This is an optimization exercise on Yosys and OpenROAD, whose aim is small area, a short achievable clock period and few clock cycles, not a production implementation.
Function was checked by simulation only, so behaviour that the tests miss may differ from the original.
Some runs may be left out. An edit can pass the tests and still lose a function that they never use.
No activity file was given, so power comes from the tool's default toggle rates.

==> flow/design.v <==
module cpu (input clk, input rst,
            output [31:0] imem_addr, input [31:0] imem_rdata,
            output [31:0] dmem_addr, output [31:0] dmem_wdata,
            output dmem_we, output dmem_re, input [31:0] dmem_rdata);
    reg [31:2] pc;
    reg        x_wr, x_lw, x_sw, x_beq, x_imm, x_sub, x_fa, x_fb;
    reg [4:0]  x_rd;
    reg [31:0] x_a, x_b;
    reg [15:0] x_i;
    reg [31:2] x_tgt;
    reg        m_wr, m_lw, m_sw;
    reg [4:0]  m_rd;
    reg [31:0] m_r, m_sd;
    assign dmem_addr  = m_r;
    assign dmem_wdata = m_sd;
    assign dmem_we    = m_sw;
    assign dmem_re    = m_lw;
    wire [31:0] m_res = m_lw ? dmem_rdata : m_r;
    wire [31:0] a   = x_fa ? m_res : x_a;
    wire [31:0] b   = x_fb ? m_res : x_b;
    wire [31:0] op2 = x_imm ? {{16{x_i[15]}}, x_i} : b;
    wire [31:0] alu = a + (op2 ^ {32{x_sub}}) + {31'd0, x_sub};
    wire taken = x_beq & (a == b);
    wire [31:0] inst = imem_rdata;
    wire [5:0] op = inst[31:26];
    wire [4:0] rs = inst[25:21];
    wire [4:0] rt = inst[20:16];
    wire [4:0] rdf = inst[15:11];
    wire d_R    = (op == 6'h00);
    wire d_addi = (op == 6'h08) | (op == 6'h09);
    wire d_lw   = (op == 6'h23);
    wire d_sw   = (op == 6'h2B);
    wire d_beq  = (op == 6'h04);
    wire d_j    = (op == 6'h02);
    wire d_ubeq = d_beq & (rs == rt);
    wire [4:0] d_rd = d_R ? rdf : (d_addi | d_lw) ? rt : 5'd0;
    wire d_wr = (d_R | d_addi | d_lw) & (d_rd != 5'd0);
    wire [31:2] pc4  = pc + 30'd1;
    wire [31:2] btgt = pc4 + {{14{inst[15]}}, inst[15:0]};
    wire [31:2] jtgt = {4'b0000, inst[25:0]};
    wire [31:0] rsv, rtv;
    regfile rf (.clk(clk), .rst(rst), .ra(rs), .rb(rt), .qa(rsv), .qb(rtv),
                .we(m_wr), .wa(m_rd), .wd(m_res));
    always @(posedge clk or posedge rst) begin
        if (rst) begin
            pc <= 30'd0;
            x_wr <= 1'b0; x_lw <= 1'b0; x_sw <= 1'b0; x_beq <= 1'b0;
            m_wr <= 1'b0; m_lw <= 1'b0; m_sw <= 1'b0;
        end else begin
            if (taken)             pc <= x_tgt;
            else if (d_j)          pc <= jtgt;
            else if (d_ubeq)       pc <= btgt;
            else                   pc <= pc4;
            x_wr  <= ~taken & d_wr;
            x_lw  <= ~taken & d_lw;
            x_sw  <= ~taken & d_sw;
            x_beq <= ~taken & d_beq & ~d_ubeq;
            m_wr  <= x_wr;
            m_lw  <= x_lw;
            m_sw  <= x_sw;
        end
    end
    always @(posedge clk) begin
        x_rd  <= d_rd;
        x_imm <= ~d_R;
        x_sub <= d_R & inst[1];
        x_fa  <= x_wr & (x_rd == rs);
        x_fb  <= x_wr & (x_rd == rt);
        x_a   <= rsv;
        x_b   <= rtv;
        x_i   <= inst[15:0];
        x_tgt <= btgt;
        m_rd  <= x_rd;
        m_r   <= alu;
        m_sd  <= b;
    end
    assign imem_addr = {pc, 2'b00};
endmodule
module regfile (input clk, input rst,
                input [4:0] ra, input [4:0] rb, output [31:0] qa, output [31:0] qb,
                input we, input [4:0] wa, input [31:0] wd);
    reg [31:0] r [1:31];
    reg [31:1] v;
    integer i;
    always @(posedge clk)
        for (i = 1; i < 32; i = i + 1)
            if (we && wa == i) r[i] <= wd;
    always @(posedge clk or posedge rst)
        if (rst) v <= 31'd0;
        else
            for (i = 1; i < 32; i = i + 1)
                if (we && wa == i) v[i] <= 1'b1;
    reg [31:0] oa, ob;
    always @* begin
        oa = 32'd0;
        ob = 32'd0;
        for (i = 1; i < 32; i = i + 1) begin
            oa = oa | ({32{v[i] && ra == i}} & r[i]);
            ob = ob | ({32{v[i] && rb == i}} & r[i]);
        end
    end
    wire hita = we && wa == ra;    
    wire hitb = we && wa == rb;
    assign qa = hita ? wd : oa;
    assign qb = hitb ? wd : ob;
endmodule
==> flow/run.sh <==
#!/bin/bash
# synth_recipe.tcl (not shown) runs the flow's synth.tcl, then flattens the netlist and writes it again
# the make line also repeats each setting of config.mk as NAME=value (left out here)
make -C /OpenROAD-flow-scripts/flow DESIGN_CONFIG=/design/flow/config.mk WORK_HOME=/design/flow/orfs CLKGATE_MAP_FILE= SYNTH_SCRIPT=/design/flow/synth_recipe.tcl finish
==> flow/config.mk <==
export PLATFORM = sky130hd
export DESIGN_NAME = cpu
export DESIGN_NICKNAME = cpu
export VERILOG_FILES = /design/flow/design.v
export SDC_FILE = /design/flow/constraint.sdc
export NUM_CORES = 4
export LEC_CHECK = 0
export CAP_MARGIN = 20
export CELL_PAD_IN_SITES_DETAIL_PLACEMENT = 2
export CELL_PAD_IN_SITES_GLOBAL_PLACEMENT = 2
export CORE_MARGIN = 2
export CORE_UTILIZATION = 35
export PLACE_DENSITY = 0.6
export SLEW_MARGIN = 20
==> flow/constraint.sdc <==
create_clock -name core_clock -period 8.0 [get_ports {clk}]
set_input_delay 1.6000 -clock core_clock [delete_from_list [all_inputs] [get_ports {clk}]]
set_output_delay 1.6000 -clock core_clock [all_outputs]
set_load 0.01 [all_outputs]
==> run_1/detail.png <==
Window x 279 to 319, y 80 to 120 um. Cells in gray, sequential cells in the stronger gray; small squares are vias.
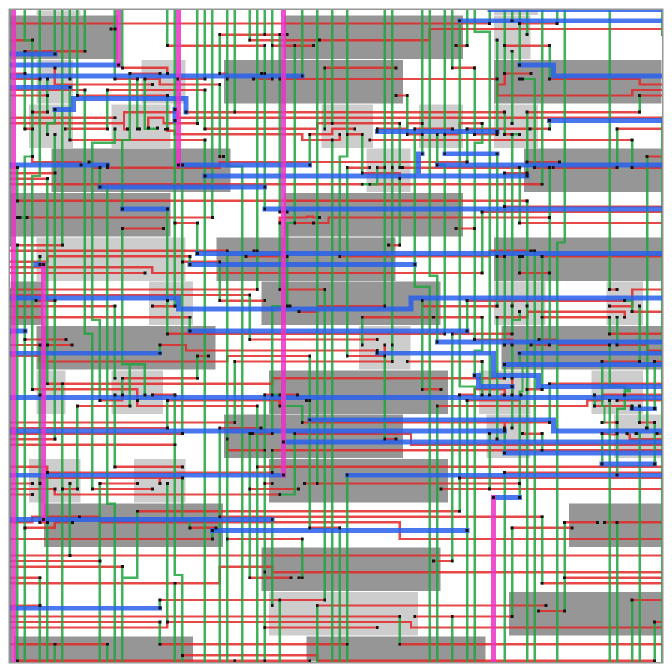
green -> metal 2
magenta -> metal 4
blue -> metal 3
red -> metal 1
netlist names of flops here include = rf.r (22)
sequential cells in the window = 22
most frequent = edfxtp_1 (22), a22oi_1 (6), a22o_1 (5)
cells with their middle in the window = 45

==> run_1/congestion.png <==
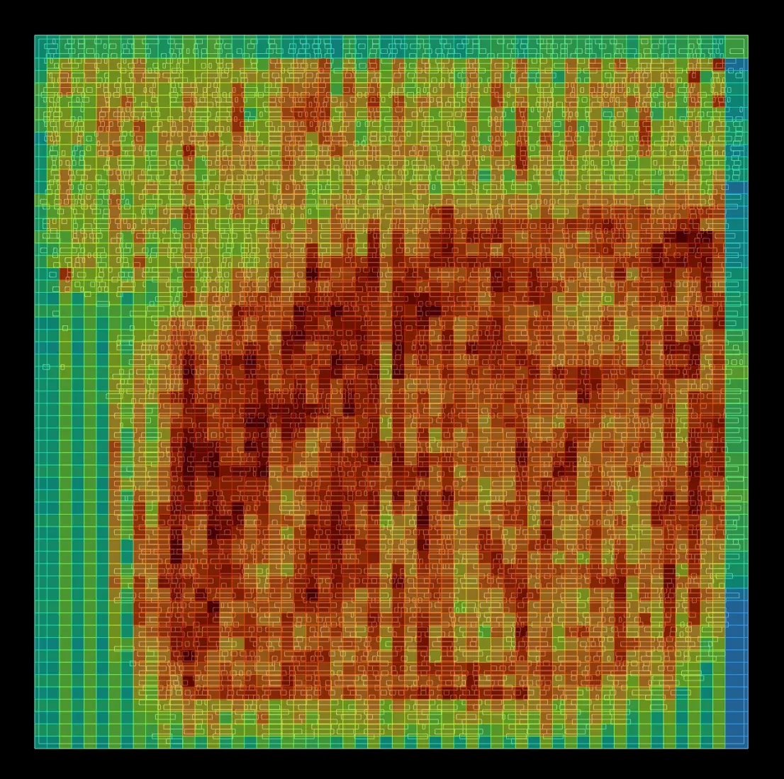
final core utilization: 41.34%
GR Util met2: 53.88%

==> results.json, run 1 <==
{
  "status": "timing/DRC/antenna clean",
  "dpl-instance-area_sq_um": 59500,
  "setup_ws_ns": 2.153,
  "p_sw_mw": 4.003,
  "ctsHtreeMaxLevel": 4,
  "path_max_fanout": 33,
  "stdcell_count": 6464,
  "ant_nets": 0,
  "synth_fa_ha_area_share_pct": 1.447,
  "synth.avg_cell_area_sq_um": 13.28,
  "cp.depth": 11,
  "slew_violations": 0,
  "ys_seq_area_share_pct": 64.49,
  "worstPathArrival_ns": 6.52,
  "drt-total-wl_um": 299000,
  "drc": 0,
  "synth_cell_type_count": 80,
  "critPathTopFamily": "simple AND/OR/NAND/NOR gates",
  "min_path_cells": 0,
  "cts_setup_buffers": 0,
  "io_pins": 164,
  "path_class": "input port to register",
  "final_cell_mix": "992 x edfxtp_1, 306 x a22oi_1, 300 x a22o_1",
  "rsz0062_at_grt": "no",
  "fin_skew_ns": 0.04053,
  "die_h_um": 399.2,
  "path_cells": "clkdlybuf4s50_1 > mux2i_1 > clkinv_1 > mux2i_1 > xor2_1 > nand4_1 > nor4b_2 > and3_1 > buf_4 > nor2_1 > a22o_1",
  "r2r_cells": 11,
  "grt_start_max_net_pins": 63,
  "synth-edff-count": 992,
  "switching_share_pct": 25.57,
  "vias": 46320,
  "timing.rr.end": "pc[13]",
  "power_mw": 15.65,
  "clock_net_power_mw": 6.72,
  "portBuffers": 161,
  "ys_top_cells_by_count": "992 x edfxtp_1, 306 x a22oi_1, 300 x a22o_1",
  "worstPathRequired_ns": 8.67,
  "area_growth_pct": 17.71,
  "r2r_slack_ns": 2.18,
  "synth.cell_area_sq_um": 54660,
  "cts_hold_buf": 0,
  "tightest_slew_ns": 1.272,
  "fin_area_sq_um": 64350,
  "nNetsFinal": 4405,
  "max_freq_mhz": 171.0,
  "cp_common_cell": "mux2i_1",
  "cts_resized": 0,
  "fp.dieW_um": 399.2,
  "seq-power_mw": 7.37,
  "dr.pass1.iters": 9,
  "tns_ns": 0,
  "hp-class": "register to register",
  "grt_first_pass_wirelength_um": 399200,
  "synth_top_family_by_area": "compound AO/OA/AOI/OAI gates",
  "antenna_found_initial": 13,
  "initial_core_util_pct": 35.12,
  "internal-power_mw": 11.65,
  "power_density_nw_per_um2": 243.3,
  "leakage_nw": 22.19,
  "wire_per_inst_um": 46.25,
  "synth_cells": 4115,
  "largest_reg_flops": 992,
  "overflow": 0,
  "r2r_start": "m_lw",
  "finalCriticalPeriod_ns": 5.847,
  "period_share_pct": 73.09,
  "cts_made_buffers": 145,
  "critPathBufInv": 3,
  "crit_path_top_delay_cell": "clkinv_1",
  "row_count": 145,
  "slowest_delay_ns": 0.92,
  "yosys.area.top_type": "edfxtp_1",
  "drt-initial-drc-count": 8165,
  "clock-sinks": 1248,
  "dpl_worst_slack_ns": 1.730,
  "cp-startpoint": "dmem_rdata[21]",
  "p_comb_mw": 1.56,
  "drive_gt1_share_pct": 13.07,
  "hold_path_startpoint": "x_lw",
  "seqPwrFrac_pct": 47.1,
  "coreArea_sq_um": 155700,
  "cts_tree": "built",
  "relSlewSlack_pct": 14.47,
  "post-synth-top-area-fraction_pct": 54.49
}
Testbench counts for the RTL of run 1, summed over its fixed seeds: cycles 46,573.
==> run_1/clock_tree.png <==
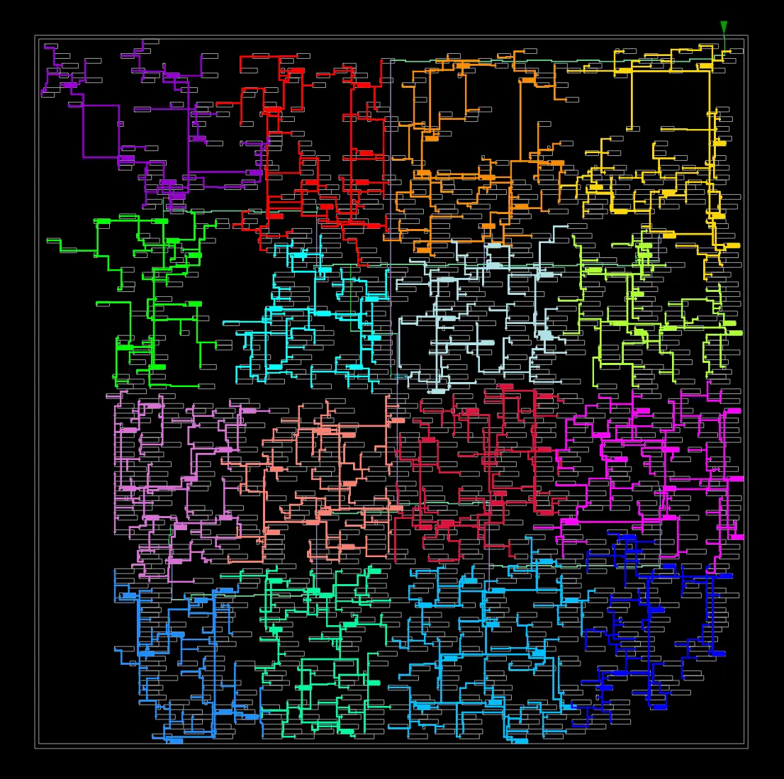
sequential cell count: 1248
clock root cell: clkbuf_16

==> run_1/sizes.png <==
Bar = 100 um.
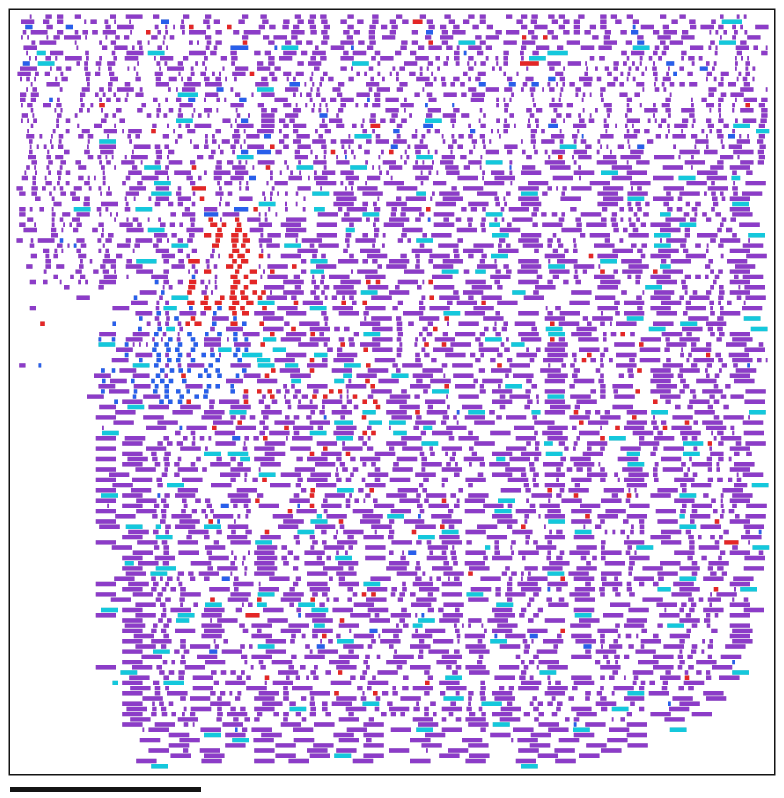
purple -> _0 and _1 cells  # cells 3824, share 87%
red -> _3 and _4 cells  # cells 203, share 4.6%
blue -> _2 cells  # cells 170, share 3.9%
cyan -> _6 and larger  # cells 202, share 4.6%

## run 1: kinds of logic (layout without fill, tap and decap cells)
logic type      after synthesis  in the layout
other cells                   1              9
buf+inv                     401            684
mux                          87             87
compound gates             1332           1332
fa+ha+maj                    62             62
simple gates                810            810
xor+xnor                    174            174
flops                      1248           1248
## run 1: per-layer routing
metal | wire length [um] | vias to the layer above | global-route usage (%) | part of all wire, %
met5 | 99 | - | 0 | 0.033
met4 | 19670 | 10 | 20.95 | 6.6
met3 | 35660 | 984 | 10.26 | 12
met2 | 128500 | 3876 | 53.88 | 43
met1 | 115000 | 24310 | 48.50 | 38
li1 | - | 17130 | - | -
## run 1: cell type report
class / count / area [sq um] / area share [%]
Antenna cell: 7 / 17.52 / 0.02722
Clock buffer: 194 / 3913 / 6.080
Clock inverter: 75 / 783.3 / 1.217
Inverter: 70 / 264.0 / 0.4103
Multi-Input combinational cell: 2467 / 18300 / 28.44
Sequential cell: 1248 / 35260 / 54.80
Tap cell: 2058 / 2575 / 4.002
Timing Repair Buffer: 345 / 3233 / 5.025
==> run 2, diff against run 1 <==
--- a/flow/config.mk
+++ b/flow/config.mk
@@ -5,10 +5,12 @@
 export SDC_FILE = /design/flow/constraint.sdc
 export NUM_CORES = 4
 export LEC_CHECK = 0
+export ABC_CLOCK_PERIOD_IN_PS = 3000
 export CAP_MARGIN = 20
 export CELL_PAD_IN_SITES_DETAIL_PLACEMENT = 2
 export CELL_PAD_IN_SITES_GLOBAL_PLACEMENT = 2
 export CORE_MARGIN = 2
 export CORE_UTILIZATION = 35
 export PLACE_DENSITY = 0.6
+export SETUP_SLACK_MARGIN = 4.8
 export SLEW_MARGIN = 20
==> run_2/sizes.png <==
Bar = 100 um.
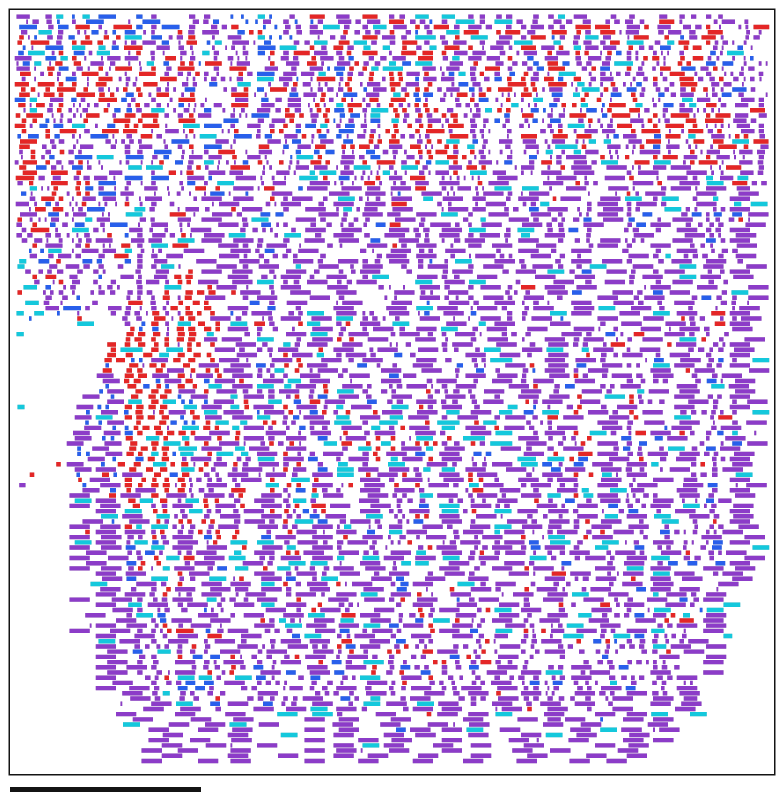
cyan -> _6 and larger  # cells 374, share 7.6%
purple -> _0 and _1 cells  # cells 3309, share 67%
red -> _3 and _4 cells  # cells 832, share 17%
blue -> _2 cells  # cells 390, share 8.0%

==> run_2/flops_by_reg.png <==
Bar = 100 um. Other sequential cells in the stronger gray, the rest of the logic in the fainter gray.
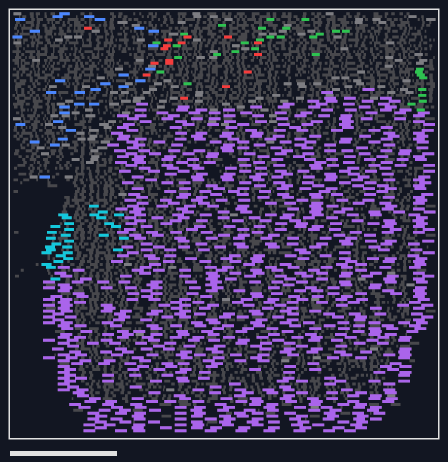
red -> x_i  # flops 16, where top center
blue -> pc  # flops 30, where upper left
green -> m_sd  # flops 32
cyan -> rf.v  # flops 31, where middle left
purple -> rf.r  # flops 992, where all over the die
not colored = 147
final core utilization: 47.24%
sequential share of cell area: 48.02%
register area: 35310 sq um

==> run_2/congestion.png <==
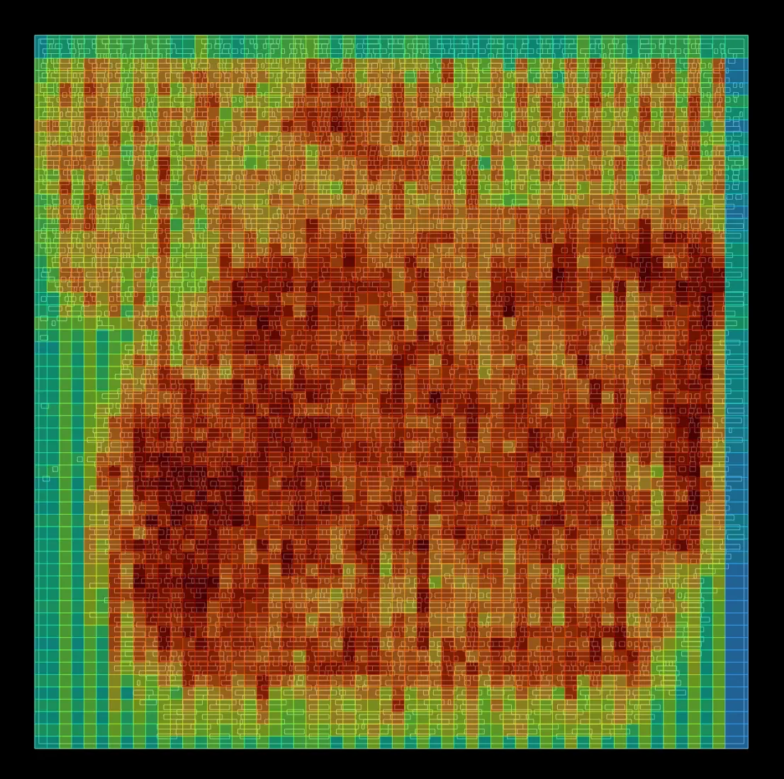
GRT Total Usage: 40.43%
global routing usage on met1: 51.43%
wire length per cell: 48.44 um
met3 GRT Util: 14.00%

==> run 2 against run 1 <==
  * Clock power rose by 3%
  * Flip-flop and latch count stayed put
  * Clock skew decreased by 0.0022 ns
  * Count of clock-buffer cells in the layout up 8
  * Final cell count increased by 7.9%
  * Wire length is 13% higher
  * Power up 6.8%
  * Sequential share of layout area decreased by 6.8 points
  * Cell area increased by 14%
  * Fmax rose by 50%
  * Register-to-register slack better by 2.0 ns
  * Worst setup slack improved by 1.9 ns
  * Largest cell class unchanged
==> results.json, run 2 <==
{
  "synth_fa_ha_area_share_pct": 1.447,
  "fin_skew_ns": 0.03831,
  "die_h_um": 399.2,
  "hp-class": "register to register",
  "vias": 50040,
  "drt-total-wl_um": 337900,
  "nNonClkInverters": 78,
  "seq_cells": 1248,
  "relSlewSlack_pct": 15.65,
  "synth.avg_cell_area_sq_um": 13.28,
  "nClkBuffers": 202,
  "fin_area_sq_um": 73530,
  "fp.dieW_um": 399.2,
  "timing.rr.end": "m_r[29]",
  "synth_top_family_by_area": "compound AO/OA/AOI/OAI gates",
  "r2r_slack_ns": 4.16,
  "cts_root_buffer": "clkbuf_16",
  "tns_ns": 0,
  "grt_first_pass_wirelength_um": 436500,
  "slew_violations": 0,
  "final-clk-cell-share_pct": 6.475,
  "path_class": "input port to register",
  "dpl_worst_slack_ns": 2.151,
  "max_freq_mhz": 256.0,
  "path_max_fanout": 4,
  "cp-startpoint": "dmem_rdata[9]",
  "synth-edff-count": 992,
  "r2r_cells": 17,
  "multi_input_area_sq_um": 22360,
  "nNetsFinal": 4909,
  "leakage_nw": 26.45,
  "critPathBufInv": 4,
  "drive_gt1_share_pct": 32.54,
  "multi_input_area_share_pct": 30.41,
  "post-synth-top-area-fraction_pct": 54.49,
  "status": "timing/DRC/antenna clean",
  "r2r_start": "m_lw",
  "hold_path_startpoint": "x_lw",
  "ant_nets": 0,
  "synth_cell_type_count": 80,
  "ys_seq_area_share_pct": 64.49
}
==> run 2: cell counts after synthesis <==
No cell type changed its count.
==> run 2: routing by layer <==
layer | wire length (um) | global-route usage, % | vias to the layer above
met4 | 26570 | 25.92 | 20
met1 | 123500 | 51.43 | 25900
met3 | 45020 | 14.00 | 1318
li1 | - | - | 18200
met2 | 142600 | 58.42 | 4610
met5 | 194 | 0 | -
==> run 2: worst reg2reg max path: stages (launching register included) <==
cell and delay [ns]:
dfrtp_4 0.57, buf_12 0.20, buf_12 0.14, mux2i_4 0.21, a21oi_4 0.26, mux2i_1 0.15
xnor2_1 0.31, ha_2 0.29, a21o_4 0.16, a21oi_1 0.05, nor2_1 0.18, o41ai_4 0.11
buf_6 0.15, o41ai_4 0.22, buf_6 0.20, a31oi_4 0.14, o31ai_4 0.26, xor2_1 0.17
==> run 2: power breakdown <==
group          switching [mW]  total (mW)  leakage (nW)  internal (mW)
registers               0.146        7.37          11.3           7.22
logic                    1.34        2.45          12.8           1.11
clock network            2.97        6.90          2.33           3.93
total                    4.45        16.7          26.5           12.3
==> run 3, diff against run 2 <==
--- a/flow/design.v
+++ b/flow/design.v
@@ -3,10 +3,10 @@
             output [31:0] dmem_addr, output [31:0] dmem_wdata,
             output dmem_we, output dmem_re, input [31:0] dmem_rdata);
     reg [31:2] pc;
-    reg        x_wr, x_lw, x_sw, x_beq, x_imm, x_sub, x_fa, x_fb;
+    reg        x_wr, x_lw, x_sw, x_beq, x_sub;
+    reg        x_fam, x_fal, x_fbm, x_fbl, x_fom;    
     reg [4:0]  x_rd;
-    reg [31:0] x_a, x_b;
-    reg [15:0] x_i;
+    reg [31:0] x_a, x_b, x_o;
     reg [31:2] x_tgt;
     reg        m_wr, m_lw, m_sw;
     reg [4:0]  m_rd;
@@ -16,10 +16,11 @@
     assign dmem_we    = m_sw;
     assign dmem_re    = m_lw;
     wire [31:0] m_res = m_lw ? dmem_rdata : m_r;
-    wire [31:0] a   = x_fa ? m_res : x_a;
-    wire [31:0] b   = x_fb ? m_res : x_b;
-    wire [31:0] op2 = x_imm ? {{16{x_i[15]}}, x_i} : b;
-    wire [31:0] alu = a + (op2 ^ {32{x_sub}}) + {31'd0, x_sub};
+    wire [31:0] a   = x_fam ? m_r : x_fal ? dmem_rdata : x_a;
+    wire [31:0] b   = x_fbm ? m_r : x_fbl ? dmem_rdata : x_b;
+    wire [31:0] aa  = x_fam ? m_r : x_a;
+    wire [31:0] op2 = x_fom ? m_r : x_o;
+    wire [31:0] alu = aa + (op2 ^ {32{x_sub}}) + {31'd0, x_sub};
     wire taken = x_beq & (a == b);
     wire [31:0] inst = imem_rdata;
     wire [5:0] op = inst[31:26];
@@ -36,11 +37,16 @@
     wire [4:0] d_rd = d_R ? rdf : (d_addi | d_lw) ? rt : 5'd0;
     wire d_wr = (d_R | d_addi | d_lw) & (d_rd != 5'd0);
     wire [31:2] pc4  = pc + 30'd1;
-    wire [31:2] btgt = pc4 + {{14{inst[15]}}, inst[15:0]};
+    wire [31:1] btgt_c = {pc, 1'b1} + {{14{inst[15]}}, inst[15:0], 1'b1};
+    wire [31:2] btgt = btgt_c[31:2];    
     wire [31:2] jtgt = {4'b0000, inst[25:0]};
     wire [31:0] rsv, rtv;
     regfile rf (.clk(clk), .rst(rst), .ra(rs), .rb(rt), .qa(rsv), .qb(rtv),
                 .we(m_wr), .wa(m_rd), .wd(m_res));
+    wire hs = x_wr & (x_rd == rs);
+    wire ht = x_wr & (x_rd == rt);
+    wire stall = x_lw & ((hs & (d_R | d_addi | d_lw | d_sw)) | (ht & d_R));
+    wire go = ~taken & ~stall;
     always @(posedge clk or posedge rst) begin
         if (rst) begin
             pc <= 30'd0;
@@ -48,13 +54,14 @@
             m_wr <= 1'b0; m_lw <= 1'b0; m_sw <= 1'b0;
         end else begin
             if (taken)             pc <= x_tgt;
+            else if (stall)        pc <= pc;
             else if (d_j)          pc <= jtgt;
             else if (d_ubeq)       pc <= btgt;
             else                   pc <= pc4;
-            x_wr  <= ~taken & d_wr;
-            x_lw  <= ~taken & d_lw;
-            x_sw  <= ~taken & d_sw;
-            x_beq <= ~taken & d_beq & ~d_ubeq;
+            x_wr  <= go & d_wr;
+            x_lw  <= go & d_lw;
+            x_sw  <= go & d_sw;
+            x_beq <= go & d_beq & ~d_ubeq;
             m_wr  <= x_wr;
             m_lw  <= x_lw;
             m_sw  <= x_sw;
@@ -62,13 +69,15 @@
     end
     always @(posedge clk) begin
         x_rd  <= d_rd;
-        x_imm <= ~d_R;
         x_sub <= d_R & inst[1];
-        x_fa  <= x_wr & (x_rd == rs);
-        x_fb  <= x_wr & (x_rd == rt);
+        x_fam <= hs & ~x_lw;
+        x_fal <= hs & x_lw;
+        x_fbm <= ht & ~x_lw;
+        x_fbl <= ht & x_lw;
+        x_fom <= ht & ~x_lw & d_R;
         x_a   <= rsv;
         x_b   <= rtv;
-        x_i   <= inst[15:0];
+        x_o   <= d_R ? rtv : {{16{inst[15]}}, inst[15:0]};
         x_tgt <= btgt;
         m_rd  <= x_rd;
         m_r   <= alu;
--- a/flow/config.mk
+++ b/flow/config.mk
@@ -5,12 +5,13 @@
 export SDC_FILE = /design/flow/constraint.sdc
 export NUM_CORES = 4
 export LEC_CHECK = 0
-export ABC_CLOCK_PERIOD_IN_PS = 3000
 export CAP_MARGIN = 20
 export CELL_PAD_IN_SITES_DETAIL_PLACEMENT = 2
 export CELL_PAD_IN_SITES_GLOBAL_PLACEMENT = 2
 export CORE_MARGIN = 2
 export CORE_UTILIZATION = 35
+export CTS_BUF_LIST = sky130_fd_sc_hd__clkbuf_8
+export CTS_CLUSTER_SIZE = 20
 export PLACE_DENSITY = 0.6
 export SETUP_SLACK_MARGIN = 4.8
 export SLEW_MARGIN = 20
==> run_3/flops_by_reg.png <==
Bar = 100 um. Other sequential cells in the stronger gray, the rest of the logic in the fainter gray.
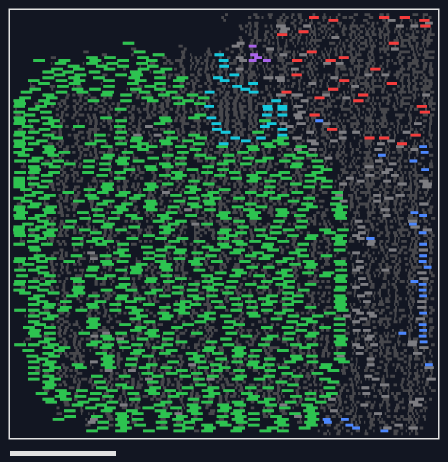
cyan -> rf.v  # flops 31, where top center
purple -> x_rd  # flops 5, where top center
green -> rf.r  # flops 992, where all over the die
red -> pc  # flops 30, where upper right
blue -> m_sd  # flops 32, where a vertical strip on the right
not colored = 176

==> run_3/clock_tree.png <==
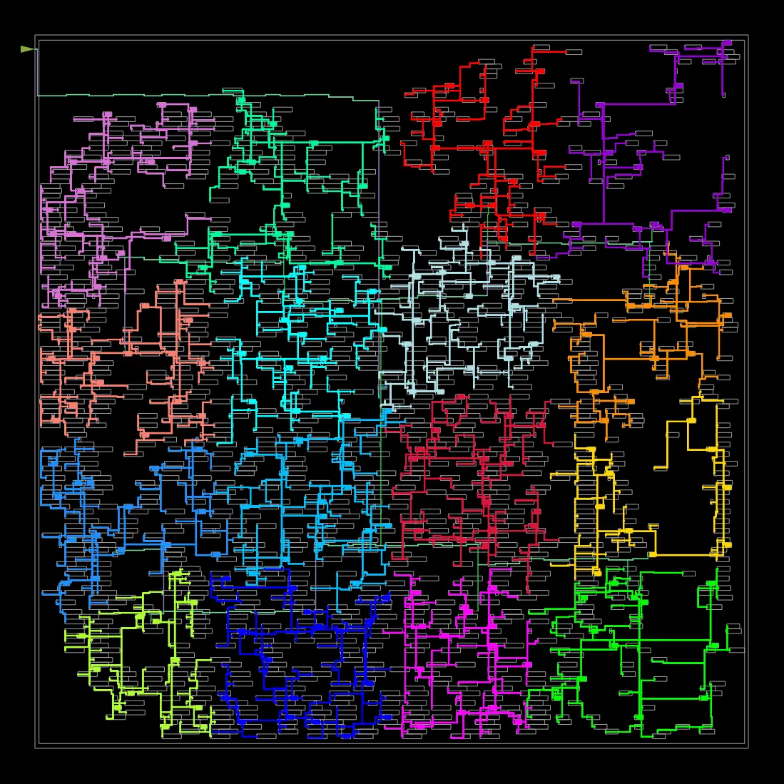
clock root cell: clkbuf_8
Num Clock Sinks: 1266

==> run_3/detail.png <==
Window x 284 to 324, y 81 to 121 um. Cells in gray, sequential cells in the stronger gray; small squares are vias.
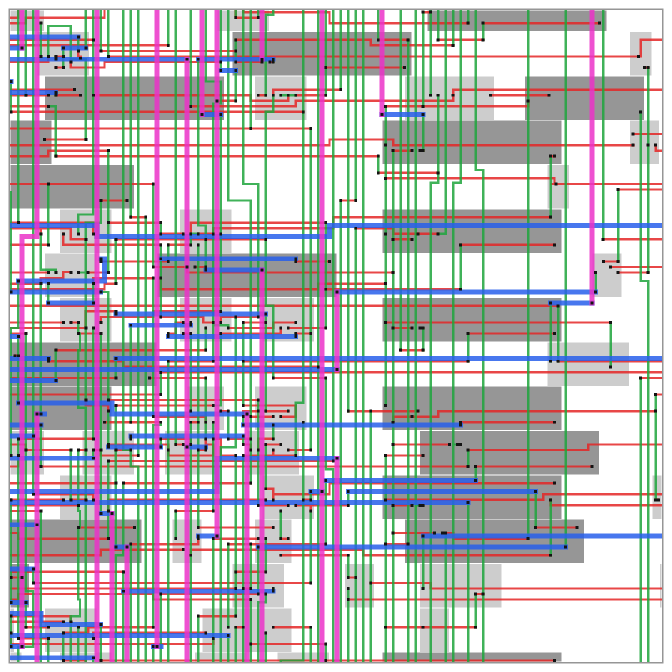
blue -> metal 3
magenta -> metal 4
green -> metal 2
red -> metal 1
most frequent = edfxtp_1 (14), a221oi_1 (8), a22o_1 (8)
cells with their middle in the window = 44
sequential cells in the window = 15
netlist names of flops here include = rf.r (14), x_a (1)

==> run 3 against run 2 <==
  * Fmax increased by 6.2%
  * Largest power group unchanged
  * Synthesized cell count increased by 4.5%
  * Final cell count increased by 3.0%
  * First-iteration DRC count decreased by 6.6%
  * Register-to-register slack improved by 0.16 ns
  * Still clean
  * Flip-flop and latch count increased by 18
  * Worst setup slack improved by 0.23 ns
==> results.json, run 3 <==
{
  "switching_share_pct": 28.02,
  "cp-startpoint": "x_fom",
  "internal-power_mw": 11.48,
  "power_mw": 15.96,
  "ys_top_cells_by_area": "edfxtp_1 53%, dfxtp_1 7.3%, a221oi_1 6.8%, a22o_1 6.8%, dfrtp_1 3.0%",
  "wl_met1_um": 126400,
  "synth.avg_cell_area_sq_um": 13.12,
  "route.met2.wl_um": 142500,
  "async_reset_ff_share_pct": 5.371,
  "ys_seq_area_share_pct": 63.11,
  "ant_nets": 0,
  "use_met2_pct": 57.81,
  "seq-power_mw": 7.47,
  "highest_layer": "met5",
  "yosysMostFrequentCell": "edfxtp_1",
  "hp-class": "register to register",
  "tightest_slew_ns": 1.292,
  "r2r_cells": 15,
  "top_power_group": "registers",
  "use_met3_pct": 13.91,
  "seqPwrFrac_pct": 46.8,
  "wl_met3_um": 45390,
  "vias": 50740,
  "clock_path_buffers": 3,
  "fp.dieW_um": 405.5,
  "p_clk_share_pct": 38.7,
  "leakage_nw": 25.06,
  "fin_skew_ns": 0.07665,
  "grt_first_pass_wirelength_um": 443400,
  "tns_ns": 0,
  "wire_per_inst_um": 46.96,
  "relSlewSlack_pct": 13.85,
  "p_comb_mw": 2.31,
  "critPathBufInv": 2,
  "r2r_start": "x_fom",
  "drt-total-wl_um": 337200,
  "status": "timing/DRC/antenna clean",
  "fin_area_sq_um": 71370,
  "synth_cell_type_count": 90,
  "largest_reg_flops": 992,
  "hold_path_startpoint": "x_sw",
  "nNetsFinal": 4943,
  "grtUsageTotal_pct": 39.71,
  "drive_gt1_share_pct": 30.11,
  "dpl.hpwl_um": 195400,
  "die_h_um": 405.5,
  "dpl_worst_slack_ns": 2.064,
  "ys_top_cells_by_count": "992 x edfxtp_1, 441 x a221oi_1, 438 x a22o_1",
  "top_usage_layer": "met2",
  "max_freq_mhz": 272.0,
  "p_sw_mw": 4.472,
  "path_max_fanout": 4,
  "period_share_pct": 45.96,
  "clock_net_power_mw": 6.17,
  "cts_resized": 838,
  "fin_util_pct": 44.50,
  "stdcell_count": 7181,
  "r2r_slack_ns": 4.32,
  "cts_hold_buf": 0,
  "slew_violations": 0,
  "layout.cells.most_common": "edfxtp_1",
  "cts_made_buffers": 220,
  "grt_use_met1_pct": 51.28,
  "p_comb_share_pct": 14.5,
  "timing.rr.end": "m_r[30]",
  "post-synth-top-area-fraction_pct": 52.79,
  "path_class": "register to register",
  "synth-edff-count": 992
}
Testbench counts for the RTL of run 3, summed over its fixed seeds: cycles 47,174.
[run 3: cell count changes in the layout (fill, tap and decap cells not counted), sizes merged, moves of 48 or more]
cell | before | now
a22o | 300 | 438
nand3 | 97 | 45
o21ai | 58 | 138
a22oi | 306 | 23
buf | 688 | 557
mux2i | 65 | 123
clkbuf | 214 | 262
dlygate4sd2 | 91 | 10
inv | 85 | 158
nor2 | 190 | 114
a221oi | 298 | 442
nand2 | 107 | 231
[run 3: layout make-up]
class                           count  area [sq um]
Tap cell                         2160          2703
Timing Repair Buffer              642          5817
Clock buffer                      250          3441
Sequential cell                  1266         35790
Antenna cell                       16         40.04
Inverter                           94         376.6
Fill cell                       15630         89010
Multi-Input combinational cell   2589         22210
Clock inverter                    162         996.0
Timing Repair inverter              2         10.01
[run 3: kinds of logic after synthesis]
family                     synth area share (%)
other                                  0.006645
adders and majority gates                 1.401
DFF                                       63.11
xor gates and xnor gates                  2.592
muxes                                     2.488
and+or+nand+nor                           7.330
buffers and inverters                     3.126
AOI/OAI and AO/OA                         19.94
==> run 4, diff against run 3 <==
--- a/flow/design.v
+++ b/flow/design.v
@@ -20,7 +20,8 @@
     wire [31:0] b   = x_fbm ? m_r : x_fbl ? dmem_rdata : x_b;
     wire [31:0] aa  = x_fam ? m_r : x_a;
     wire [31:0] op2 = x_fom ? m_r : x_o;
-    wire [31:0] alu = aa + (op2 ^ {32{x_sub}}) + {31'd0, x_sub};
+    wire [31:0] alu;
+    sk_add #(32) alu_add (.a(aa), .b(op2 ^ {32{x_sub}}), .ci(x_sub), .s(alu));
     wire taken = x_beq & (a == b);
     wire [31:0] inst = imem_rdata;
     wire [5:0] op = inst[31:26];
@@ -36,9 +37,9 @@
     wire d_ubeq = d_beq & (rs == rt);
     wire [4:0] d_rd = d_R ? rdf : (d_addi | d_lw) ? rt : 5'd0;
     wire d_wr = (d_R | d_addi | d_lw) & (d_rd != 5'd0);
-    wire [31:2] pc4  = pc + 30'd1;
-    wire [31:1] btgt_c = {pc, 1'b1} + {{14{inst[15]}}, inst[15:0], 1'b1};
-    wire [31:2] btgt = btgt_c[31:2];    
+    wire [31:2] pc4, btgt;
+    sk_add #(30) pc_inc (.a(pc), .b(30'd0), .ci(1'b1), .s(pc4));
+    sk_add #(30) br_add (.a(pc), .b({{14{inst[15]}}, inst[15:0]}), .ci(1'b1), .s(btgt));
     wire [31:2] jtgt = {4'b0000, inst[25:0]};
     wire [31:0] rsv, rtv;
     regfile rf (.clk(clk), .rst(rst), .ra(rs), .rb(rt), .qa(rsv), .qb(rtv),
@@ -113,3 +114,27 @@
     assign qa = hita ? wd : oa;
     assign qb = hitb ? wd : ob;
 endmodule
+module sk_add #(parameter N = 32) (input [N-1:0] a, input [N-1:0] b, input ci,
+                                   output [N-1:0] s);
+    wire [N-1:0] g0 = a & b;
+    wire [N-1:0] p0 = a ^ b;
+    reg  [N-1:0] g, p, gn, pn;
+    integer i, l;
+    always @* begin
+        g = g0;
+        p = p0;
+        for (l = 0; (1 << l) < N; l = l + 1) begin
+            gn = g;
+            pn = p;
+            for (i = 0; i < N; i = i + 1)
+                if ((i >> l) & 1) begin
+                    gn[i] = g[i] | (p[i] & g[((i >> l) << l) - 1]);
+                    pn[i] = p[i] & p[((i >> l) << l) - 1];
+                end
+            g = gn;
+            p = pn;
+        end
+    end
+    wire [N-1:0] c = {g[N-2:0] | (p[N-2:0] & {(N-1){ci}}), ci};
+    assign s = p0 ^ c;
+endmodule
==> run_4/placement_by_type.png <==
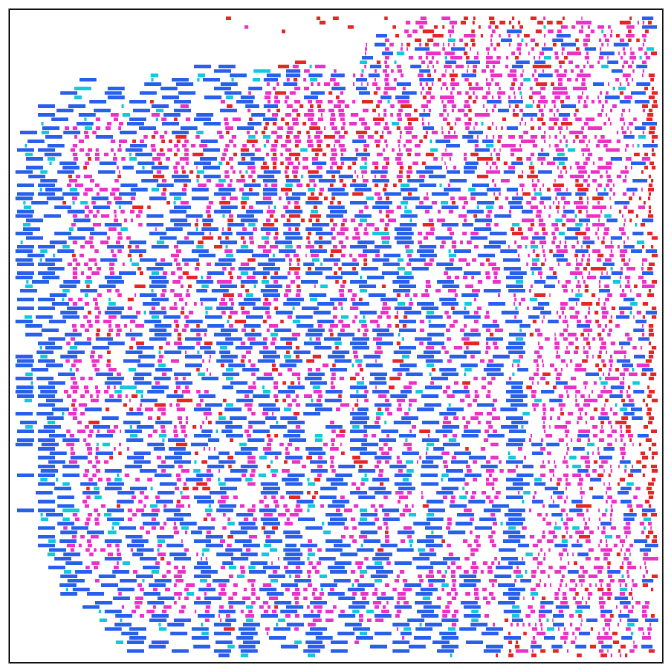
blue -> flops  # cells 1266
magenta -> combinational and other logic  # cells 2574
cyan -> clock drivers and dummy loads  # cells 415
red -> other buffers and delay cells  # cells 656

==> run_4/flops_by_reg.png <==
Bar = 100 um. Other sequential cells in the stronger gray, the rest of the logic in the fainter gray.
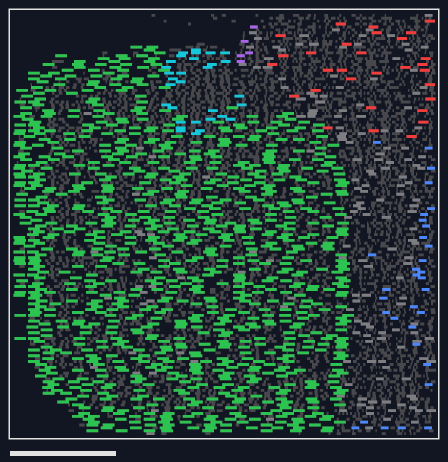
cyan -> rf.v  # flops 31, where top center
blue -> m_sd  # flops 32
red -> pc  # flops 30, where upper right
purple -> x_rd  # flops 5, where top center
green -> rf.r  # flops 992, where all over the die
not colored = 176
sequential share of cell area: 50.33%
register area: 35790 sq um
seq pwr: 7.44 mW
final core utilization: 44.84%

==> run_4/sizes.png <==
Bar = 100 um.
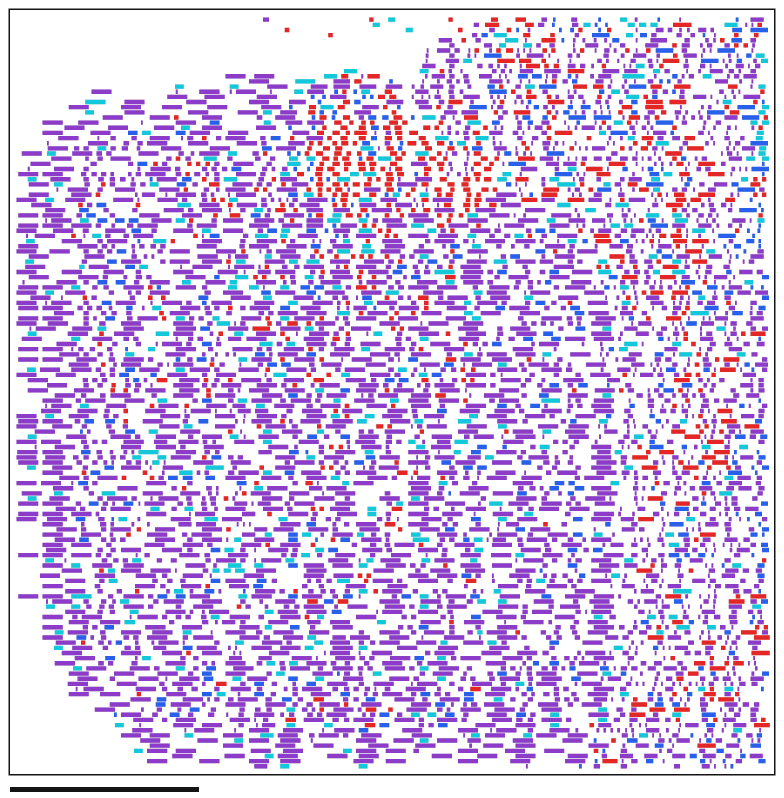
red -> _3 and _4 cells  # cells 646, share 13%
cyan -> _6 and larger  # cells 397, share 8.1%
purple -> _0 and _1 cells  # cells 3387, share 69%
blue -> _2 cells  # cells 481, share 9.8%
Layout area overhead: 27.23%
bufs w/o clock: 656
fin worst setup slack: 4.563 ns
finished layout cell area: 71100 sq um

==> run 4 against run 3 <==
  * Still clean
  * Sequential share of layout area increased by 0.20 points
  * Flip-flop and latch count unchanged
  * Register-to-register slack better by 0.31 ns
  * Clock power shrank 4.2%
  * Highest routed layer unchanged
==> results.json, run 4 <==
{
  "multi_input_area_share_pct": 30.73,
  "clock_path_buffers": 3,
  "p_clk_share_pct": 38.7,
  "seq_cells": 1266,
  "drt-total-wl_um": 340300,
  "cts_root_buffer": "clkbuf_8",
  "nNonClkInverters": 88,
  "relSlewSlack_pct": 14.30,
  "grtUsageTotal_pct": 40.22,
  "nNetsFinal": 4849,
  "nClkBuffers": 241,
  "synth_cell_type_count": 93,
  "clock_net_power_mw": 5.91,
  "multi_input_area_sq_um": 21850,
  "synth-edff-count": 992,
  "synth.avg_cell_area_sq_um": 13.40,
  "layout.cells.most_common": "edfxtp_1",
  "largest_reg_flops": 992,
  "fillCellCount": 15330,
  "dpl_worst_slack_ns": 2.202,
  "top_power_group": "registers",
  "path_class": "input port to register",
  "use_met3_pct": 14.39,
  "top_usage_layer": "met2",
  "fin_skew_ns": 0.07398,
  "multi_input_gates": 2486,
  "p_comb_mw": 1.91,
  "drive_gt1_share_pct": 31.03,
  "grt_use_met1_pct": 50.36,
  "largest_class": "flip-flops and latches",
  "tightest_slew_ns": 1.285,
  "fp.dieW_um": 403.6,
  "seqPwrFrac_pct": 48.8,
  "async_reset_ff_share_pct": 5.371,
  "ys_top_cells_by_area": "edfxtp_1 53%, dfxtp_1 7.4%, a221oi_1 7.0%, a22o_1 7.0%, dfrtp_1 3.0%",
  "ant_nets": 0,
  "dpl.hpwl_um": 185400,
  "ys_top_cells_by_count": "992 x edfxtp_1, 448 x a221oi_1, 446 x a22o_1",
  "switching_share_pct": 27.43,
  "wl_met1_um": 124200,
  "ys_seq_area_share_pct": 63.73,
  "post-synth-top-area-fraction_pct": 53.31,
  "period_share_pct": 42.96,
  "max_freq_mhz": 290.9,
  "yosysMostFrequentCell": "edfxtp_1",
  "highest_layer": "met5",
  "nonClkBufAreaFrac_pct": 8.759,
  "leakage_nw": 25.05,
  "tns_ns": 0,
  "final-clk-cell-share_pct": 5.948,
  "cts_hold_buf": 0,
  "status": "timing/DRC/antenna clean",
  "p_comb_share_pct": 12.5,
  "internal-power_mw": 11.08,
  "slew_violations": 0,
  "p_sw_mw": 4.187,
  "vias": 50140
}
Testbench counts for the RTL of run 4, summed over its fixed seeds: cycles 47,174.
==> run 4: final timing paths <==
check / start / endpoint / slack [ns] / cells past startpoint
max: imem_rdata[19] / x_o[0] / 4.56 / 12
max reg2reg: m_lw / rf.r[2][20] / 4.63 / 4
min reg2reg: x_sw / m_sw / 0.36 / 0
max in group asynchronous: rst / pc[11] / 5.67 / 3
min: x_sw / m_sw / 0.36 / 0
min in group asynchronous: rst / rf.v[14] / 1.02 / 2
==> run 4: per-stage QoR <==
stage	power [mW]	hold WS, ns	instances	instance area (sq um)	util, %
2_1_floorplan	8.512	0.3312	4170	58230	-
3_3_place_gp	9.092	0.3379	6217	61560	38.83
3_5_place_dp	9.133	0.3477	6220	61640	38.88
4_1_cts	15.17	0.3612	6873	69460	43.80
5_1_grt	15.73	0.3801	6988	71070	44.82
6_report	15.26	0.3577	7000	71100	44.84
==> run 4: cells by family after synthesis <==
kind of cell    after synthesis  synth area share, %
fa+ha+maj                    66                1.478
mux                         144                2.635
simple gates                768                7.062
buf+inv                     432                3.258
flops                      1266                63.73
other cells                   1             0.006711
compound gates             1333                19.32
xor+xnor                    159                2.505
==> run 5: a larger rewrite; changed files in full <==
==> flow/design.v <==
module cpu (input clk, input rst,
            output [31:0] imem_addr, input [31:0] imem_rdata,
            output [31:0] dmem_addr, output [31:0] dmem_wdata,
            output dmem_we, output dmem_re, input [31:0] dmem_rdata);
    reg [31:2] pc;
    reg        x_wr, x_lw, x_sw, x_beq, x_sub;
    reg        x_fam, x_fbm, x_fom;    
    reg [4:0]  x_rd;
    reg [31:0] x_a, x_b, x_o;
    reg [31:2] x_tgt;
    reg        m_wr, m_lw, m_sw;
    reg [4:0]  m_rd;
    reg [31:0] m_r, m_sd;
    assign dmem_addr  = m_r;
    assign dmem_wdata = m_sd;
    assign dmem_we    = m_sw;
    assign dmem_re    = m_lw;
    wire [31:0] m_res = m_lw ? dmem_rdata : m_r;
    wire [31:0] a   = x_fam ? m_r : x_a;
    wire [31:0] b   = x_fbm ? m_r : x_b;
    wire [31:0] op2 = x_fom ? m_r : x_o;
    wire [31:0] alu;
    sk_add #(32) alu_add (.a(a), .b(op2 ^ {32{x_sub}}), .ci(x_sub), .s(alu));
    wire taken = x_beq & (a == b);
    wire [31:0] inst = imem_rdata;
    wire [5:0] op = inst[31:26];
    wire [4:0] rs = inst[25:21];
    wire [4:0] rt = inst[20:16];
    wire [4:0] rdf = inst[15:11];
    wire d_R    = (op == 6'h00);
    wire d_addi = (op == 6'h08) | (op == 6'h09);
    wire d_lw   = (op == 6'h23);
    wire d_sw   = (op == 6'h2B);
    wire d_beq  = (op == 6'h04);
    wire d_j    = (op == 6'h02);
    wire d_ubeq = d_beq & (rs == rt);
    wire [4:0] d_rd = d_R ? rdf : (d_addi | d_lw) ? rt : 5'd0;
    wire d_wr = (d_R | d_addi | d_lw) & (d_rd != 5'd0);
    wire [31:2] pc4, btgt;
    assign pc4 = pc + 30'd1;
    sk_add #(30) br_add (.a(pc), .b({{14{inst[15]}}, inst[15:0]}), .ci(1'b1), .s(btgt));
    wire [31:2] jtgt = {4'b0000, inst[25:0]};
    reg [31:0] rf_r [1:31];
    reg [31:1] rf_v;
    integer i;
    always @(posedge clk)
        for (i = 1; i < 32; i = i + 1)
            if (m_wr && m_rd == i) rf_r[i] <= m_res;
    always @(posedge clk or posedge rst)
        if (rst) rf_v <= 31'd0;
        else
            for (i = 1; i < 32; i = i + 1)
                if (m_wr && m_rd == i) rf_v[i] <= 1'b1;
    wire [31:0] sa, sb;
    assign sa[0] = m_wr && m_rd == rs;    
    assign sb[0] = m_wr && m_rd == rt;
    genvar k, n;
    generate for (k = 1; k < 32; k = k + 1) begin : sel
        assign sa[k] = rf_v[k] && !(m_wr && m_rd == k) && rs == k;
        assign sb[k] = rf_v[k] && !(m_wr && m_rd == k) && rt == k;
    end endgenerate
    wire [31:0] rsv, rtv;
    generate for (n = 0; n < 32; n = n + 1) begin : col
        wire [31:0] d;
        assign d[0] = m_res[n];
        for (k = 1; k < 32; k = k + 1) begin : rb
            assign d[k] = rf_r[k][n];
        end
        wire [3:0] pa, pb;
        for (k = 0; k < 4; k = k + 1) begin : grp
            ao8 ua (.s(sa[8*k+7:8*k]), .d(d[8*k+7:8*k]), .y(pa[k]));
            ao8 ub (.s(sb[8*k+7:8*k]), .d(d[8*k+7:8*k]), .y(pb[k]));
        end
        assign rsv[n] = |pa;
        assign rtv[n] = |pb;
    end endgenerate
    wire hs = x_wr & (x_rd == rs);
    wire ht = x_wr & (x_rd == rt);
    wire use_rs = d_R | d_addi | d_lw | d_sw | (d_beq & ~d_ubeq);
    wire use_rt = d_R | d_sw | (d_beq & ~d_ubeq);
    wire stall = x_lw & ((hs & use_rs) | (ht & use_rt));
    wire go = ~taken & ~stall;
    always @(posedge clk or posedge rst) begin
        if (rst) begin
            pc <= 30'd0;
            x_wr <= 1'b0; x_lw <= 1'b0; x_sw <= 1'b0; x_beq <= 1'b0;
            m_wr <= 1'b0; m_lw <= 1'b0; m_sw <= 1'b0;
        end else begin
            if (taken)             pc <= x_tgt;
            else if (stall)        pc <= pc;
            else if (d_j)          pc <= jtgt;
            else if (d_ubeq)       pc <= btgt;
            else                   pc <= pc4;
            x_wr  <= go & d_wr;
            x_lw  <= go & d_lw;
            x_sw  <= go & d_sw;
            x_beq <= go & d_beq & ~d_ubeq;
            m_wr  <= x_wr;
            m_lw  <= x_lw;
            m_sw  <= x_sw;
        end
    end
    always @(posedge clk) begin
        x_rd  <= d_rd;
        x_sub <= d_R & inst[1];
        x_fam <= hs;
        x_fbm <= ht;
        x_fom <= ht & d_R;
        x_a   <= rsv;
        x_b   <= rtv;
        x_o   <= d_R ? rtv : {{16{inst[15]}}, inst[15:0]};
        x_tgt <= btgt;
        m_rd  <= x_rd;
        m_r   <= alu;
        m_sd  <= b;
    end
    assign imem_addr = {pc, 2'b00};
endmodule
module ao8 (input [7:0] s, input [7:0] d, output y);
    assign y = |(s & d);
endmodule
module sk_add #(parameter N = 32) (input [N-1:0] a, input [N-1:0] b, input ci,
                                   output [N-1:0] s);
    wire [N-1:0] g0 = a & b;
    wire [N-1:0] p0 = a ^ b;
    reg  [N-1:0] g, p, gn, pn;
    integer i, l;
    always @* begin
        g = g0;
        p = p0;
        for (l = 0; (1 << l) < N; l = l + 1) begin
            gn = g;
            pn = p;
            for (i = 0; i < N; i = i + 1)
                if ((i >> l) & 1) begin
                    gn[i] = g[i] | (p[i] & g[((i >> l) << l) - 1]);
                    pn[i] = p[i] & p[((i >> l) << l) - 1];
                end
            g = gn;
            p = pn;
        end
    end
    wire [N-1:0] c = {g[N-2:0] | (p[N-2:0] & {(N-1){ci}}), ci};
    assign s = p0 ^ c;
endmodule
==> flow/config.mk <==
export PLATFORM = sky130hd
export DESIGN_NAME = cpu
export DESIGN_NICKNAME = cpu
export VERILOG_FILES = /design/flow/design.v
export SDC_FILE = /design/flow/constraint.sdc
export NUM_CORES = 4
export LEC_CHECK = 0
export CAP_MARGIN = 20
export CELL_PAD_IN_SITES_DETAIL_PLACEMENT = 2
export CELL_PAD_IN_SITES_GLOBAL_PLACEMENT = 2
export CORE_MARGIN = 2
export CORE_UTILIZATION = 35
export CTS_CLUSTER_DIAMETER = 80
export CTS_CLUSTER_SIZE = 18
export PLACE_DENSITY = 0.6
export SETUP_SLACK_MARGIN = 4.8
export SLEW_MARGIN = 20
export SYNTH_HIERARCHICAL = 1
export SYNTH_MINIMUM_KEEP_SIZE = 0
==> run_5/flops_by_reg.png <==
Bar = 100 um. Other sequential cells in the stronger gray, the rest of the logic in the fainter gray.
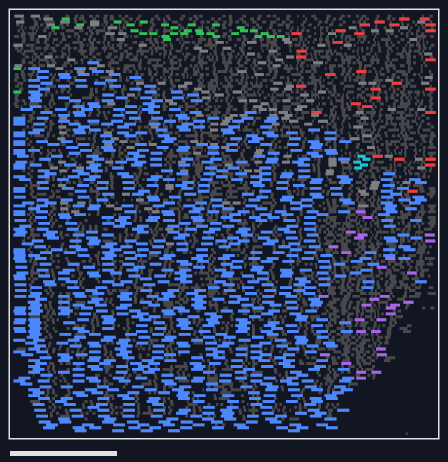
purple -> rf_v  # flops 31
red -> pc  # flops 30, where upper right
green -> m_sd  # flops 32
blue -> rf_r  # flops 992, where all over the die
cyan -> x_rd  # flops 5
not colored = 174

==> run_5/placement_by_type.png <==
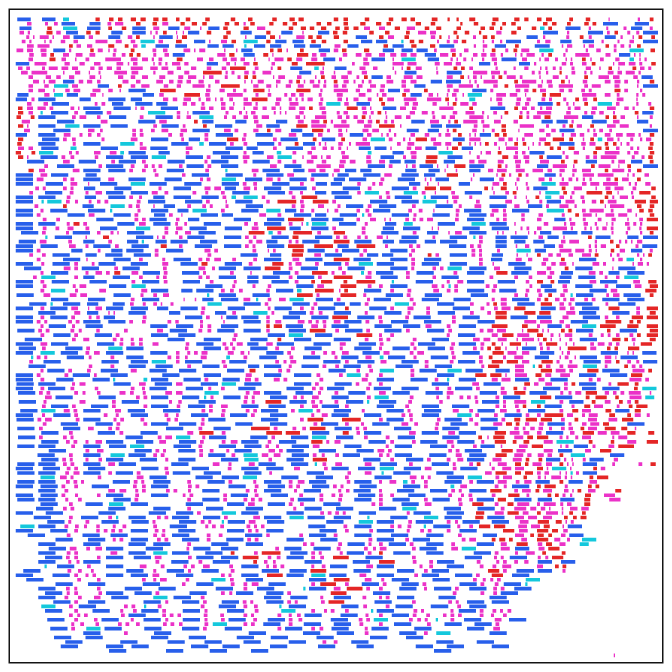
blue -> flops  # cells 1264
magenta -> combinational and other logic  # cells 2640
red -> other buffers and delay cells  # cells 590
cyan -> clock drivers and dummy loads  # cells 161
final core utilization: 45.72%
site row count: 144
finished layout cell area: 70600 sq um
core area: 154400 sq um
sequential share of cell area: 50.58%

==> run_5/sizes.png <==
Bar = 100 um.
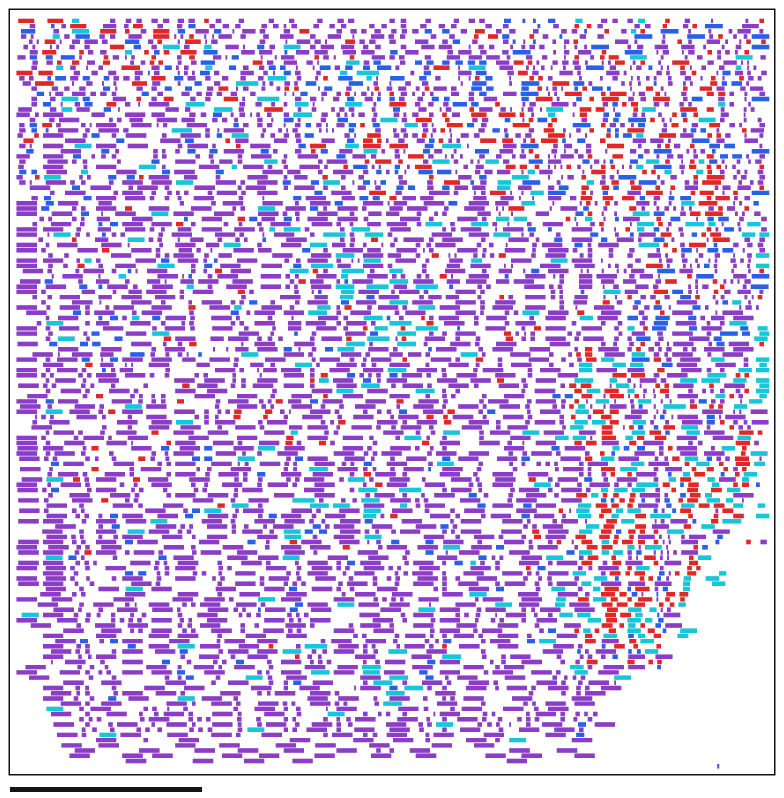
purple -> _0 and _1 cells  # cells 3349, share 72%
blue -> _2 cells  # cells 446, share 9.6%
red -> _3 and _4 cells  # cells 521, share 11%
cyan -> _6 and larger  # cells 339, share 7.3%

==> run 5 against run 4 <==
  * Flip-flop and latch count is 2 lower
  * Die area is 2.4% lower
  * Power is 4.9% lower
  * Global-route usage is 5.8 points lower
  * Worst setup slack worse by 0.054 ns
  * First-iteration DRC count is 46% lower
  * Largest cell class unchanged
  * Highest routed layer unchanged
==> results.json, run 5 <==
{
  "dpl.hpwl_um": 155300,
  "tns_ns": 0,
  "period_share_pct": 43.64,
  "grt_use_met1_pct": 45.20,
  "ys_top_cells_by_area": "edfxtp_1 55%, a22oi_1 14%, dfxtp_1 7.5%, nand4_1 3.2%, dfrtp_1 3.1%",
  "switching_share_pct": 27.21,
  "placed_cells": 6235,
  "post-synth-top-area-fraction_pct": 54.62,
  "power_mw": 14.52,
  "wl_met1_um": 111500,
  "hold_viol_final": 0,
  "tightest_slew_ns": 1.003,
  "seq-power_mw": 7.45,
  "final-clk-cell-share_pct": 4.019,
  "multi_input_area_sq_um": 21880,
  "slowest_delay_ns": 0.74,
  "seq_area_sq_um": 35710,
  "ys_seq_area_share_pct": 65.23,
  "p_comb_mw": 2.29,
  "n_all_buffers": 590,
  "fillCellCount": 14630,
  "drive_gt1_share_pct": 28.06,
  "multi_input_area_share_pct": 30.99,
  "hold_ws_ns": 0.3675,
  "largest_reg_flops": 992,
  "grtUsageTotal_pct": 34.45,
  "clock_path_buffers": 3,
  "cts_root_buffer": "clkbuf_16",
  "drt-total-wl_um": 279900,
  "slew_violations": 0,
  "ys_top_cells_by_count": "1028 x a22oi_1, 992 x edfxtp_1, 275 x nand4_1",
  "use_met3_pct": 5.461,
  "grt_pass1_vias": 45420,
  "status": "timing/DRC/antenna clean",
  "nNetsFinal": 4717,
  "synth_cell_type_count": 82,
  "relSlewSlack_pct": 33.14,
  "stdcell_count": 6705,
  "max_freq_mhz": 286.4,
  "synth.avg_cell_area_sq_um": 13.72,
  "layout.cells.most_common": "edfxtp_1",
  "internal-power_mw": 10.57,
  "area_growth_pct": 29.46,
  "yosysMostFrequentCell": "a22oi_1",
  "leakage_nw": 23.77,
  "path_class": "input port to register",
  "largest_class": "flip-flops and latches",
  "die_h_um": 398.7,
  "nonClkBufAreaFrac_pct": 10.43,
  "highest_layer": "met5",
  "seq_cells": 1264,
  "cp-startpoint": "imem_rdata[16]",
  "p_clk_share_pct": 33.0,
  "vias": 44620,
  "fp.dieW_um": 398.7,
  "initial_core_util_pct": 35.32,
  "fin_skew_ns": 0.08665,
  "nNonClkInverters": 62,
  "top_power_group": "registers",
  "ant_nets": 0,
  "dpl_worst_slack_ns": 2.156,
  "top_usage_layer": "met2",
  "dr.pass1.iters": 6,
  "worstPathArrival_ns": 4.14,
  "async_reset_ff_share_pct": 5.380,
  "dpl-instance-area_sq_um": 60730,
  "clock_net_power_mw": 4.79,
  "nClkBuffers": 119,
  "hold_path_startpoint": "x_sw",
  "r2r_start": "x_fom",
  "setup_ws_ns": 4.509,
  "multi_input_gates": 2578
}
Testbench counts for the RTL of run 5, summed over its fixed seeds: cycles 47,352.
run 5: worst paths after layout:
kind	endpoint	slack, ns	cells after the start
max	x_o[19]	4.51	13
min	m_sw	0.37	0
max reg2reg	m_r[31]	4.60	12
min reg2reg	m_sw	0.37	0
max in group asynchronous	pc[15]	5.37	3
min in group asynchronous	rf_v[9]	1.39	2
run 5: modules after synthesis, one instance, submodules excluded, excerpt:
module / area [sq um] / flops+latches
cpu: 42720 / 1264
ao8: 36.28 / 0
run 5: cells by family (layout without fill, tap and decap cells):
kind of cell	Yosys count	in the layout	synth area share, %
AO/OA/AOI/OAI	1282	1282	17.32
XOR/XNOR	161	161	2.586
adder cells (fa/ha/maj)	63	63	1.473
buffers and inverters	138	813	1.023
flip-flops	1264	1264	65.23
multiplexers	156	156	3.067
other	2	10	0.01377
AND/OR/NAND/NOR	909	912	9.287
run 5: repair_timing:
action | 4_1_cts | 5_1_grt
gates resized for setup | 934 | 163
hold buffers | 0 | 0
setup endpoints to repair | 264 | 121
pin swaps | 260 | 169
gates cloned | 57 | 4
buffers inserted | 192 | 50
==> run 6, diff against run 5 <==
--- a/flow/design.v
+++ b/flow/design.v
@@ -3,6 +3,9 @@
             output [31:0] dmem_addr, output [31:0] dmem_wdata,
             output dmem_we, output dmem_re, input [31:0] dmem_rdata);
     reg [31:2] pc;
+    reg        d_v;
+    reg [31:0] ir;
+    reg [31:2] d_tgt;
     reg        x_wr, x_lw, x_sw, x_beq, x_sub;
     reg        x_fam, x_fbm, x_fom;    
     reg [4:0]  x_rd;
@@ -23,23 +26,24 @@
     sk_add #(32) alu_add (.a(a), .b(op2 ^ {32{x_sub}}), .ci(x_sub), .s(alu));
     wire taken = x_beq & (a == b);
     wire [31:0] inst = imem_rdata;
-    wire [5:0] op = inst[31:26];
-    wire [4:0] rs = inst[25:21];
-    wire [4:0] rt = inst[20:16];
-    wire [4:0] rdf = inst[15:11];
-    wire d_R    = (op == 6'h00);
-    wire d_addi = (op == 6'h08) | (op == 6'h09);
-    wire d_lw   = (op == 6'h23);
-    wire d_sw   = (op == 6'h2B);
-    wire d_beq  = (op == 6'h04);
-    wire d_j    = (op == 6'h02);
-    wire d_ubeq = d_beq & (rs == rt);
-    wire [4:0] d_rd = d_R ? rdf : (d_addi | d_lw) ? rt : 5'd0;
-    wire d_wr = (d_R | d_addi | d_lw) & (d_rd != 5'd0);
+    wire f_j    = (inst[31:26] == 6'h02);
+    wire f_ubeq = (inst[31:26] == 6'h04) & (inst[25:21] == inst[20:16]);
     wire [31:2] pc4, btgt;
     assign pc4 = pc + 30'd1;
     sk_add #(30) br_add (.a(pc), .b({{14{inst[15]}}, inst[15:0]}), .ci(1'b1), .s(btgt));
     wire [31:2] jtgt = {4'b0000, inst[25:0]};
+    wire [5:0] op = ir[31:26];
+    wire [4:0] rs = ir[25:21];
+    wire [4:0] rt = ir[20:16];
+    wire [4:0] rdf = ir[15:11];
+    wire d_R    = d_v & (op == 6'h00);
+    wire d_addi = d_v & ((op == 6'h08) | (op == 6'h09));
+    wire d_lw   = d_v & (op == 6'h23);
+    wire d_sw   = d_v & (op == 6'h2B);
+    wire d_beq  = d_v & (op == 6'h04);
+    wire d_ubeq = d_beq & (rs == rt);
+    wire [4:0] d_rd = d_R ? rdf : (d_addi | d_lw) ? rt : 5'd0;
+    wire d_wr = (d_R | d_addi | d_lw) & (d_rd != 5'd0);
     reg [31:0] rf_r [1:31];
     reg [31:1] rf_v;
     integer i;
@@ -83,14 +87,17 @@
     always @(posedge clk or posedge rst) begin
         if (rst) begin
             pc <= 30'd0;
+            d_v <= 1'b0;
             x_wr <= 1'b0; x_lw <= 1'b0; x_sw <= 1'b0; x_beq <= 1'b0;
             m_wr <= 1'b0; m_lw <= 1'b0; m_sw <= 1'b0;
         end else begin
             if (taken)             pc <= x_tgt;
             else if (stall)        pc <= pc;
-            else if (d_j)          pc <= jtgt;
-            else if (d_ubeq)       pc <= btgt;
+            else if (f_j)          pc <= jtgt;
+            else if (f_ubeq)       pc <= btgt;
             else                   pc <= pc4;
+            if (taken)             d_v <= 1'b0;
+            else if (!stall)       d_v <= 1'b1;
             x_wr  <= go & d_wr;
             x_lw  <= go & d_lw;
             x_sw  <= go & d_sw;
@@ -101,15 +108,19 @@
         end
     end
     always @(posedge clk) begin
+        if (!stall) begin
+            ir    <= inst;
+            d_tgt <= btgt;
+        end
         x_rd  <= d_rd;
-        x_sub <= d_R & inst[1];
+        x_sub <= d_R & ir[1];
         x_fam <= hs;
         x_fbm <= ht;
         x_fom <= ht & d_R;
         x_a   <= rsv;
         x_b   <= rtv;
-        x_o   <= d_R ? rtv : {{16{inst[15]}}, inst[15:0]};
-        x_tgt <= btgt;
+        x_o   <= d_R ? rtv : {{16{ir[15]}}, ir[15:0]};
+        x_tgt <= d_tgt;
         m_rd  <= x_rd;
         m_r   <= alu;
         m_sd  <= b;
==> run_6/placement_by_type.png <==
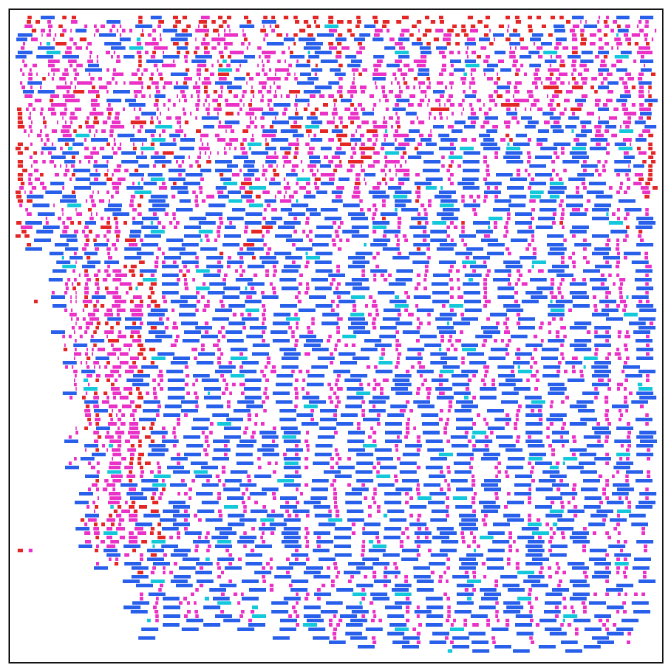
cyan -> clock drivers and dummy loads  # cells 169
blue -> flops  # cells 1327
magenta -> combinational and other logic  # cells 2604
red -> other buffers and delay cells  # cells 448

==> run_6/congestion.png <==
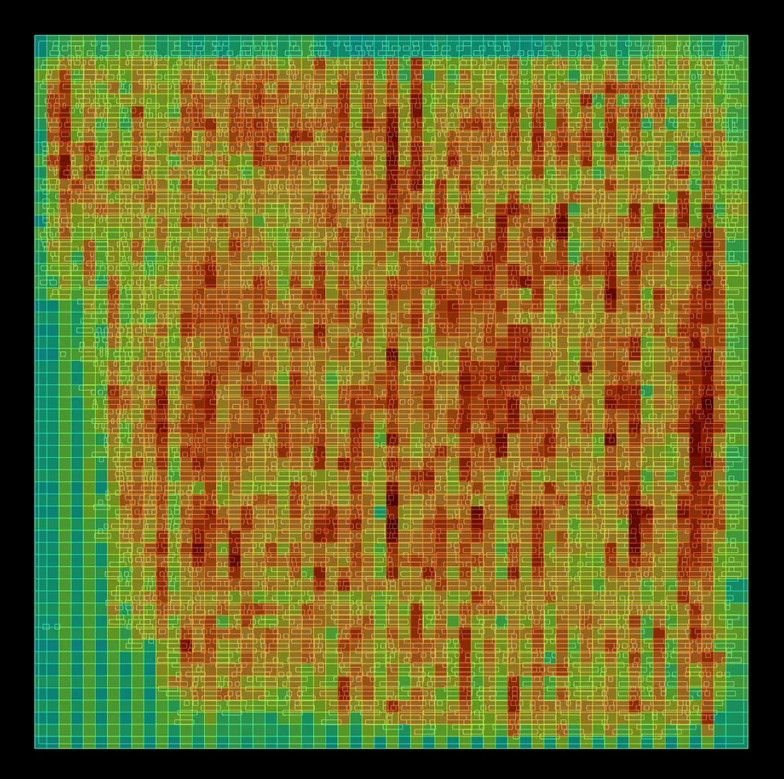
GRT Total Usage: 28.63%
wire length per cell: 36.93 um

==> run_6/detail.png <==
Window x 284 to 324, y 81 to 121 um. Cells in gray, sequential cells in the stronger gray; small squares are vias.
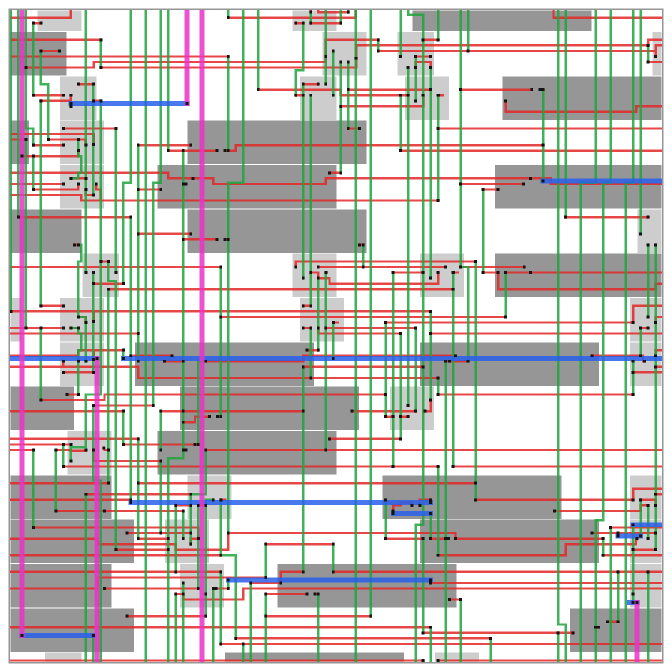
red -> metal 1
blue -> metal 3
green -> metal 2
magenta -> metal 4
most frequent = a22oi_1 (18), edfxtp_1 (18), nand4_1 (5)
netlist names of flops here include = rf_r (18)
sequential cells in the window = 18
cells with their middle in the window = 41

==> run 6 against run 5 <==
  * Still clean
  * Utilization decreased by 2.7 points
  * Via count fell by 5.2%
  * Count of clock-buffer cells in the layout did not move
  * Register-to-register slack gained 0.03 ns
  * Worst setup slack got worse by 0.016 ns
  * Cell area shrank 2.3%
  * Die area up 3.6%
  * Power rose by 4.8%
  * Critical endpoint is now pc[23]
==> results.json, run 6 <==
{
  "post-synth-top-area-fraction_pct": 55.99,
  "stdcell_count": 6710,
  "r2r_cells": 16,
  "internal-power_mw": 11.21,
  "top_register": "rf_r",
  "coreArea_sq_um": 160400,
  "synth_cell_type_count": 91,
  "ys_seq_area_share_pct": 66.27,
  "hp-class": "register to register",
  "drive_gt1_share_pct": 21.83,
  "fin_skew_ns": 0.04153,
  "power_density_nw_per_um2": 220.5,
  "crit_path_top_delay_cell": "a22o_4",
  "async_reset_ff_share_pct": 5.200,
  "die_h_um": 405.9,
  "end_kind": "register",
  "overflow": 0,
  "clk_latency_ns": 0.77,
  "cts_root_buffer": "clkbuf_16",
  "grt_pass1_vias": 44140,
  "largest_reg_flops": 992,
  "row_count": 147,
  "seq-power_mw": 7.94,
  "antenna_found_initial": 3,
  "period_share_pct": 43.84,
  "routabilityCongestion": 0.9044,
  "cts_resized": 481,
  "hold_path_end": "x_tgt[4]",
  "drc": 0,
  "worstPathArrival_ns": 4.15,
  "cts_tree": "built",
  "vias": 42300,
  "p_sw_mw": 4.001,
  "ys_seq_elements": 1327,
  "dpl_worst_slack_ns": 2.532,
  "r2r_slack_ns": 4.63,
  "portBuffers": 161,
  "synth_simple_gate_area_share_pct": 8.617,
  "nNetsFinal": 4606,
  "final_cell_mix": "1054 x edfxtp_1, 1023 x a22oi_1, 279 x nand4_1",
  "power_mw": 15.21,
  "ant_nets": 0,
  "drt-total-wl_um": 247800,
  "fp.dieW_um": 405.9,
  "cts.reportedPaths.clkPinSlew_ns": 0.08,
  "grt_first_pass_wirelength_um": 336900,
  "endpoint": "pc[23]",
  "setup_ws_ns": 4.493,
  "slew_violations": 0,
  "rsz0062_at_grt": "yes",
  "yosysMostFrequentCell": "edfxtp_1",
  "ys_top_cells_by_area": "edfxtp_1 56%, a22oi_1 14%, dfxtp_1 7.2%, nand4_1 3.1%, dfrtp_1 3.1%",
  "top_power_group": "registers",
  "worstPathRequired_ns": 8.64,
  "path_class": "input port to register",
  "synth_fa_ha_area_share_pct": 1.421,
  "ys_top_cells_by_count": "1054 x edfxtp_1, 1027 x a22oi_1, 279 x nand4_1",
  "synth_top_family_by_area": "compound AO/OA/AOI/OAI gates",
  "r2r_start": "x_fom",
  "synth.avg_cell_area_sq_um": 14.17,
  "area_growth_pct": 22.04,
  "synth.cell_area_sq_um": 56520,
  "cp.depth": 16,
  "p_comb_mw": 2.01,
  "status": "timing/DRC/antenna clean",
  "io_pins": 164,
  "synth_compound_area_share_pct": 16.85,
  "p_comb_share_pct": 13.2,
  "cp-startpoint": "imem_rdata[9]",
  "hold_path_startpoint": "d_tgt[4]",
  "synth-edff-count": 1054,
  "clock_net_power_mw": 5.26,
  "timing.rr.end": "m_r[31]",
  "hold_viol_final": 0,
  "slowest_delay_ns": 0.28,
  "dpl.hpwl_um": 149300,
  "fillCellCount": 15640,
  "cp-start-kind": "input port",
  "synthMuxAreaShare_pct": 3.179,
  "relSlewSlack_pct": 22.87,
  "tightest_slew_ns": 1.157,
  "synth_xor_area_share_pct": 2.572,
  "min_path_cells": 0,
  "p_clk_share_pct": 34.6,
  "yosys_warnings": 10,
  "layout.cells.most_common": "edfxtp_1",
  "placed_cells": 6359,
  "dr.pass1.iters": 8,
  "initial_core_util_pct": 35.24,
  "cts_hold_buf": 0,
  "tns_ns": 0,
  "switching_share_pct": 26.30,
  "clock-sinks": 1327,
  "synthFlopType": "edfxtp_1",
  "critPathTopFamily": "compound AO/OA/AOI/OAI gates",
  "leakage_nw": 23.21,
  "hold_ws_ns": 0.3394,
  "max_freq_mhz": 285.1,
  "finalCriticalPeriod_ns": 3.507,
  "critPathBufInv": 4,
  "yosys.area.top_type": "edfxtp_1",
  "seqPwrFrac_pct": 52.2,
  "clock_path_buffers": 3,
  "cts_setup_buffers": 98
}
Testbench counts for the RTL of run 6, summed over its fixed seeds: cycles 48,361.
## run 6: cell types whose count changed in the layout (fill, tap and decap cells not counted), sizes merged, moves of 30 or more
cell / delta
buf: -139
edfxtp: +62
mux2: +37
nor2: -51
nor4: -30
o21ai: -40
## run 6: routing by layer
metal  wire (um)  global-route usage, %
met4       14430                  12.82
met2      120200                  47.88
met3       11100                  2.421
met5          13                      0
met1      102000                  37.92
## run 6: per-stage QoR
| step | util [%] | cell area, sq um |
|---|---|---|
| final | 43.01 | 68980 |
| after global routing | 43.01 | 68980 |
| after CTS | 42.23 | 67730 |
| after detailed placement | 38.97 | 62500 |
| after global placement | 38.97 | 62500 |
| after floorplan | - | 57140 |
## run 6: area by class of cell
type / instances / area [sq um] / area share (%)
Sequential cell: 1327 / 37620 / 54.53
Clock buffer: 119 / 2595 / 3.762
Antenna cell: 2 / 5.005 / 0.007255
Multi-Input combinational cell: 2537 / 20970 / 30.40
Clock inverter: 50 / 608.1 / 0.8815
Inverter: 67 / 261.5 / 0.3791
Timing Repair Buffer: 448 / 4220 / 6.118
Tap cell: 2160 / 2703 / 3.918
## Run 7: files that changed since run 6, shown whole
==> flow/design.v <==
module cpu (input clk, input rst,
            output [31:0] imem_addr, input [31:0] imem_rdata,
            output [31:0] dmem_addr, output [31:0] dmem_wdata,
            output dmem_we, output dmem_re, input [31:0] dmem_rdata);
    reg [31:2] pc;
    reg        x_wr, x_lw, x_sw, x_beq, x_sub;
    reg        x_fam, x_fbm;    
    reg        x_imm;           
    reg [4:0]  x_rd;
    reg [31:0] x_a, x_b;
    reg [15:0] x_i;
    reg [31:2] x_tgt;
    reg        m_wr, m_lw, m_sw;
    reg [4:0]  m_rd;
    reg [31:0] m_r, m_sd;
    assign dmem_addr  = m_r;
    assign dmem_wdata = m_sd;
    assign dmem_we    = m_sw;
    assign dmem_re    = m_lw;
    wire [31:0] m_res = m_lw ? dmem_rdata : m_r;
    wire [31:0] a   = x_fam ? m_r : x_a;
    wire [31:0] b   = x_fbm ? m_r : x_b;
    wire [31:0] op2 = x_imm ? {{16{x_i[15]}}, x_i} : b;
    wire [31:0] alu;
    sk_add #(32) alu_add (.a(a), .b(op2 ^ {32{x_sub}}), .ci(x_sub), .s(alu));
    wire taken = x_beq & (a == b);
    wire [31:0] inst = imem_rdata;
    wire [5:0] op = inst[31:26];
    wire [4:0] rs = inst[25:21];
    wire [4:0] rt = inst[20:16];
    wire [4:0] rdf = inst[15:11];
    wire d_R    = (op == 6'h00);
    wire d_addi = (op == 6'h08) | (op == 6'h09);
    wire d_lw   = (op == 6'h23);
    wire d_sw   = (op == 6'h2B);
    wire d_beq  = (op == 6'h04);
    wire d_j    = (op == 6'h02);
    wire d_ubeq = d_beq & (rs == rt);
    wire [4:0] d_rd = d_R ? rdf : (d_addi | d_lw) ? rt : 5'd0;
    wire d_wr = (d_R | d_addi | d_lw) & (d_rd != 5'd0);
    wire [31:2] pc4, btgt;
    assign pc4 = pc + 30'd1;
    wire [16:0] bt_lo;
    sk_add #(17) br_add (.a({1'b0, pc[17:2]}), .b({1'b0, inst[15:0]}), .ci(1'b1), .s(bt_lo));
    wire [31:18] pc_hi = pc[31:18];
    wire [31:18] pc_hi_p1 = pc_hi + 14'd1;
    wire [31:18] pc_hi_m1 = pc_hi - 14'd1;
    wire [31:18] bt_hi = inst[15] ? (bt_lo[16] ? pc_hi : pc_hi_m1)
                                  : (bt_lo[16] ? pc_hi_p1 : pc_hi);
    assign btgt = {bt_hi, bt_lo[15:0]};
    wire [31:2] jtgt = {4'b0000, inst[25:0]};
    reg [31:0] rf_r [1:31];
    reg [31:1] rf_v;
    integer i;
    always @(posedge clk)
        for (i = 1; i < 32; i = i + 1)
            if (m_wr && m_rd == i) rf_r[i] <= m_res;
    always @(posedge clk or posedge rst)
        if (rst) rf_v <= 31'd0;
        else
            for (i = 1; i < 32; i = i + 1)
                if (m_wr && m_rd == i) rf_v[i] <= 1'b1;
    wire [31:0] sa, sb;
    assign sa[0] = m_wr && m_rd == rs;    
    assign sb[0] = m_wr && m_rd == rt;
    genvar k, n;
    generate for (k = 1; k < 32; k = k + 1) begin : sel
        assign sa[k] = rf_v[k] && !(m_wr && m_rd == k) && rs == k;
        assign sb[k] = rf_v[k] && !(m_wr && m_rd == k) && rt == k;
    end endgenerate
    wire [31:0] rsv, rtv;
    generate for (n = 0; n < 32; n = n + 1) begin : col
        wire [31:0] d;
        assign d[0] = m_res[n];
        for (k = 1; k < 32; k = k + 1) begin : rb
            assign d[k] = rf_r[k][n];
        end
        wire [3:0] pa, pb;
        for (k = 0; k < 4; k = k + 1) begin : grp
            ao8 ua (.s(sa[8*k+7:8*k]), .d(d[8*k+7:8*k]), .y(pa[k]));
            ao8 ub (.s(sb[8*k+7:8*k]), .d(d[8*k+7:8*k]), .y(pb[k]));
        end
        assign rsv[n] = |pa;
        assign rtv[n] = |pb;
    end endgenerate
    wire hs = x_wr & (x_rd == rs);
    wire ht = x_wr & (x_rd == rt);
    wire use_rs = d_R | d_addi | d_lw | d_sw | (d_beq & ~d_ubeq);
    wire use_rt = d_R | d_sw | (d_beq & ~d_ubeq);
    wire stall = x_lw & ((hs & use_rs) | (ht & use_rt));
    wire go = ~taken & ~stall;
    wire p_tgt  = taken;
    wire p_hold = ~taken & stall;
    wire p_j    = ~taken & ~stall & d_j;
    wire p_b    = ~taken & ~stall & d_ubeq;
    wire p_inc  = ~taken & ~stall & ~d_j & ~d_ubeq;
    wire [31:2] pc_next = ({30{p_tgt}} & x_tgt) | ({30{p_hold}} & pc) | ({30{p_j}} & jtgt) |
                          ({30{p_b}} & btgt) | ({30{p_inc}} & pc4);
    always @(posedge clk or posedge rst) begin
        if (rst) begin
            pc <= 30'd0;
            x_wr <= 1'b0; x_lw <= 1'b0; x_sw <= 1'b0; x_beq <= 1'b0;
            m_wr <= 1'b0; m_lw <= 1'b0; m_sw <= 1'b0;
        end else begin
            pc <= pc_next;
            x_wr  <= go & d_wr;
            x_lw  <= go & d_lw;
            x_sw  <= go & d_sw;
            x_beq <= go & d_beq & ~d_ubeq;
            m_wr  <= x_wr;
            m_lw  <= x_lw;
            m_sw  <= x_sw;
        end
    end
    always @(posedge clk) begin
        x_rd  <= d_rd;
        x_sub <= d_R & inst[1];
        x_fam <= hs;
        x_fbm <= ht;
        x_imm <= ~d_R;
        x_a   <= rsv;
        x_b   <= rtv;
        x_i   <= inst[15:0];
        x_tgt <= btgt;
        m_rd  <= x_rd;
        m_r   <= alu;
        m_sd  <= b;
    end
    assign imem_addr = {pc, 2'b00};
endmodule
module ao8 (input [7:0] s, input [7:0] d, output y);
    assign y = |(s & d);
endmodule
module sk_add #(parameter N = 32) (input [N-1:0] a, input [N-1:0] b, input ci,
                                   output [N-1:0] s);
    wire [N-1:0] g0 = a & b;
    wire [N-1:0] p0 = a ^ b;
    reg  [N-1:0] g, p, gn, pn;
    integer i, l;
    always @* begin
        g = g0;
        p = p0;
        for (l = 0; (1 << l) < N; l = l + 1) begin
            gn = g;
            pn = p;
            for (i = 0; i < N; i = i + 1)
                if ((i >> l) & 1) begin
                    gn[i] = g[i] | (p[i] & g[((i >> l) << l) - 1]);
                    pn[i] = p[i] & p[((i >> l) << l) - 1];
                end
            g = gn;
            p = pn;
        end
    end
    wire [N-1:0] c = {g[N-2:0] | (p[N-2:0] & {(N-1){ci}}), ci};
    assign s = p0 ^ c;
endmodule
==> run_7/clock_tree.png <==
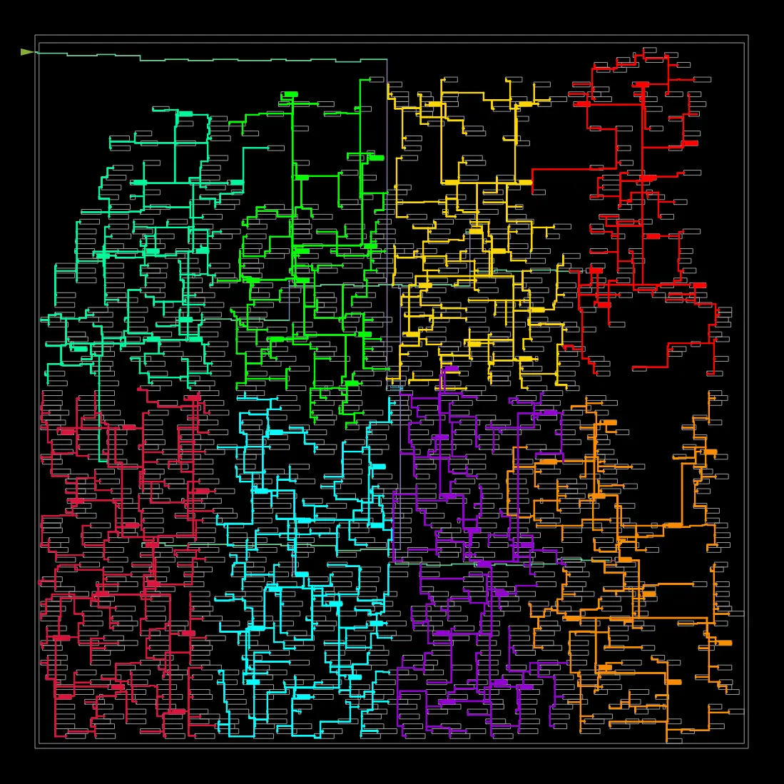
# H-tree levels: 3
clock root cell: clkbuf_16

==> run_7/flops_by_reg.png <==
Bar = 100 um. Other sequential cells in the stronger gray, the rest of the logic in the fainter gray.
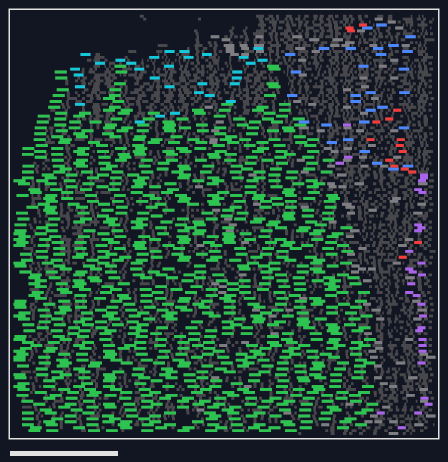
red -> x_i  # flops 16
blue -> pc  # flops 30, where upper right
purple -> m_sd  # flops 32
green -> rf_r  # flops 992, where all over the die
cyan -> rf_v  # flops 31
not colored = 147

==> run_7/sizes.png <==
Bar = 100 um.
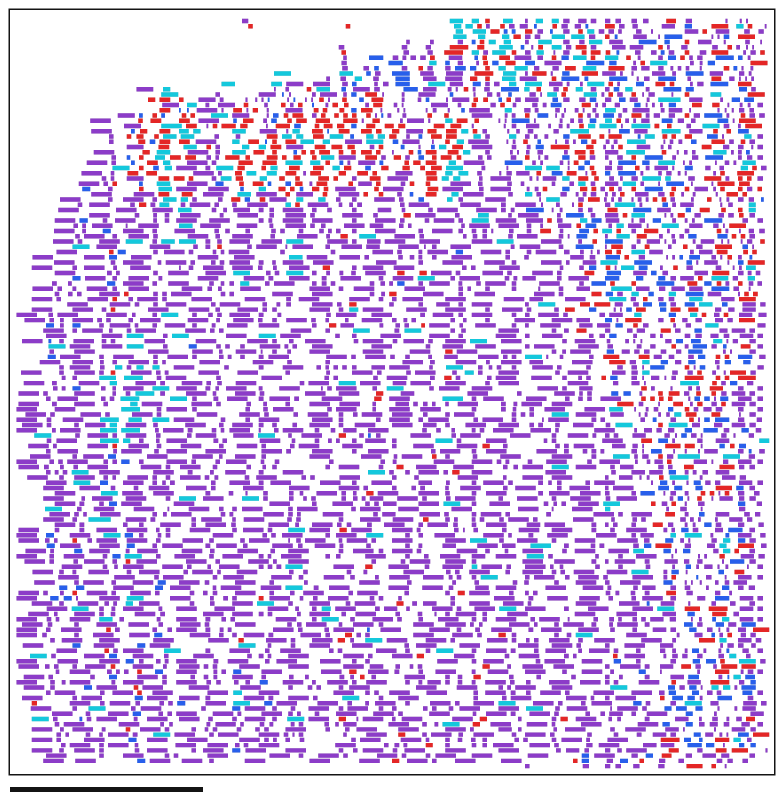
red -> _3 and _4 cells  # cells 532, share 12%
blue -> _2 cells  # cells 352, share 7.8%
cyan -> _6 and larger  # cells 300, share 6.6%
purple -> _0 and _1 cells  # cells 3339, share 74%

==> run 7 against run 6 <==
  * Combinational power up 7%
  * Flip-flop and latch count down 79
  * Largest power group unchanged
  * Highest routed layer unchanged
  * Die area down 4.8%
  * Worst setup slack got worse by 0.47 ns
  * First-iteration DRC count up 17%
==> results.json, run 7 <==
{
  "synthFlopType": "edfxtp_1",
  "cts_hold_buf": 0,
  "stdcell_count": 6562,
  "synth.cell_area_sq_um": 53800,
  "r2r_start": "x_fbm",
  "cts.reportedPaths.clkPinSlew_ns": 0.08,
  "layout.cells.most_common": "edfxtp_1",
  "ys_seq_elements": 1248,
  "cp-startpoint": "imem_rdata[9]",
  "grt_pass1_vias": 43260,
  "min_path_cells": 0,
  "clock_net_power_mw": 4.89,
  "synth_cell_type_count": 99,
  "hold_path_startpoint": "x_sw",
  "routabilityCongestion": 0.8616,
  "async_reset_ff_share_pct": 5.449,
  "tns_ns": 0,
  "synth-edff-count": 992,
  "relSlewSlack_pct": 31.34,
  "max_freq_mhz": 251.2,
  "path_class": "input port to register",
  "cts_setup_buffers": 186,
  "synth.avg_cell_area_sq_um": 13.90,
  "fin_skew_ns": 0.05452,
  "power_density_nw_per_um2": 212.9,
  "tightest_slew_ns": 1.030,
  "hp-class": "register to register",
  "rsz0062_at_grt": "yes",
  "dpl.hpwl_um": 149300,
  "p_comb_share_pct": 14.9,
  "vias": 42930,
  "seqPwrFrac_pct": 51.4,
  "clock-sinks": 1248,
  "nNetsFinal": 4576,
  "yosysMostFrequentCell": "a22oi_1",
  "cts_resized": 706,
  "ys_seq_area_share_pct": 65.53,
  "ant_nets": 0,
  "period_share_pct": 49.77,
  "portBuffers": 161,
  "p_clk_share_pct": 33.8,
  "ys_top_cells_by_area": "edfxtp_1 55%, a22oi_1 14%, dfxtp_1 7.0%, nand4_1 3.3%, dfrtp_1 3.2%",
  "hold_path_end": "m_sw",
  "crit_path_top_delay_cell": "or3_1",
  "top_power_group": "registers",
  "wire_per_inst_um": 38.35,
  "hold_viol_final": 0,
  "coreArea_sq_um": 152300,
  "cp.depth": 17,
  "worstPathRequired_ns": 8.65,
  "cp-start-kind": "input port",
  "drt-total-wl_um": 251600,
  "switching_share_pct": 27.56,
  "row_count": 143,
  "internal-power_mw": 10.49,
  "r2r_cells": 14,
  "drive_gt1_share_pct": 26.18,
  "dr.pass1.iters": 6,
  "fp.dieW_um": 396.1,
  "die_h_um": 396.1,
  "ys_top_cells_by_count": "1039 x a22oi_1, 992 x edfxtp_1, 284 x nand4_1",
  "slew_violations": 0,
  "grt_first_pass_wirelength_um": 340700,
  "cts_tree": "built",
  "hold_ws_ns": 0.3861,
  "top_register": "rf_r",
  "yosys.area.top_type": "edfxtp_1",
  "io_pins": 164,
  "final_cell_mix": "992 x edfxtp_1, 987 x a22oi_1, 284 x nand4_1",
  "status": "timing/DRC/antenna clean",
  "yosys_warnings": 10,
  "p_comb_mw": 2.15
}
Testbench counts for the RTL of run 7, summed over its fixed seeds: cycles 47,352.
-- run 7: cells by family after synthesis --
logic type / Yosys count / share of synthesized area, %
muxes: 120 / 2.505
xor gates and xnor gates: 145 / 2.361
other: 2 / 0.01396
AOI/OAI and AO/OA: 1330 / 18.35
buffers and inverters: 145 / 1.184
DFF: 1248 / 65.53
adders and majority gates: 52 / 1.237
and+or+nand+nor: 829 / 8.824
-- run 7: layer usage --
layer / share of wire, % / up-vias / GRT usage (%)
met5: 0.017 / - / 0
met4: 3.4 / 8 / 9.078
met3: 8.0 / 373 / 4.373
met2: 46 / 2012 / 48.35
met1: 42 / 23020 / 42.89
li1: - / 17520 / -
-- run 7: Yosys stat by module (local to each module, per instance), a selection --
module  cell area [sq um]  cells
cpu                 42400   2313
ao8                 36.28      5
-- run 7: layout make-up --
class / instances / area (sq um)
fill: 14670 / 84260
sequential: 1248 / 35390
multi-input combinational: 2486 / 20790
timing repair buffer: 575 / 6118
tap: 2030 / 2540
clock buffer: 119 / 2464
clock inverter: 38 / 467.9
inverter: 57 / 217.7
antenna: 9 / 22.52
==> run 8, diff against run 7 <==
--- a/flow/config.mk
+++ b/flow/config.mk
@@ -13,7 +13,7 @@
 export CTS_CLUSTER_DIAMETER = 80
 export CTS_CLUSTER_SIZE = 18
 export PLACE_DENSITY = 0.6
-export SETUP_SLACK_MARGIN = 4.8
+export SETUP_SLACK_MARGIN = 4.4
 export SLEW_MARGIN = 20
 export SYNTH_HIERARCHICAL = 1
 export SYNTH_MINIMUM_KEEP_SIZE = 0
==> run_8/sizes.png <==
Bar = 100 um.
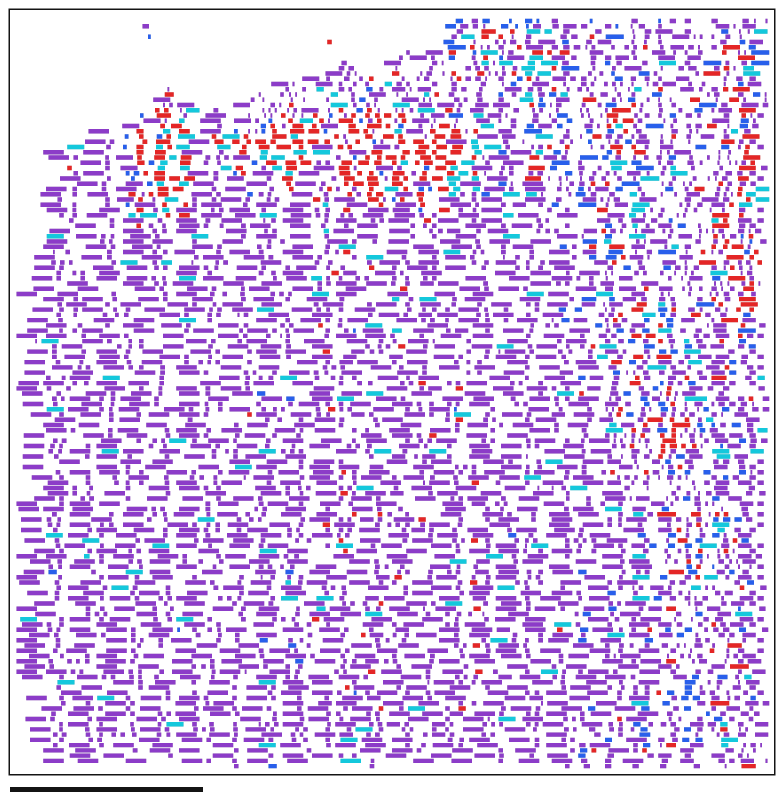
cyan -> _6 and larger  # cells 210, share 4.8%
red -> _3 and _4 cells  # cells 389, share 8.9%
purple -> _0 and _1 cells  # cells 3526, share 81%
blue -> _2 cells  # cells 254, share 5.8%
finished layout cell area: 65200 sq um
bufs w/o clock: 426
Layout area overhead: 21.19%
fin worst setup slack: 4.220 ns

==> run_8/detail.png <==
Window x 277 to 317, y 79 to 119 um. Cells in gray, sequential cells in the stronger gray; small squares are vias.
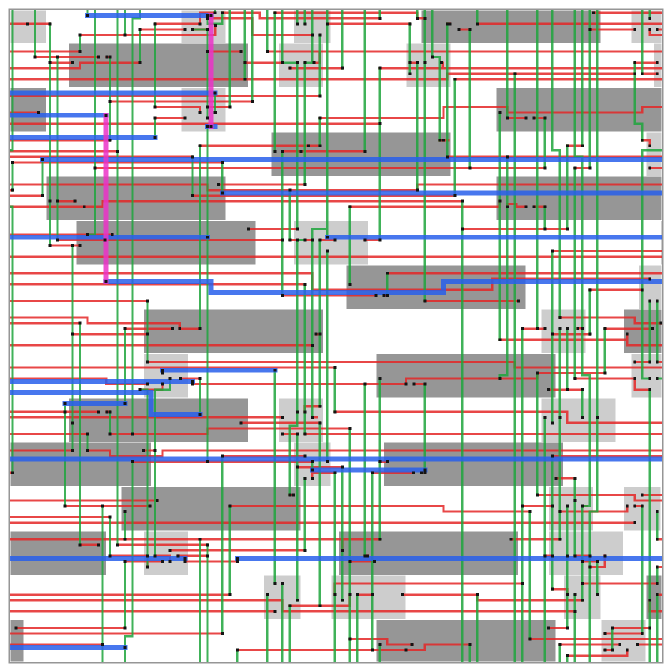
green -> metal 2
blue -> metal 3
red -> metal 1
magenta -> metal 4
netlist names of flops here include = rf_r (17)
most frequent = edfxtp_1 (17), a22oi_1 (12), nand4_1 (6)
cells with their middle in the window = 39
sequential cells in the window = 17

==> run_8/congestion.png <==
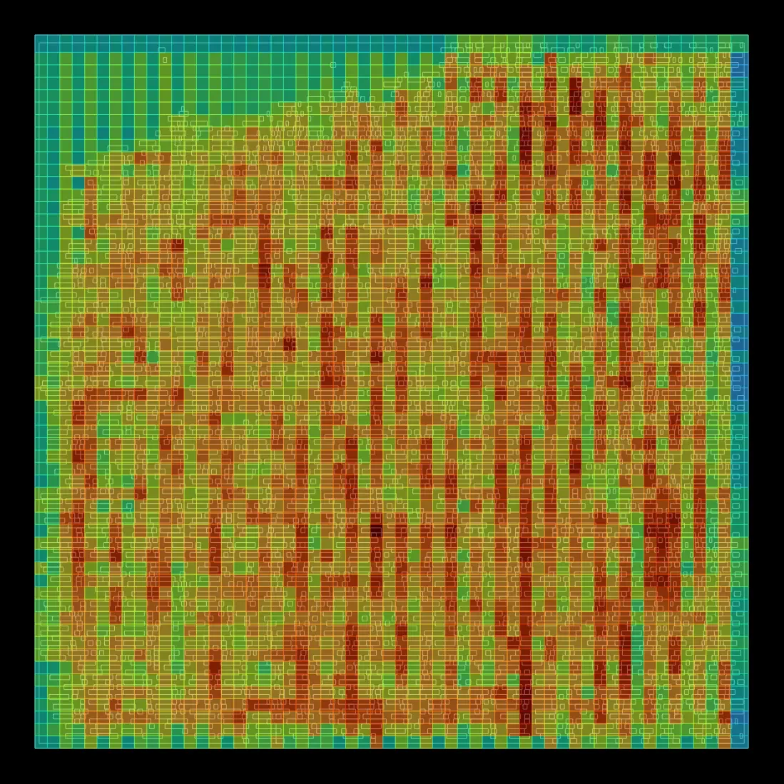
GR Util met2: 45.89%
wire length per cell: 37.05 um

==> run 8 against run 7 <==
  * Worst setup slack improved by 0.20 ns
  * Synthesized area stayed put
  * Combinational power fell by 16%
  * Cell area down 4.1%
  * Largest cell class unchanged
==> results.json, run 8 <==
{
  "synthFlopType": "edfxtp_1",
  "cts.reportedPaths.clkPinSlew_ns": 0.07,
  "clock_net_power_mw": 4.84,
  "io_pins": 164,
  "cts_setup_buffers": 85,
  "p_comb_share_pct": 12.7,
  "switching_share_pct": 27.42,
  "layout.cells.most_common": "a22oi_1",
  "coreArea_sq_um": 152300,
  "clock-sinks": 1248,
  "cts_tree": "built",
  "portBuffers": 161,
  "antenna_found_initial": 28,
  "nonClkBufAreaFrac_pct": 6.527,
  "row_count": 143,
  "crit_path_top_delay_cell": "or3_1",
  "vias": 41570,
  "power_density_nw_per_um2": 217.8,
  "ys_seq_area_share_pct": 65.53,
  "ys_seq_elements": 1248,
  "final-clk-cell-share_pct": 4.487,
  "cts_hold_buf": 0,
  "taps": 2030,
  "hp-class": "register to register",
  "slew_violations": 0,
  "nNetsFinal": 4428,
  "tns_ns": 0,
  "seq_area_sq_um": 35290,
  "status": "timing/DRC/antenna clean",
  "dr.pass1.iters": 5,
  "fin_skew_ns": 0.03072,
  "drive_gt1_share_pct": 19.48,
  "largest_class": "flip-flops and latches",
  "internal-power_mw": 10.31,
  "routabilityCongestion": 0.8539,
  "synth_cell_type_count": 99,
  "final_cell_mix": "1015 x a22oi_1, 992 x edfxtp_1, 284 x nand4_1",
  "ys_top_cells_by_count": "1039 x a22oi_1, 992 x edfxtp_1, 284 x nand4_1",
  "nClkBuffers": 119,
  "ant_nets": 0,
  "top_power_group": "registers",
  "synth.cell_area_sq_um": 53800,
  "dpl.hpwl_um": 150800,
  "relSlewSlack_pct": 37.77,
  "grtUsageTotal_pct": 29.33,
  "yosys_warnings": 10,
  "seq_area_share_pct": 54.13,
  "cts_resized": 361,
  "multi_input_gates": 2484,
  "multi_input_area_share_pct": 30.61,
  "seqPwrFrac_pct": 53.2,
  "hold_viol_final": 0,
  "drt-total-wl_um": 237600,
  "synth.avg_cell_area_sq_um": 13.90,
  "worstPathRequired_ns": 8.65,
  "die_h_um": 396.1,
  "nNonClkInverters": 57,
  "max_freq_mhz": 264.5,
  "cp-start-kind": "input port",
  "top_register": "rf_r",
  "fp.dieW_um": 396.1,
  "ys_top_cells_by_area": "edfxtp_1 55%, a22oi_1 14%, dfxtp_1 7.0%, nand4_1 3.3%, dfrtp_1 3.2%",
  "num_antenna_cells": 5,
  "yosysMostFrequentCell": "a22oi_1",
  "ctsHtreeMaxLevel": 3,
  "seq_cells": 1248,
  "multi_input_area_sq_um": 19960,
  "grt_pass1_vias": 42570,
  "path_class": "input port to register",
  "grt_first_pass_wirelength_um": 330300
}
## run 8: cell count changes in the layout (fill, tap and decap cells not counted), moves of 28 or more
cell             previous run  this run
buf_4                     254       186
dfxtp_1                   147       182
buf_6                      87        43
a22oi_2                    55        27
dlygate4sd2_1              93         2
a22oi_1                   987      1015
clkdlybuf4s50_1            34       131
## run 8: cell families (layout without fill, tap and decap cells)
logic type	count (synthesis)	in the layout	share of synthesized area, %
compound gates	1330	1331	18.35
flops	1248	1248	65.53
simple gates	829	830	8.824
xor+xnor	145	145	2.361
buf+inv	145	647	1.184
mux	120	120	2.505
fa+ha+maj	52	52	1.237
other cells	2	11	0.01396
## run 8: final timing paths
check                              start      end  slack (ns)  cells past startpoint
hold / removal                      x_sw     m_sw        0.35                      0
hold reg to reg                     x_sw     m_sw        0.35                      0
min in group asynchronous            rst  rf_v[2]        1.16                      2
max in group asynchronous            rst   pc[18]        5.51                      3
setup / recovery           imem_rdata[3]   pc[26]        4.22                     14
setup reg to reg                   x_fbm  m_r[30]        4.34                     15
## run 8: layer usage
metal	up-vias	share of wire, %	track usage [%]
li1	17220	-	-
met1	22310	44	42.62
met2	1694	46	45.89
met3	341	7.4	4.036
met4	4	2.6	7.863
met5	-	0.0097	0
==> run 9, diff against run 8 <==
--- a/flow/design.v
+++ b/flow/design.v
@@ -40,14 +40,7 @@
     wire d_wr = (d_R | d_addi | d_lw) & (d_rd != 5'd0);
     wire [31:2] pc4, btgt;
     assign pc4 = pc + 30'd1;
-    wire [16:0] bt_lo;
-    sk_add #(17) br_add (.a({1'b0, pc[17:2]}), .b({1'b0, inst[15:0]}), .ci(1'b1), .s(bt_lo));
-    wire [31:18] pc_hi = pc[31:18];
-    wire [31:18] pc_hi_p1 = pc_hi + 14'd1;
-    wire [31:18] pc_hi_m1 = pc_hi - 14'd1;
-    wire [31:18] bt_hi = inst[15] ? (bt_lo[16] ? pc_hi : pc_hi_m1)
-                                  : (bt_lo[16] ? pc_hi_p1 : pc_hi);
-    assign btgt = {bt_hi, bt_lo[15:0]};
+    sk_add #(30) br_add (.a(pc), .b({{14{inst[15]}}, inst[15:0]}), .ci(1'b1), .s(btgt));
     wire [31:2] jtgt = {4'b0000, inst[25:0]};
     reg [31:0] rf_r [1:31];
     reg [31:1] rf_v;
@@ -75,13 +68,13 @@
         for (k = 1; k < 32; k = k + 1) begin : rb
             assign d[k] = rf_r[k][n];
         end
-        wire [3:0] pa, pb;
+        wire [3:0] pa_n, pb_n;
         for (k = 0; k < 4; k = k + 1) begin : grp
-            ao8 ua (.s(sa[8*k+7:8*k]), .d(d[8*k+7:8*k]), .y(pa[k]));
-            ao8 ub (.s(sb[8*k+7:8*k]), .d(d[8*k+7:8*k]), .y(pb[k]));
+            aoi8 ua (.s(sa[8*k+7:8*k]), .d(d[8*k+7:8*k]), .y_n(pa_n[k]));
+            aoi8 ub (.s(sb[8*k+7:8*k]), .d(d[8*k+7:8*k]), .y_n(pb_n[k]));
         end
-        assign rsv[n] = |pa;
-        assign rtv[n] = |pb;
+        assign rsv[n] = ~&pa_n;
+        assign rtv[n] = ~&pb_n;
     end endgenerate
     wire hs = x_wr & (x_rd == rs);
     wire ht = x_wr & (x_rd == rt);
@@ -89,20 +82,17 @@
     wire use_rt = d_R | d_sw | (d_beq & ~d_ubeq);
     wire stall = x_lw & ((hs & use_rs) | (ht & use_rt));
     wire go = ~taken & ~stall;
-    wire p_tgt  = taken;
-    wire p_hold = ~taken & stall;
-    wire p_j    = ~taken & ~stall & d_j;
-    wire p_b    = ~taken & ~stall & d_ubeq;
-    wire p_inc  = ~taken & ~stall & ~d_j & ~d_ubeq;
-    wire [31:2] pc_next = ({30{p_tgt}} & x_tgt) | ({30{p_hold}} & pc) | ({30{p_j}} & jtgt) |
-                          ({30{p_b}} & btgt) | ({30{p_inc}} & pc4);
     always @(posedge clk or posedge rst) begin
         if (rst) begin
             pc <= 30'd0;
             x_wr <= 1'b0; x_lw <= 1'b0; x_sw <= 1'b0; x_beq <= 1'b0;
             m_wr <= 1'b0; m_lw <= 1'b0; m_sw <= 1'b0;
         end else begin
-            pc <= pc_next;
+            if (taken)             pc <= x_tgt;
+            else if (stall)        pc <= pc;
+            else if (d_j)          pc <= jtgt;
+            else if (d_ubeq)       pc <= btgt;
+            else                   pc <= pc4;
             x_wr  <= go & d_wr;
             x_lw  <= go & d_lw;
             x_sw  <= go & d_sw;
@@ -128,8 +118,8 @@
     end
     assign imem_addr = {pc, 2'b00};
 endmodule
-module ao8 (input [7:0] s, input [7:0] d, output y);
-    assign y = |(s & d);
+module aoi8 (input [7:0] s, input [7:0] d, output y_n);
+    assign y_n = ~|(s & d);
 endmodule
 module sk_add #(parameter N = 32) (input [N-1:0] a, input [N-1:0] b, input ci,
                                    output [N-1:0] s);
--- a/flow/config.mk
+++ b/flow/config.mk
@@ -13,7 +13,7 @@
 export CTS_CLUSTER_DIAMETER = 80
 export CTS_CLUSTER_SIZE = 18
 export PLACE_DENSITY = 0.6
-export SETUP_SLACK_MARGIN = 4.4
+export SETUP_SLACK_MARGIN = 4.8
 export SLEW_MARGIN = 20
 export SYNTH_HIERARCHICAL = 1
 export SYNTH_MINIMUM_KEEP_SIZE = 0
==> run_9/detail.png <==
Window x 279 to 319, y 80 to 120 um. Cells in gray, sequential cells in the stronger gray; small squares are vias.
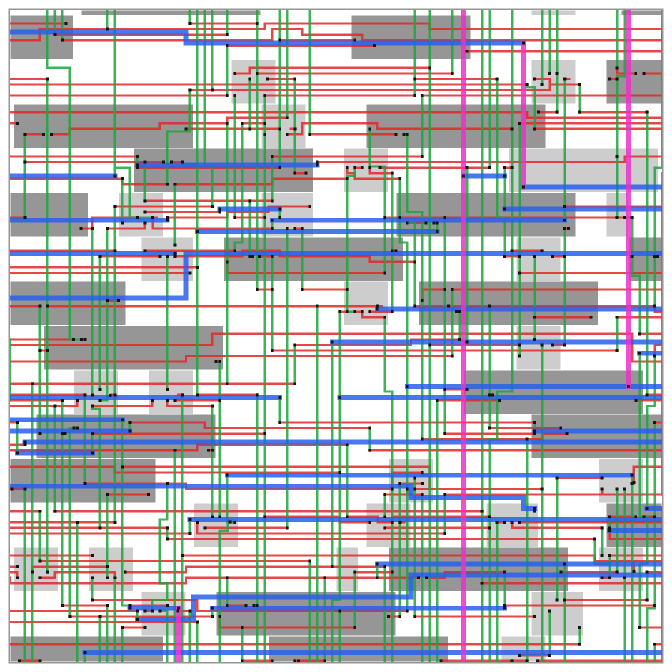
magenta -> metal 4
red -> metal 1
green -> metal 2
blue -> metal 3
cells with their middle in the window = 43
sequential cells in the window = 17
netlist names of flops here include = rf_r (16), x_b (1)
most frequent = a22oi_1 (19), edfxtp_1 (16), and4_1 (4)

==> run_9/flops_by_reg.png <==
Bar = 100 um. Other sequential cells in the stronger gray, the rest of the logic in the fainter gray.
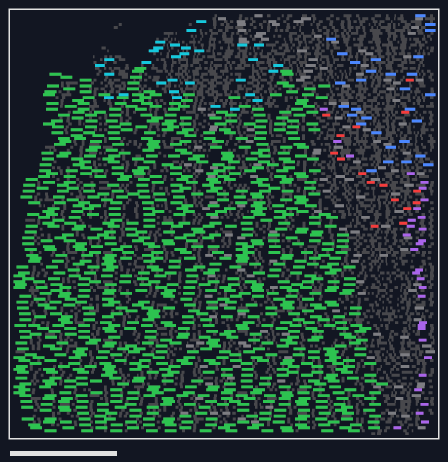
cyan -> rf_v  # flops 31
blue -> pc  # flops 30, where upper right
green -> rf_r  # flops 992, where all over the die
purple -> m_sd  # flops 32
red -> x_i  # flops 16, where middle right
not colored = 147

==> run_9/placement_by_type.png <==
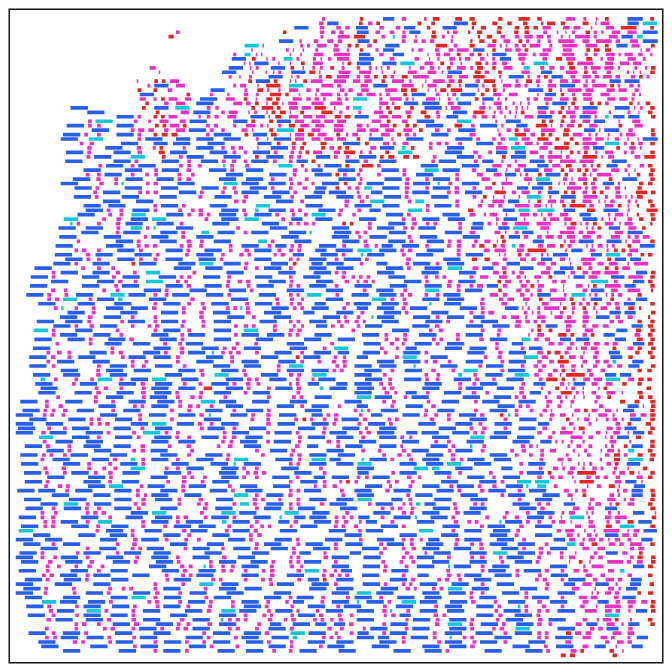
blue -> flops  # cells 1248
magenta -> combinational and other logic  # cells 2523
red -> other buffers and delay cells  # cells 458
cyan -> clock drivers and dummy loads  # cells 161

==> run 9 against run 8 <==
  * Via count is essentially flat
  * Synthesized cell count shrank 1.1%
  * Global-route usage shrank 0.13 points
  * Clock skew up 0.0013 ns
  * Utilization is 0.46 points higher
  * Worst hold slack worse by 0.0016 ns
  * First-iteration DRC count decreased by 4.2%
  * Fmax grew 5.6%
  * Still clean on timing, DRC and antenna
  * Wire length increased by 0.87%
  * Count of clock-buffer cells in the layout increased by 2
  * Worst setup slack improved by 0.20 ns
  * Sequential power fell by 2%
==> results.json, run 9 <==
{
  "io_pins": 164,
  "top_power_group": "registers",
  "hold_viol_final": 0,
  "layout.cells.most_common": "a22oi_1",
  "r2r_cells": 14,
  "p_comb_share_pct": 17.6,
  "tns_ns": 0,
  "hold_path_startpoint": "x_sw",
  "row_count": 144,
  "ys_seq_area_share_pct": 64.74,
  "cts_tree": "built",
  "yosysMostFrequentCell": "a22oi_1",
  "setup_ws_ns": 4.419,
  "switching_share_pct": 27.57,
  "fin_area_sq_um": 66750,
  "clock_net_power_mw": 4.93,
  "wire_per_inst_um": 37.24,
  "highest_layer": "met5",
  "final_cell_mix": "1026 x a22oi_1, 992 x edfxtp_1, 260 x and4_1",
  "clock-sinks": 1248,
  "cts_hold_buf": 0,
  "grt_first_pass_wirelength_um": 330900,
  "ant_nets": 0,
  "route.met2.wl_um": 110200,
  "synth_compound_area_share_pct": 17.32,
  "top_register": "rf_r",
  "timing.rr.end": "m_r[31]",
  "ys_top_cells_by_area": "edfxtp_1 55%, a22oi_1 14%, dfxtp_1 6.9%, and4_1 4.2%, dfrtp_1 3.1%",
  "portBuffers": 161,
  "antenna_found_initial": 15,
  "hold_path_end": "m_sw",
  "synthMuxAreaShare_pct": 3.370,
  "wl_met3_um": 18100,
  "ctsHtreeMaxLevel": 3,
  "dpl.hpwl_um": 150200,
  "internal-power_mw": 10.85,
  "status": "timing/DRC/antenna clean",
  "min_path_cells": 0,
  "dr.pass1.iters": 7,
  "synth.cell_area_sq_um": 54460,
  "synth_cell_type_count": 95,
  "cp-startpoint": "imem_rdata[0]",
  "r2r_start": "x_fbm",
  "relSlewSlack_pct": 31.86,
  "hp-class": "register to register",
  "use_met2_pct": 45.73,
  "coreArea_sq_um": 154200,
  "power_density_nw_per_um2": 224.4
}
Testbench counts for the RTL of run 9, summed over its fixed seeds: cycles 47,352.
-- run 9: how the worst max path moves through the flow --
stage	endpoint	slack (ns)	cells past startpoint
floorplan	pc[24]	4.10	13
global placement	pc[12]	2.30	9
detailed placement	pc[12]	2.13	9
CTS	m_r[31]	4.46	15
global route	m_r[30]	4.36	14
finish	pc[13]	4.42	15
-- run 9: kinds of logic (layout without fill, tap and decap cells) --
group,count (synthesis),after routing
buffers and inverters,115,673
other,2,7
DFF,1248,1248
adders and majority gates,63,63
and+or+nand+nor,808,809
muxes,154,154
xor gates and xnor gates,163,163
AOI/OAI and AO/OA,1276,1276
-- run 9: stage by stage --
stage	std cells	power (mW)	hold WS [ns]	utilization, %
after detailed placement	6093	9.456	0.3365	39.27
final	6437	14.98	0.3510	43.28
after floorplan	3831	8.715	0.3312	-
after global routing	6435	15.45	0.3568	43.28
after global placement	6093	9.409	0.3345	39.27
after CTS	6387	14.73	0.3549	42.60
-- run 9: area by class of cell --
cell class	instances	area [sq um]
Antenna cell	3	7.507
Clock buffer	121	2420
Clock inverter	40	549.3
Fill cell	14970	87480
Inverter	54	206.4
Multi-Input combinational cell	2469	21290
Sequential cell	1248	35380
Tap cell	2044	2557
Timing Repair Buffer	458	4337
==> run 10, diff against run 9 <==
--- a/flow/config.mk
+++ b/flow/config.mk
@@ -17,3 +17,4 @@
 export SLEW_MARGIN = 20
 export SYNTH_HIERARCHICAL = 1
 export SYNTH_MINIMUM_KEEP_SIZE = 0
+export TNS_END_PERCENT = 5
==> run_10/placement_by_type.png <==
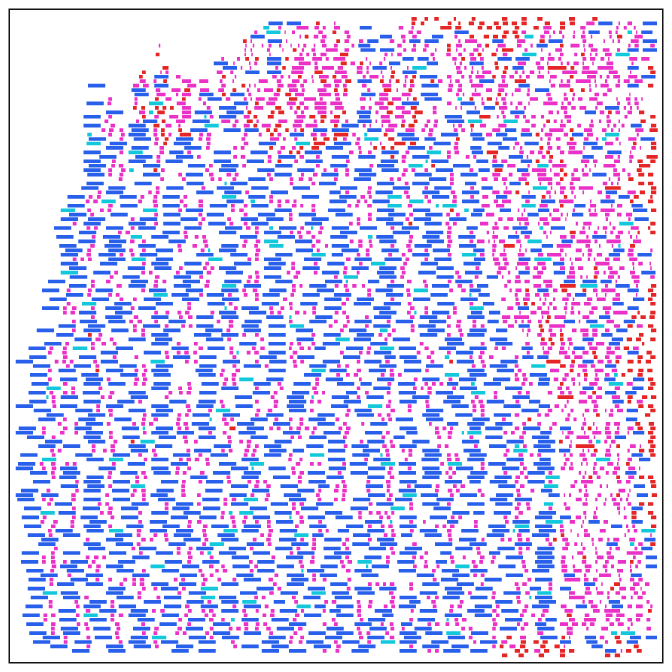
magenta -> combinational and other logic  # cells 2522
blue -> flops  # cells 1248
cyan -> clock drivers and dummy loads  # cells 153
red -> other buffers and delay cells  # cells 380

==> run_10/flops_by_reg.png <==
Bar = 100 um. Other sequential cells in the stronger gray, the rest of the logic in the fainter gray.
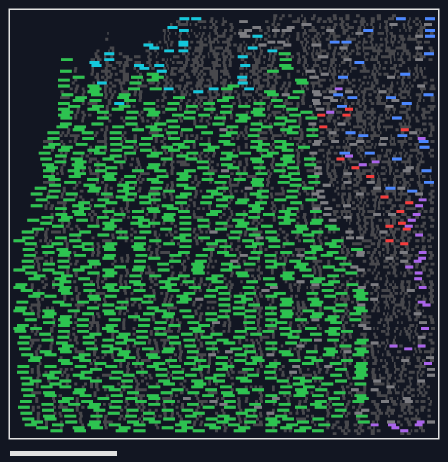
blue -> pc  # flops 30, where upper right
red -> x_i  # flops 16, where middle right
green -> rf_r  # flops 992
cyan -> rf_v  # flops 31
purple -> m_sd  # flops 32, where a vertical strip on the right
not colored = 147

==> run_10/sizes.png <==
Bar = 100 um.
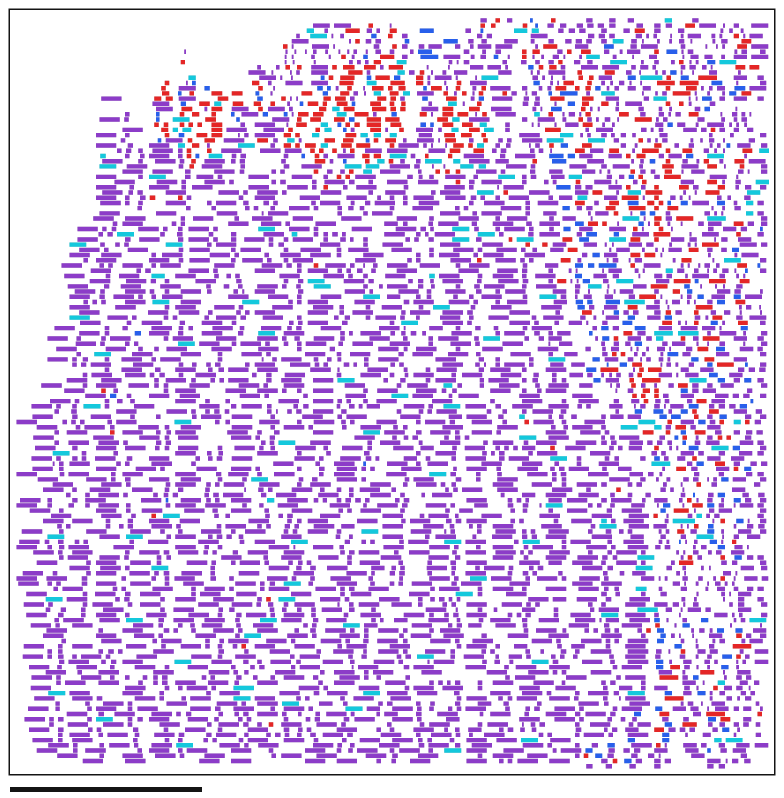
red -> _3 and _4 cells  # cells 403, share 9.4%
cyan -> _6 and larger  # cells 173, share 4.0%
purple -> _0 and _1 cells  # cells 3530, share 82%
blue -> _2 cells  # cells 197, share 4.6%

==> run 10 against run 9 <==
  * Non-clock buffer count is 78 lower
  * Sequential share of layout area is 1.1 points higher
  * Sequential power grew 1%
  * Clock power down 2%
  * Final cell count decreased by 1.4%
  * Worst hold slack better by 0.033 ns
  * Largest cell class unchanged
==> results.json, run 10 <==
{
  "seq_area_sq_um": 35270,
  "path_cells": "clkbuf_4 > ha_4 > and4_4 > nor2b_4 > and3_4 > a22o_4 > nor2_8 > buf_4 > o41ai_4 > a41o_1 > a22oi_2 > nand2_1 > a21oi_1 > a22o_1 > mux2_4",
  "hold_viol_final": 0,
  "use_met2_pct": 44.92,
  "dpl.hpwl_um": 147900,
  "drive_gt1_share_pct": 17.96,
  "top_power_group": "registers",
  "status": "timing/DRC/antenna clean",
  "fin_area_sq_um": 65170,
  "multi_input_gates": 2468,
  "dr.pass1.iters": 5,
  "ys_top_cells_by_area": "edfxtp_1 55%, a22oi_1 14%, dfxtp_1 6.9%, and4_1 4.2%, dfrtp_1 3.1%",
  "largest_class": "flip-flops and latches",
  "ys_seq_elements": 1248,
  "num_antenna_cells": 2,
  "hp-class": "register to register",
  "end_kind": "register",
  "nClkBuffers": 117,
  "synth-edff-count": 992,
  "synth_cell_type_count": 95,
  "yosysMostFrequentCell": "a22oi_1",
  "ys_seq_area_share_pct": 64.74,
  "path_class": "input port to register",
  "ctsHtreeMaxLevel": 3,
  "n_all_buffers": 380,
  "timing.rr.end": "m_r[31]",
  "wire_per_inst_um": 36.58,
  "final_cell_mix": "1027 x a22oi_1, 992 x edfxtp_1, 259 x and4_1",
  "power_mw": 14.36,
  "fillCellCount": 15060,
  "post-synth-top-area-fraction_pct": 54.70,
  "stdcell_count": 6349,
  "seq_area_share_pct": 54.12,
  "cts_hold_buf": 0,
  "fin_util_pct": 42.25,
  "cp-startpoint": "imem_rdata[8]",
  "final-clk-cell-share_pct": 4.397,
  "switching_share_pct": 26.66,
  "hold_path_end": "m_sw",
  "die_h_um": 398.5,
  "internal-power_mw": 10.53,
  "io_pins": 164,
  "seq_cells": 1248,
  "nonClkBufAreaFrac_pct": 5.581,
  "endpoint": "pc[31]",
  "setup_ws_ns": 4.381,
  "grt_start_max_net_pins": 51,
  "wl_met3_um": 17000,
  "grt_pass1_vias": 41820,
  "critPathBufInv": 2,
  "tns_ns": 0,
  "worstPathRequired_ns": 8.60,
  "taps": 2044,
  "fp.dieW_um": 398.5,
  "power_density_nw_per_um2": 220.3,
  "ant_nets": 0,
  "clock_net_power_mw": 4.83,
  "cp.depth": 15,
  "clock-sinks": 1248,
  "portBuffers": 161,
  "placed_cells": 6099,
  "layout.cells.most_common": "a22oi_1",
  "row_count": 144,
  "synth.cell_area_sq_um": 54460,
  "coreArea_sq_um": 154200,
  "hold_ws_ns": 0.3838,
  "cts_tree": "built",
  "route.met2.wl_um": 106500,
  "hold_path_startpoint": "x_sw",
  "grt_first_pass_wirelength_um": 324400,
  "antenna_found_initial": 11,
  "multi_input_area_sq_um": 20630,
  "multi_input_area_share_pct": 31.65,
  "relSlewSlack_pct": 22.96,
  "r2r_cells": 15,
  "p_comb_share_pct": 14.1,
  "setup_violations": 0,
  "top_register": "rf_r",
  "min_path_cells": 0,
  "r2r_start": "x_fbm",
  "highest_layer": "met4",
  "nNonClkInverters": 54
}
==> run 10: changes by cell type in the layout (fill, tap and decap cells not counted), moves of 9 or more <==
cell / change
dlygate4sd2_1: -87
buf_12: -12
dfrtp_2: -28
a21oi_1: +10
dfrtp_1: +28
xor2_1: +9
dfxtp_4: -18
dfxtp_1: +26
buf_6: -22
clkdlybuf4s50_1: +97
buf_4: -46
==> run 10: per-module statistics from Yosys (local to each module, per instance), a selection <==
| module | flip-flops and latches | copies in the design |
|---|---|---|
| cpu | 1248 | 1 |
| aoi8 | 0 | 256 |
==> run 10: logic make-up (layout without fill, tap and decap cells) <==
| family | Yosys count | in the layout | synth area share [%] |
|---|---|---|---|
| other | 2 | 6 | 0.01379 |
| and+or+nand+nor | 808 | 808 | 9.539 |
| DFF | 1248 | 1248 | 64.74 |
| adders and majority gates | 63 | 63 | 1.475 |
| buffers and inverters | 115 | 587 | 0.9213 |
| xor gates and xnor gates | 163 | 163 | 2.621 |
| AOI/OAI and AO/OA | 1276 | 1276 | 17.32 |
| muxes | 154 | 154 | 3.370 |

==> layout pictures side by side <==
Routing congestion map.
Plate I
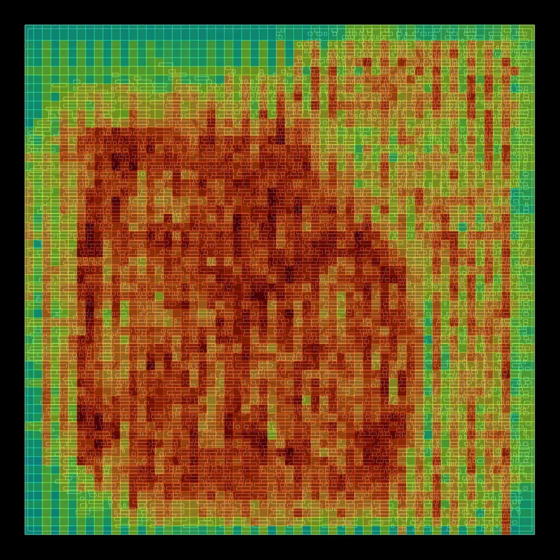
Plate II
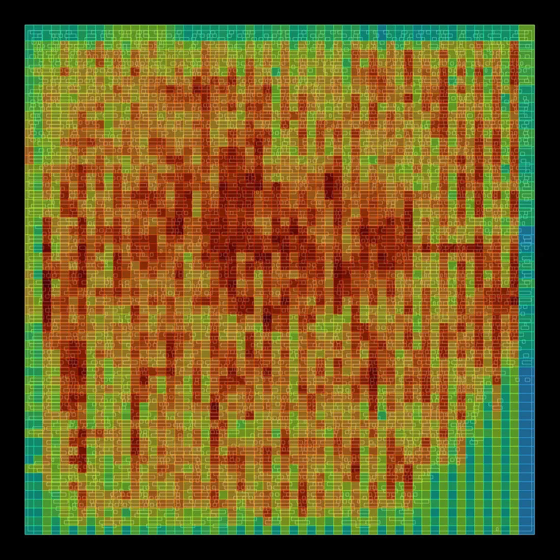
Plate III
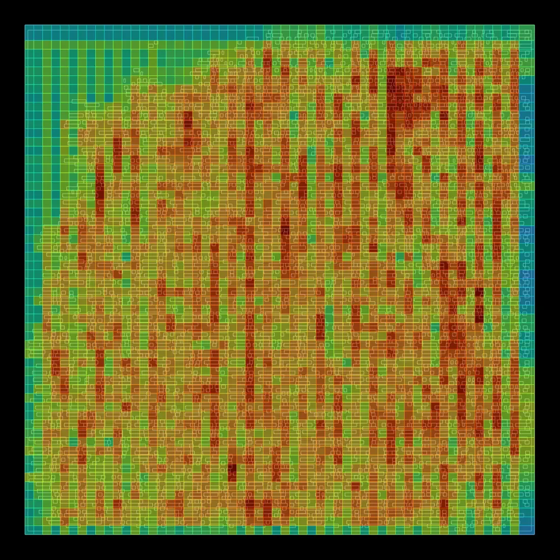
run 3: Plate I
run 5: Plate II
run 9: Plate III
The one with the highest track usage is Plate I.

==> separate check: timing with driven ports <==
How much do the figures lean on ideal ports? The routed layouts below were timed once more, with nothing changed but the port constraints. Step 1 (the two cells are an assumption about what drives the block):
set clk [get_ports {clk}]
set_driving_cell -lib_cell sky130_fd_sc_hd__clkbuf_16 $clk
set_driving_cell -lib_cell sky130_fd_sc_hd__buf_2 [delete_from_list [all_inputs] $clk]
Step 2 adds t to the input delays and takes it off the output delays; t is the mean of the earliest and latest rising clock arrival at the registers after step 1. Input paths then give back, and output paths get back, about the clock's delay inside the block. a / b / c = ideal / step 1 / step 2; a / b = the first two.
run | t, ns | setup WS [ns] | worst slew at a driven data input, ns | pins driven straight from the clock port
run 1 | 0.877 | 2.153 / 2.182 / 1.335 | 0.10 | 1
run 2 | 0.908 | 4.093 / 4.142 / 3.234 | 0.09 | 1
run 3 | 1.044 | 4.323 / 4.323 / 3.652 | 0.11 | 1
run 4 | 1.056 | 4.563 / 4.629 / 3.577 | 0.12 | 1
run 5 | 0.805 | 4.509 / 4.547 / 3.741 | 0.08 | 1
run 6 | 0.838 | 4.493 / 4.550 / 3.712 | 0.11 | 1
run 7 | 0.794 | 4.019 / 4.044 / 3.250 | 0.07 | 1
run 8 | 0.797 | 4.220 / 4.267 / 3.470 | 0.08 | 1
run 9 | 0.809 | 4.419 / 4.458 / 3.648 | 0.15 | 1
run 10 | 0.795 | 4.381 / 4.331 / 3.636 | 0.07 | 1
After both steps every run listed still meets setup and hold. The setup slack of run 4, which loses most, moves by +0.066 ns with the drivers and by -0.986 ns with both steps.
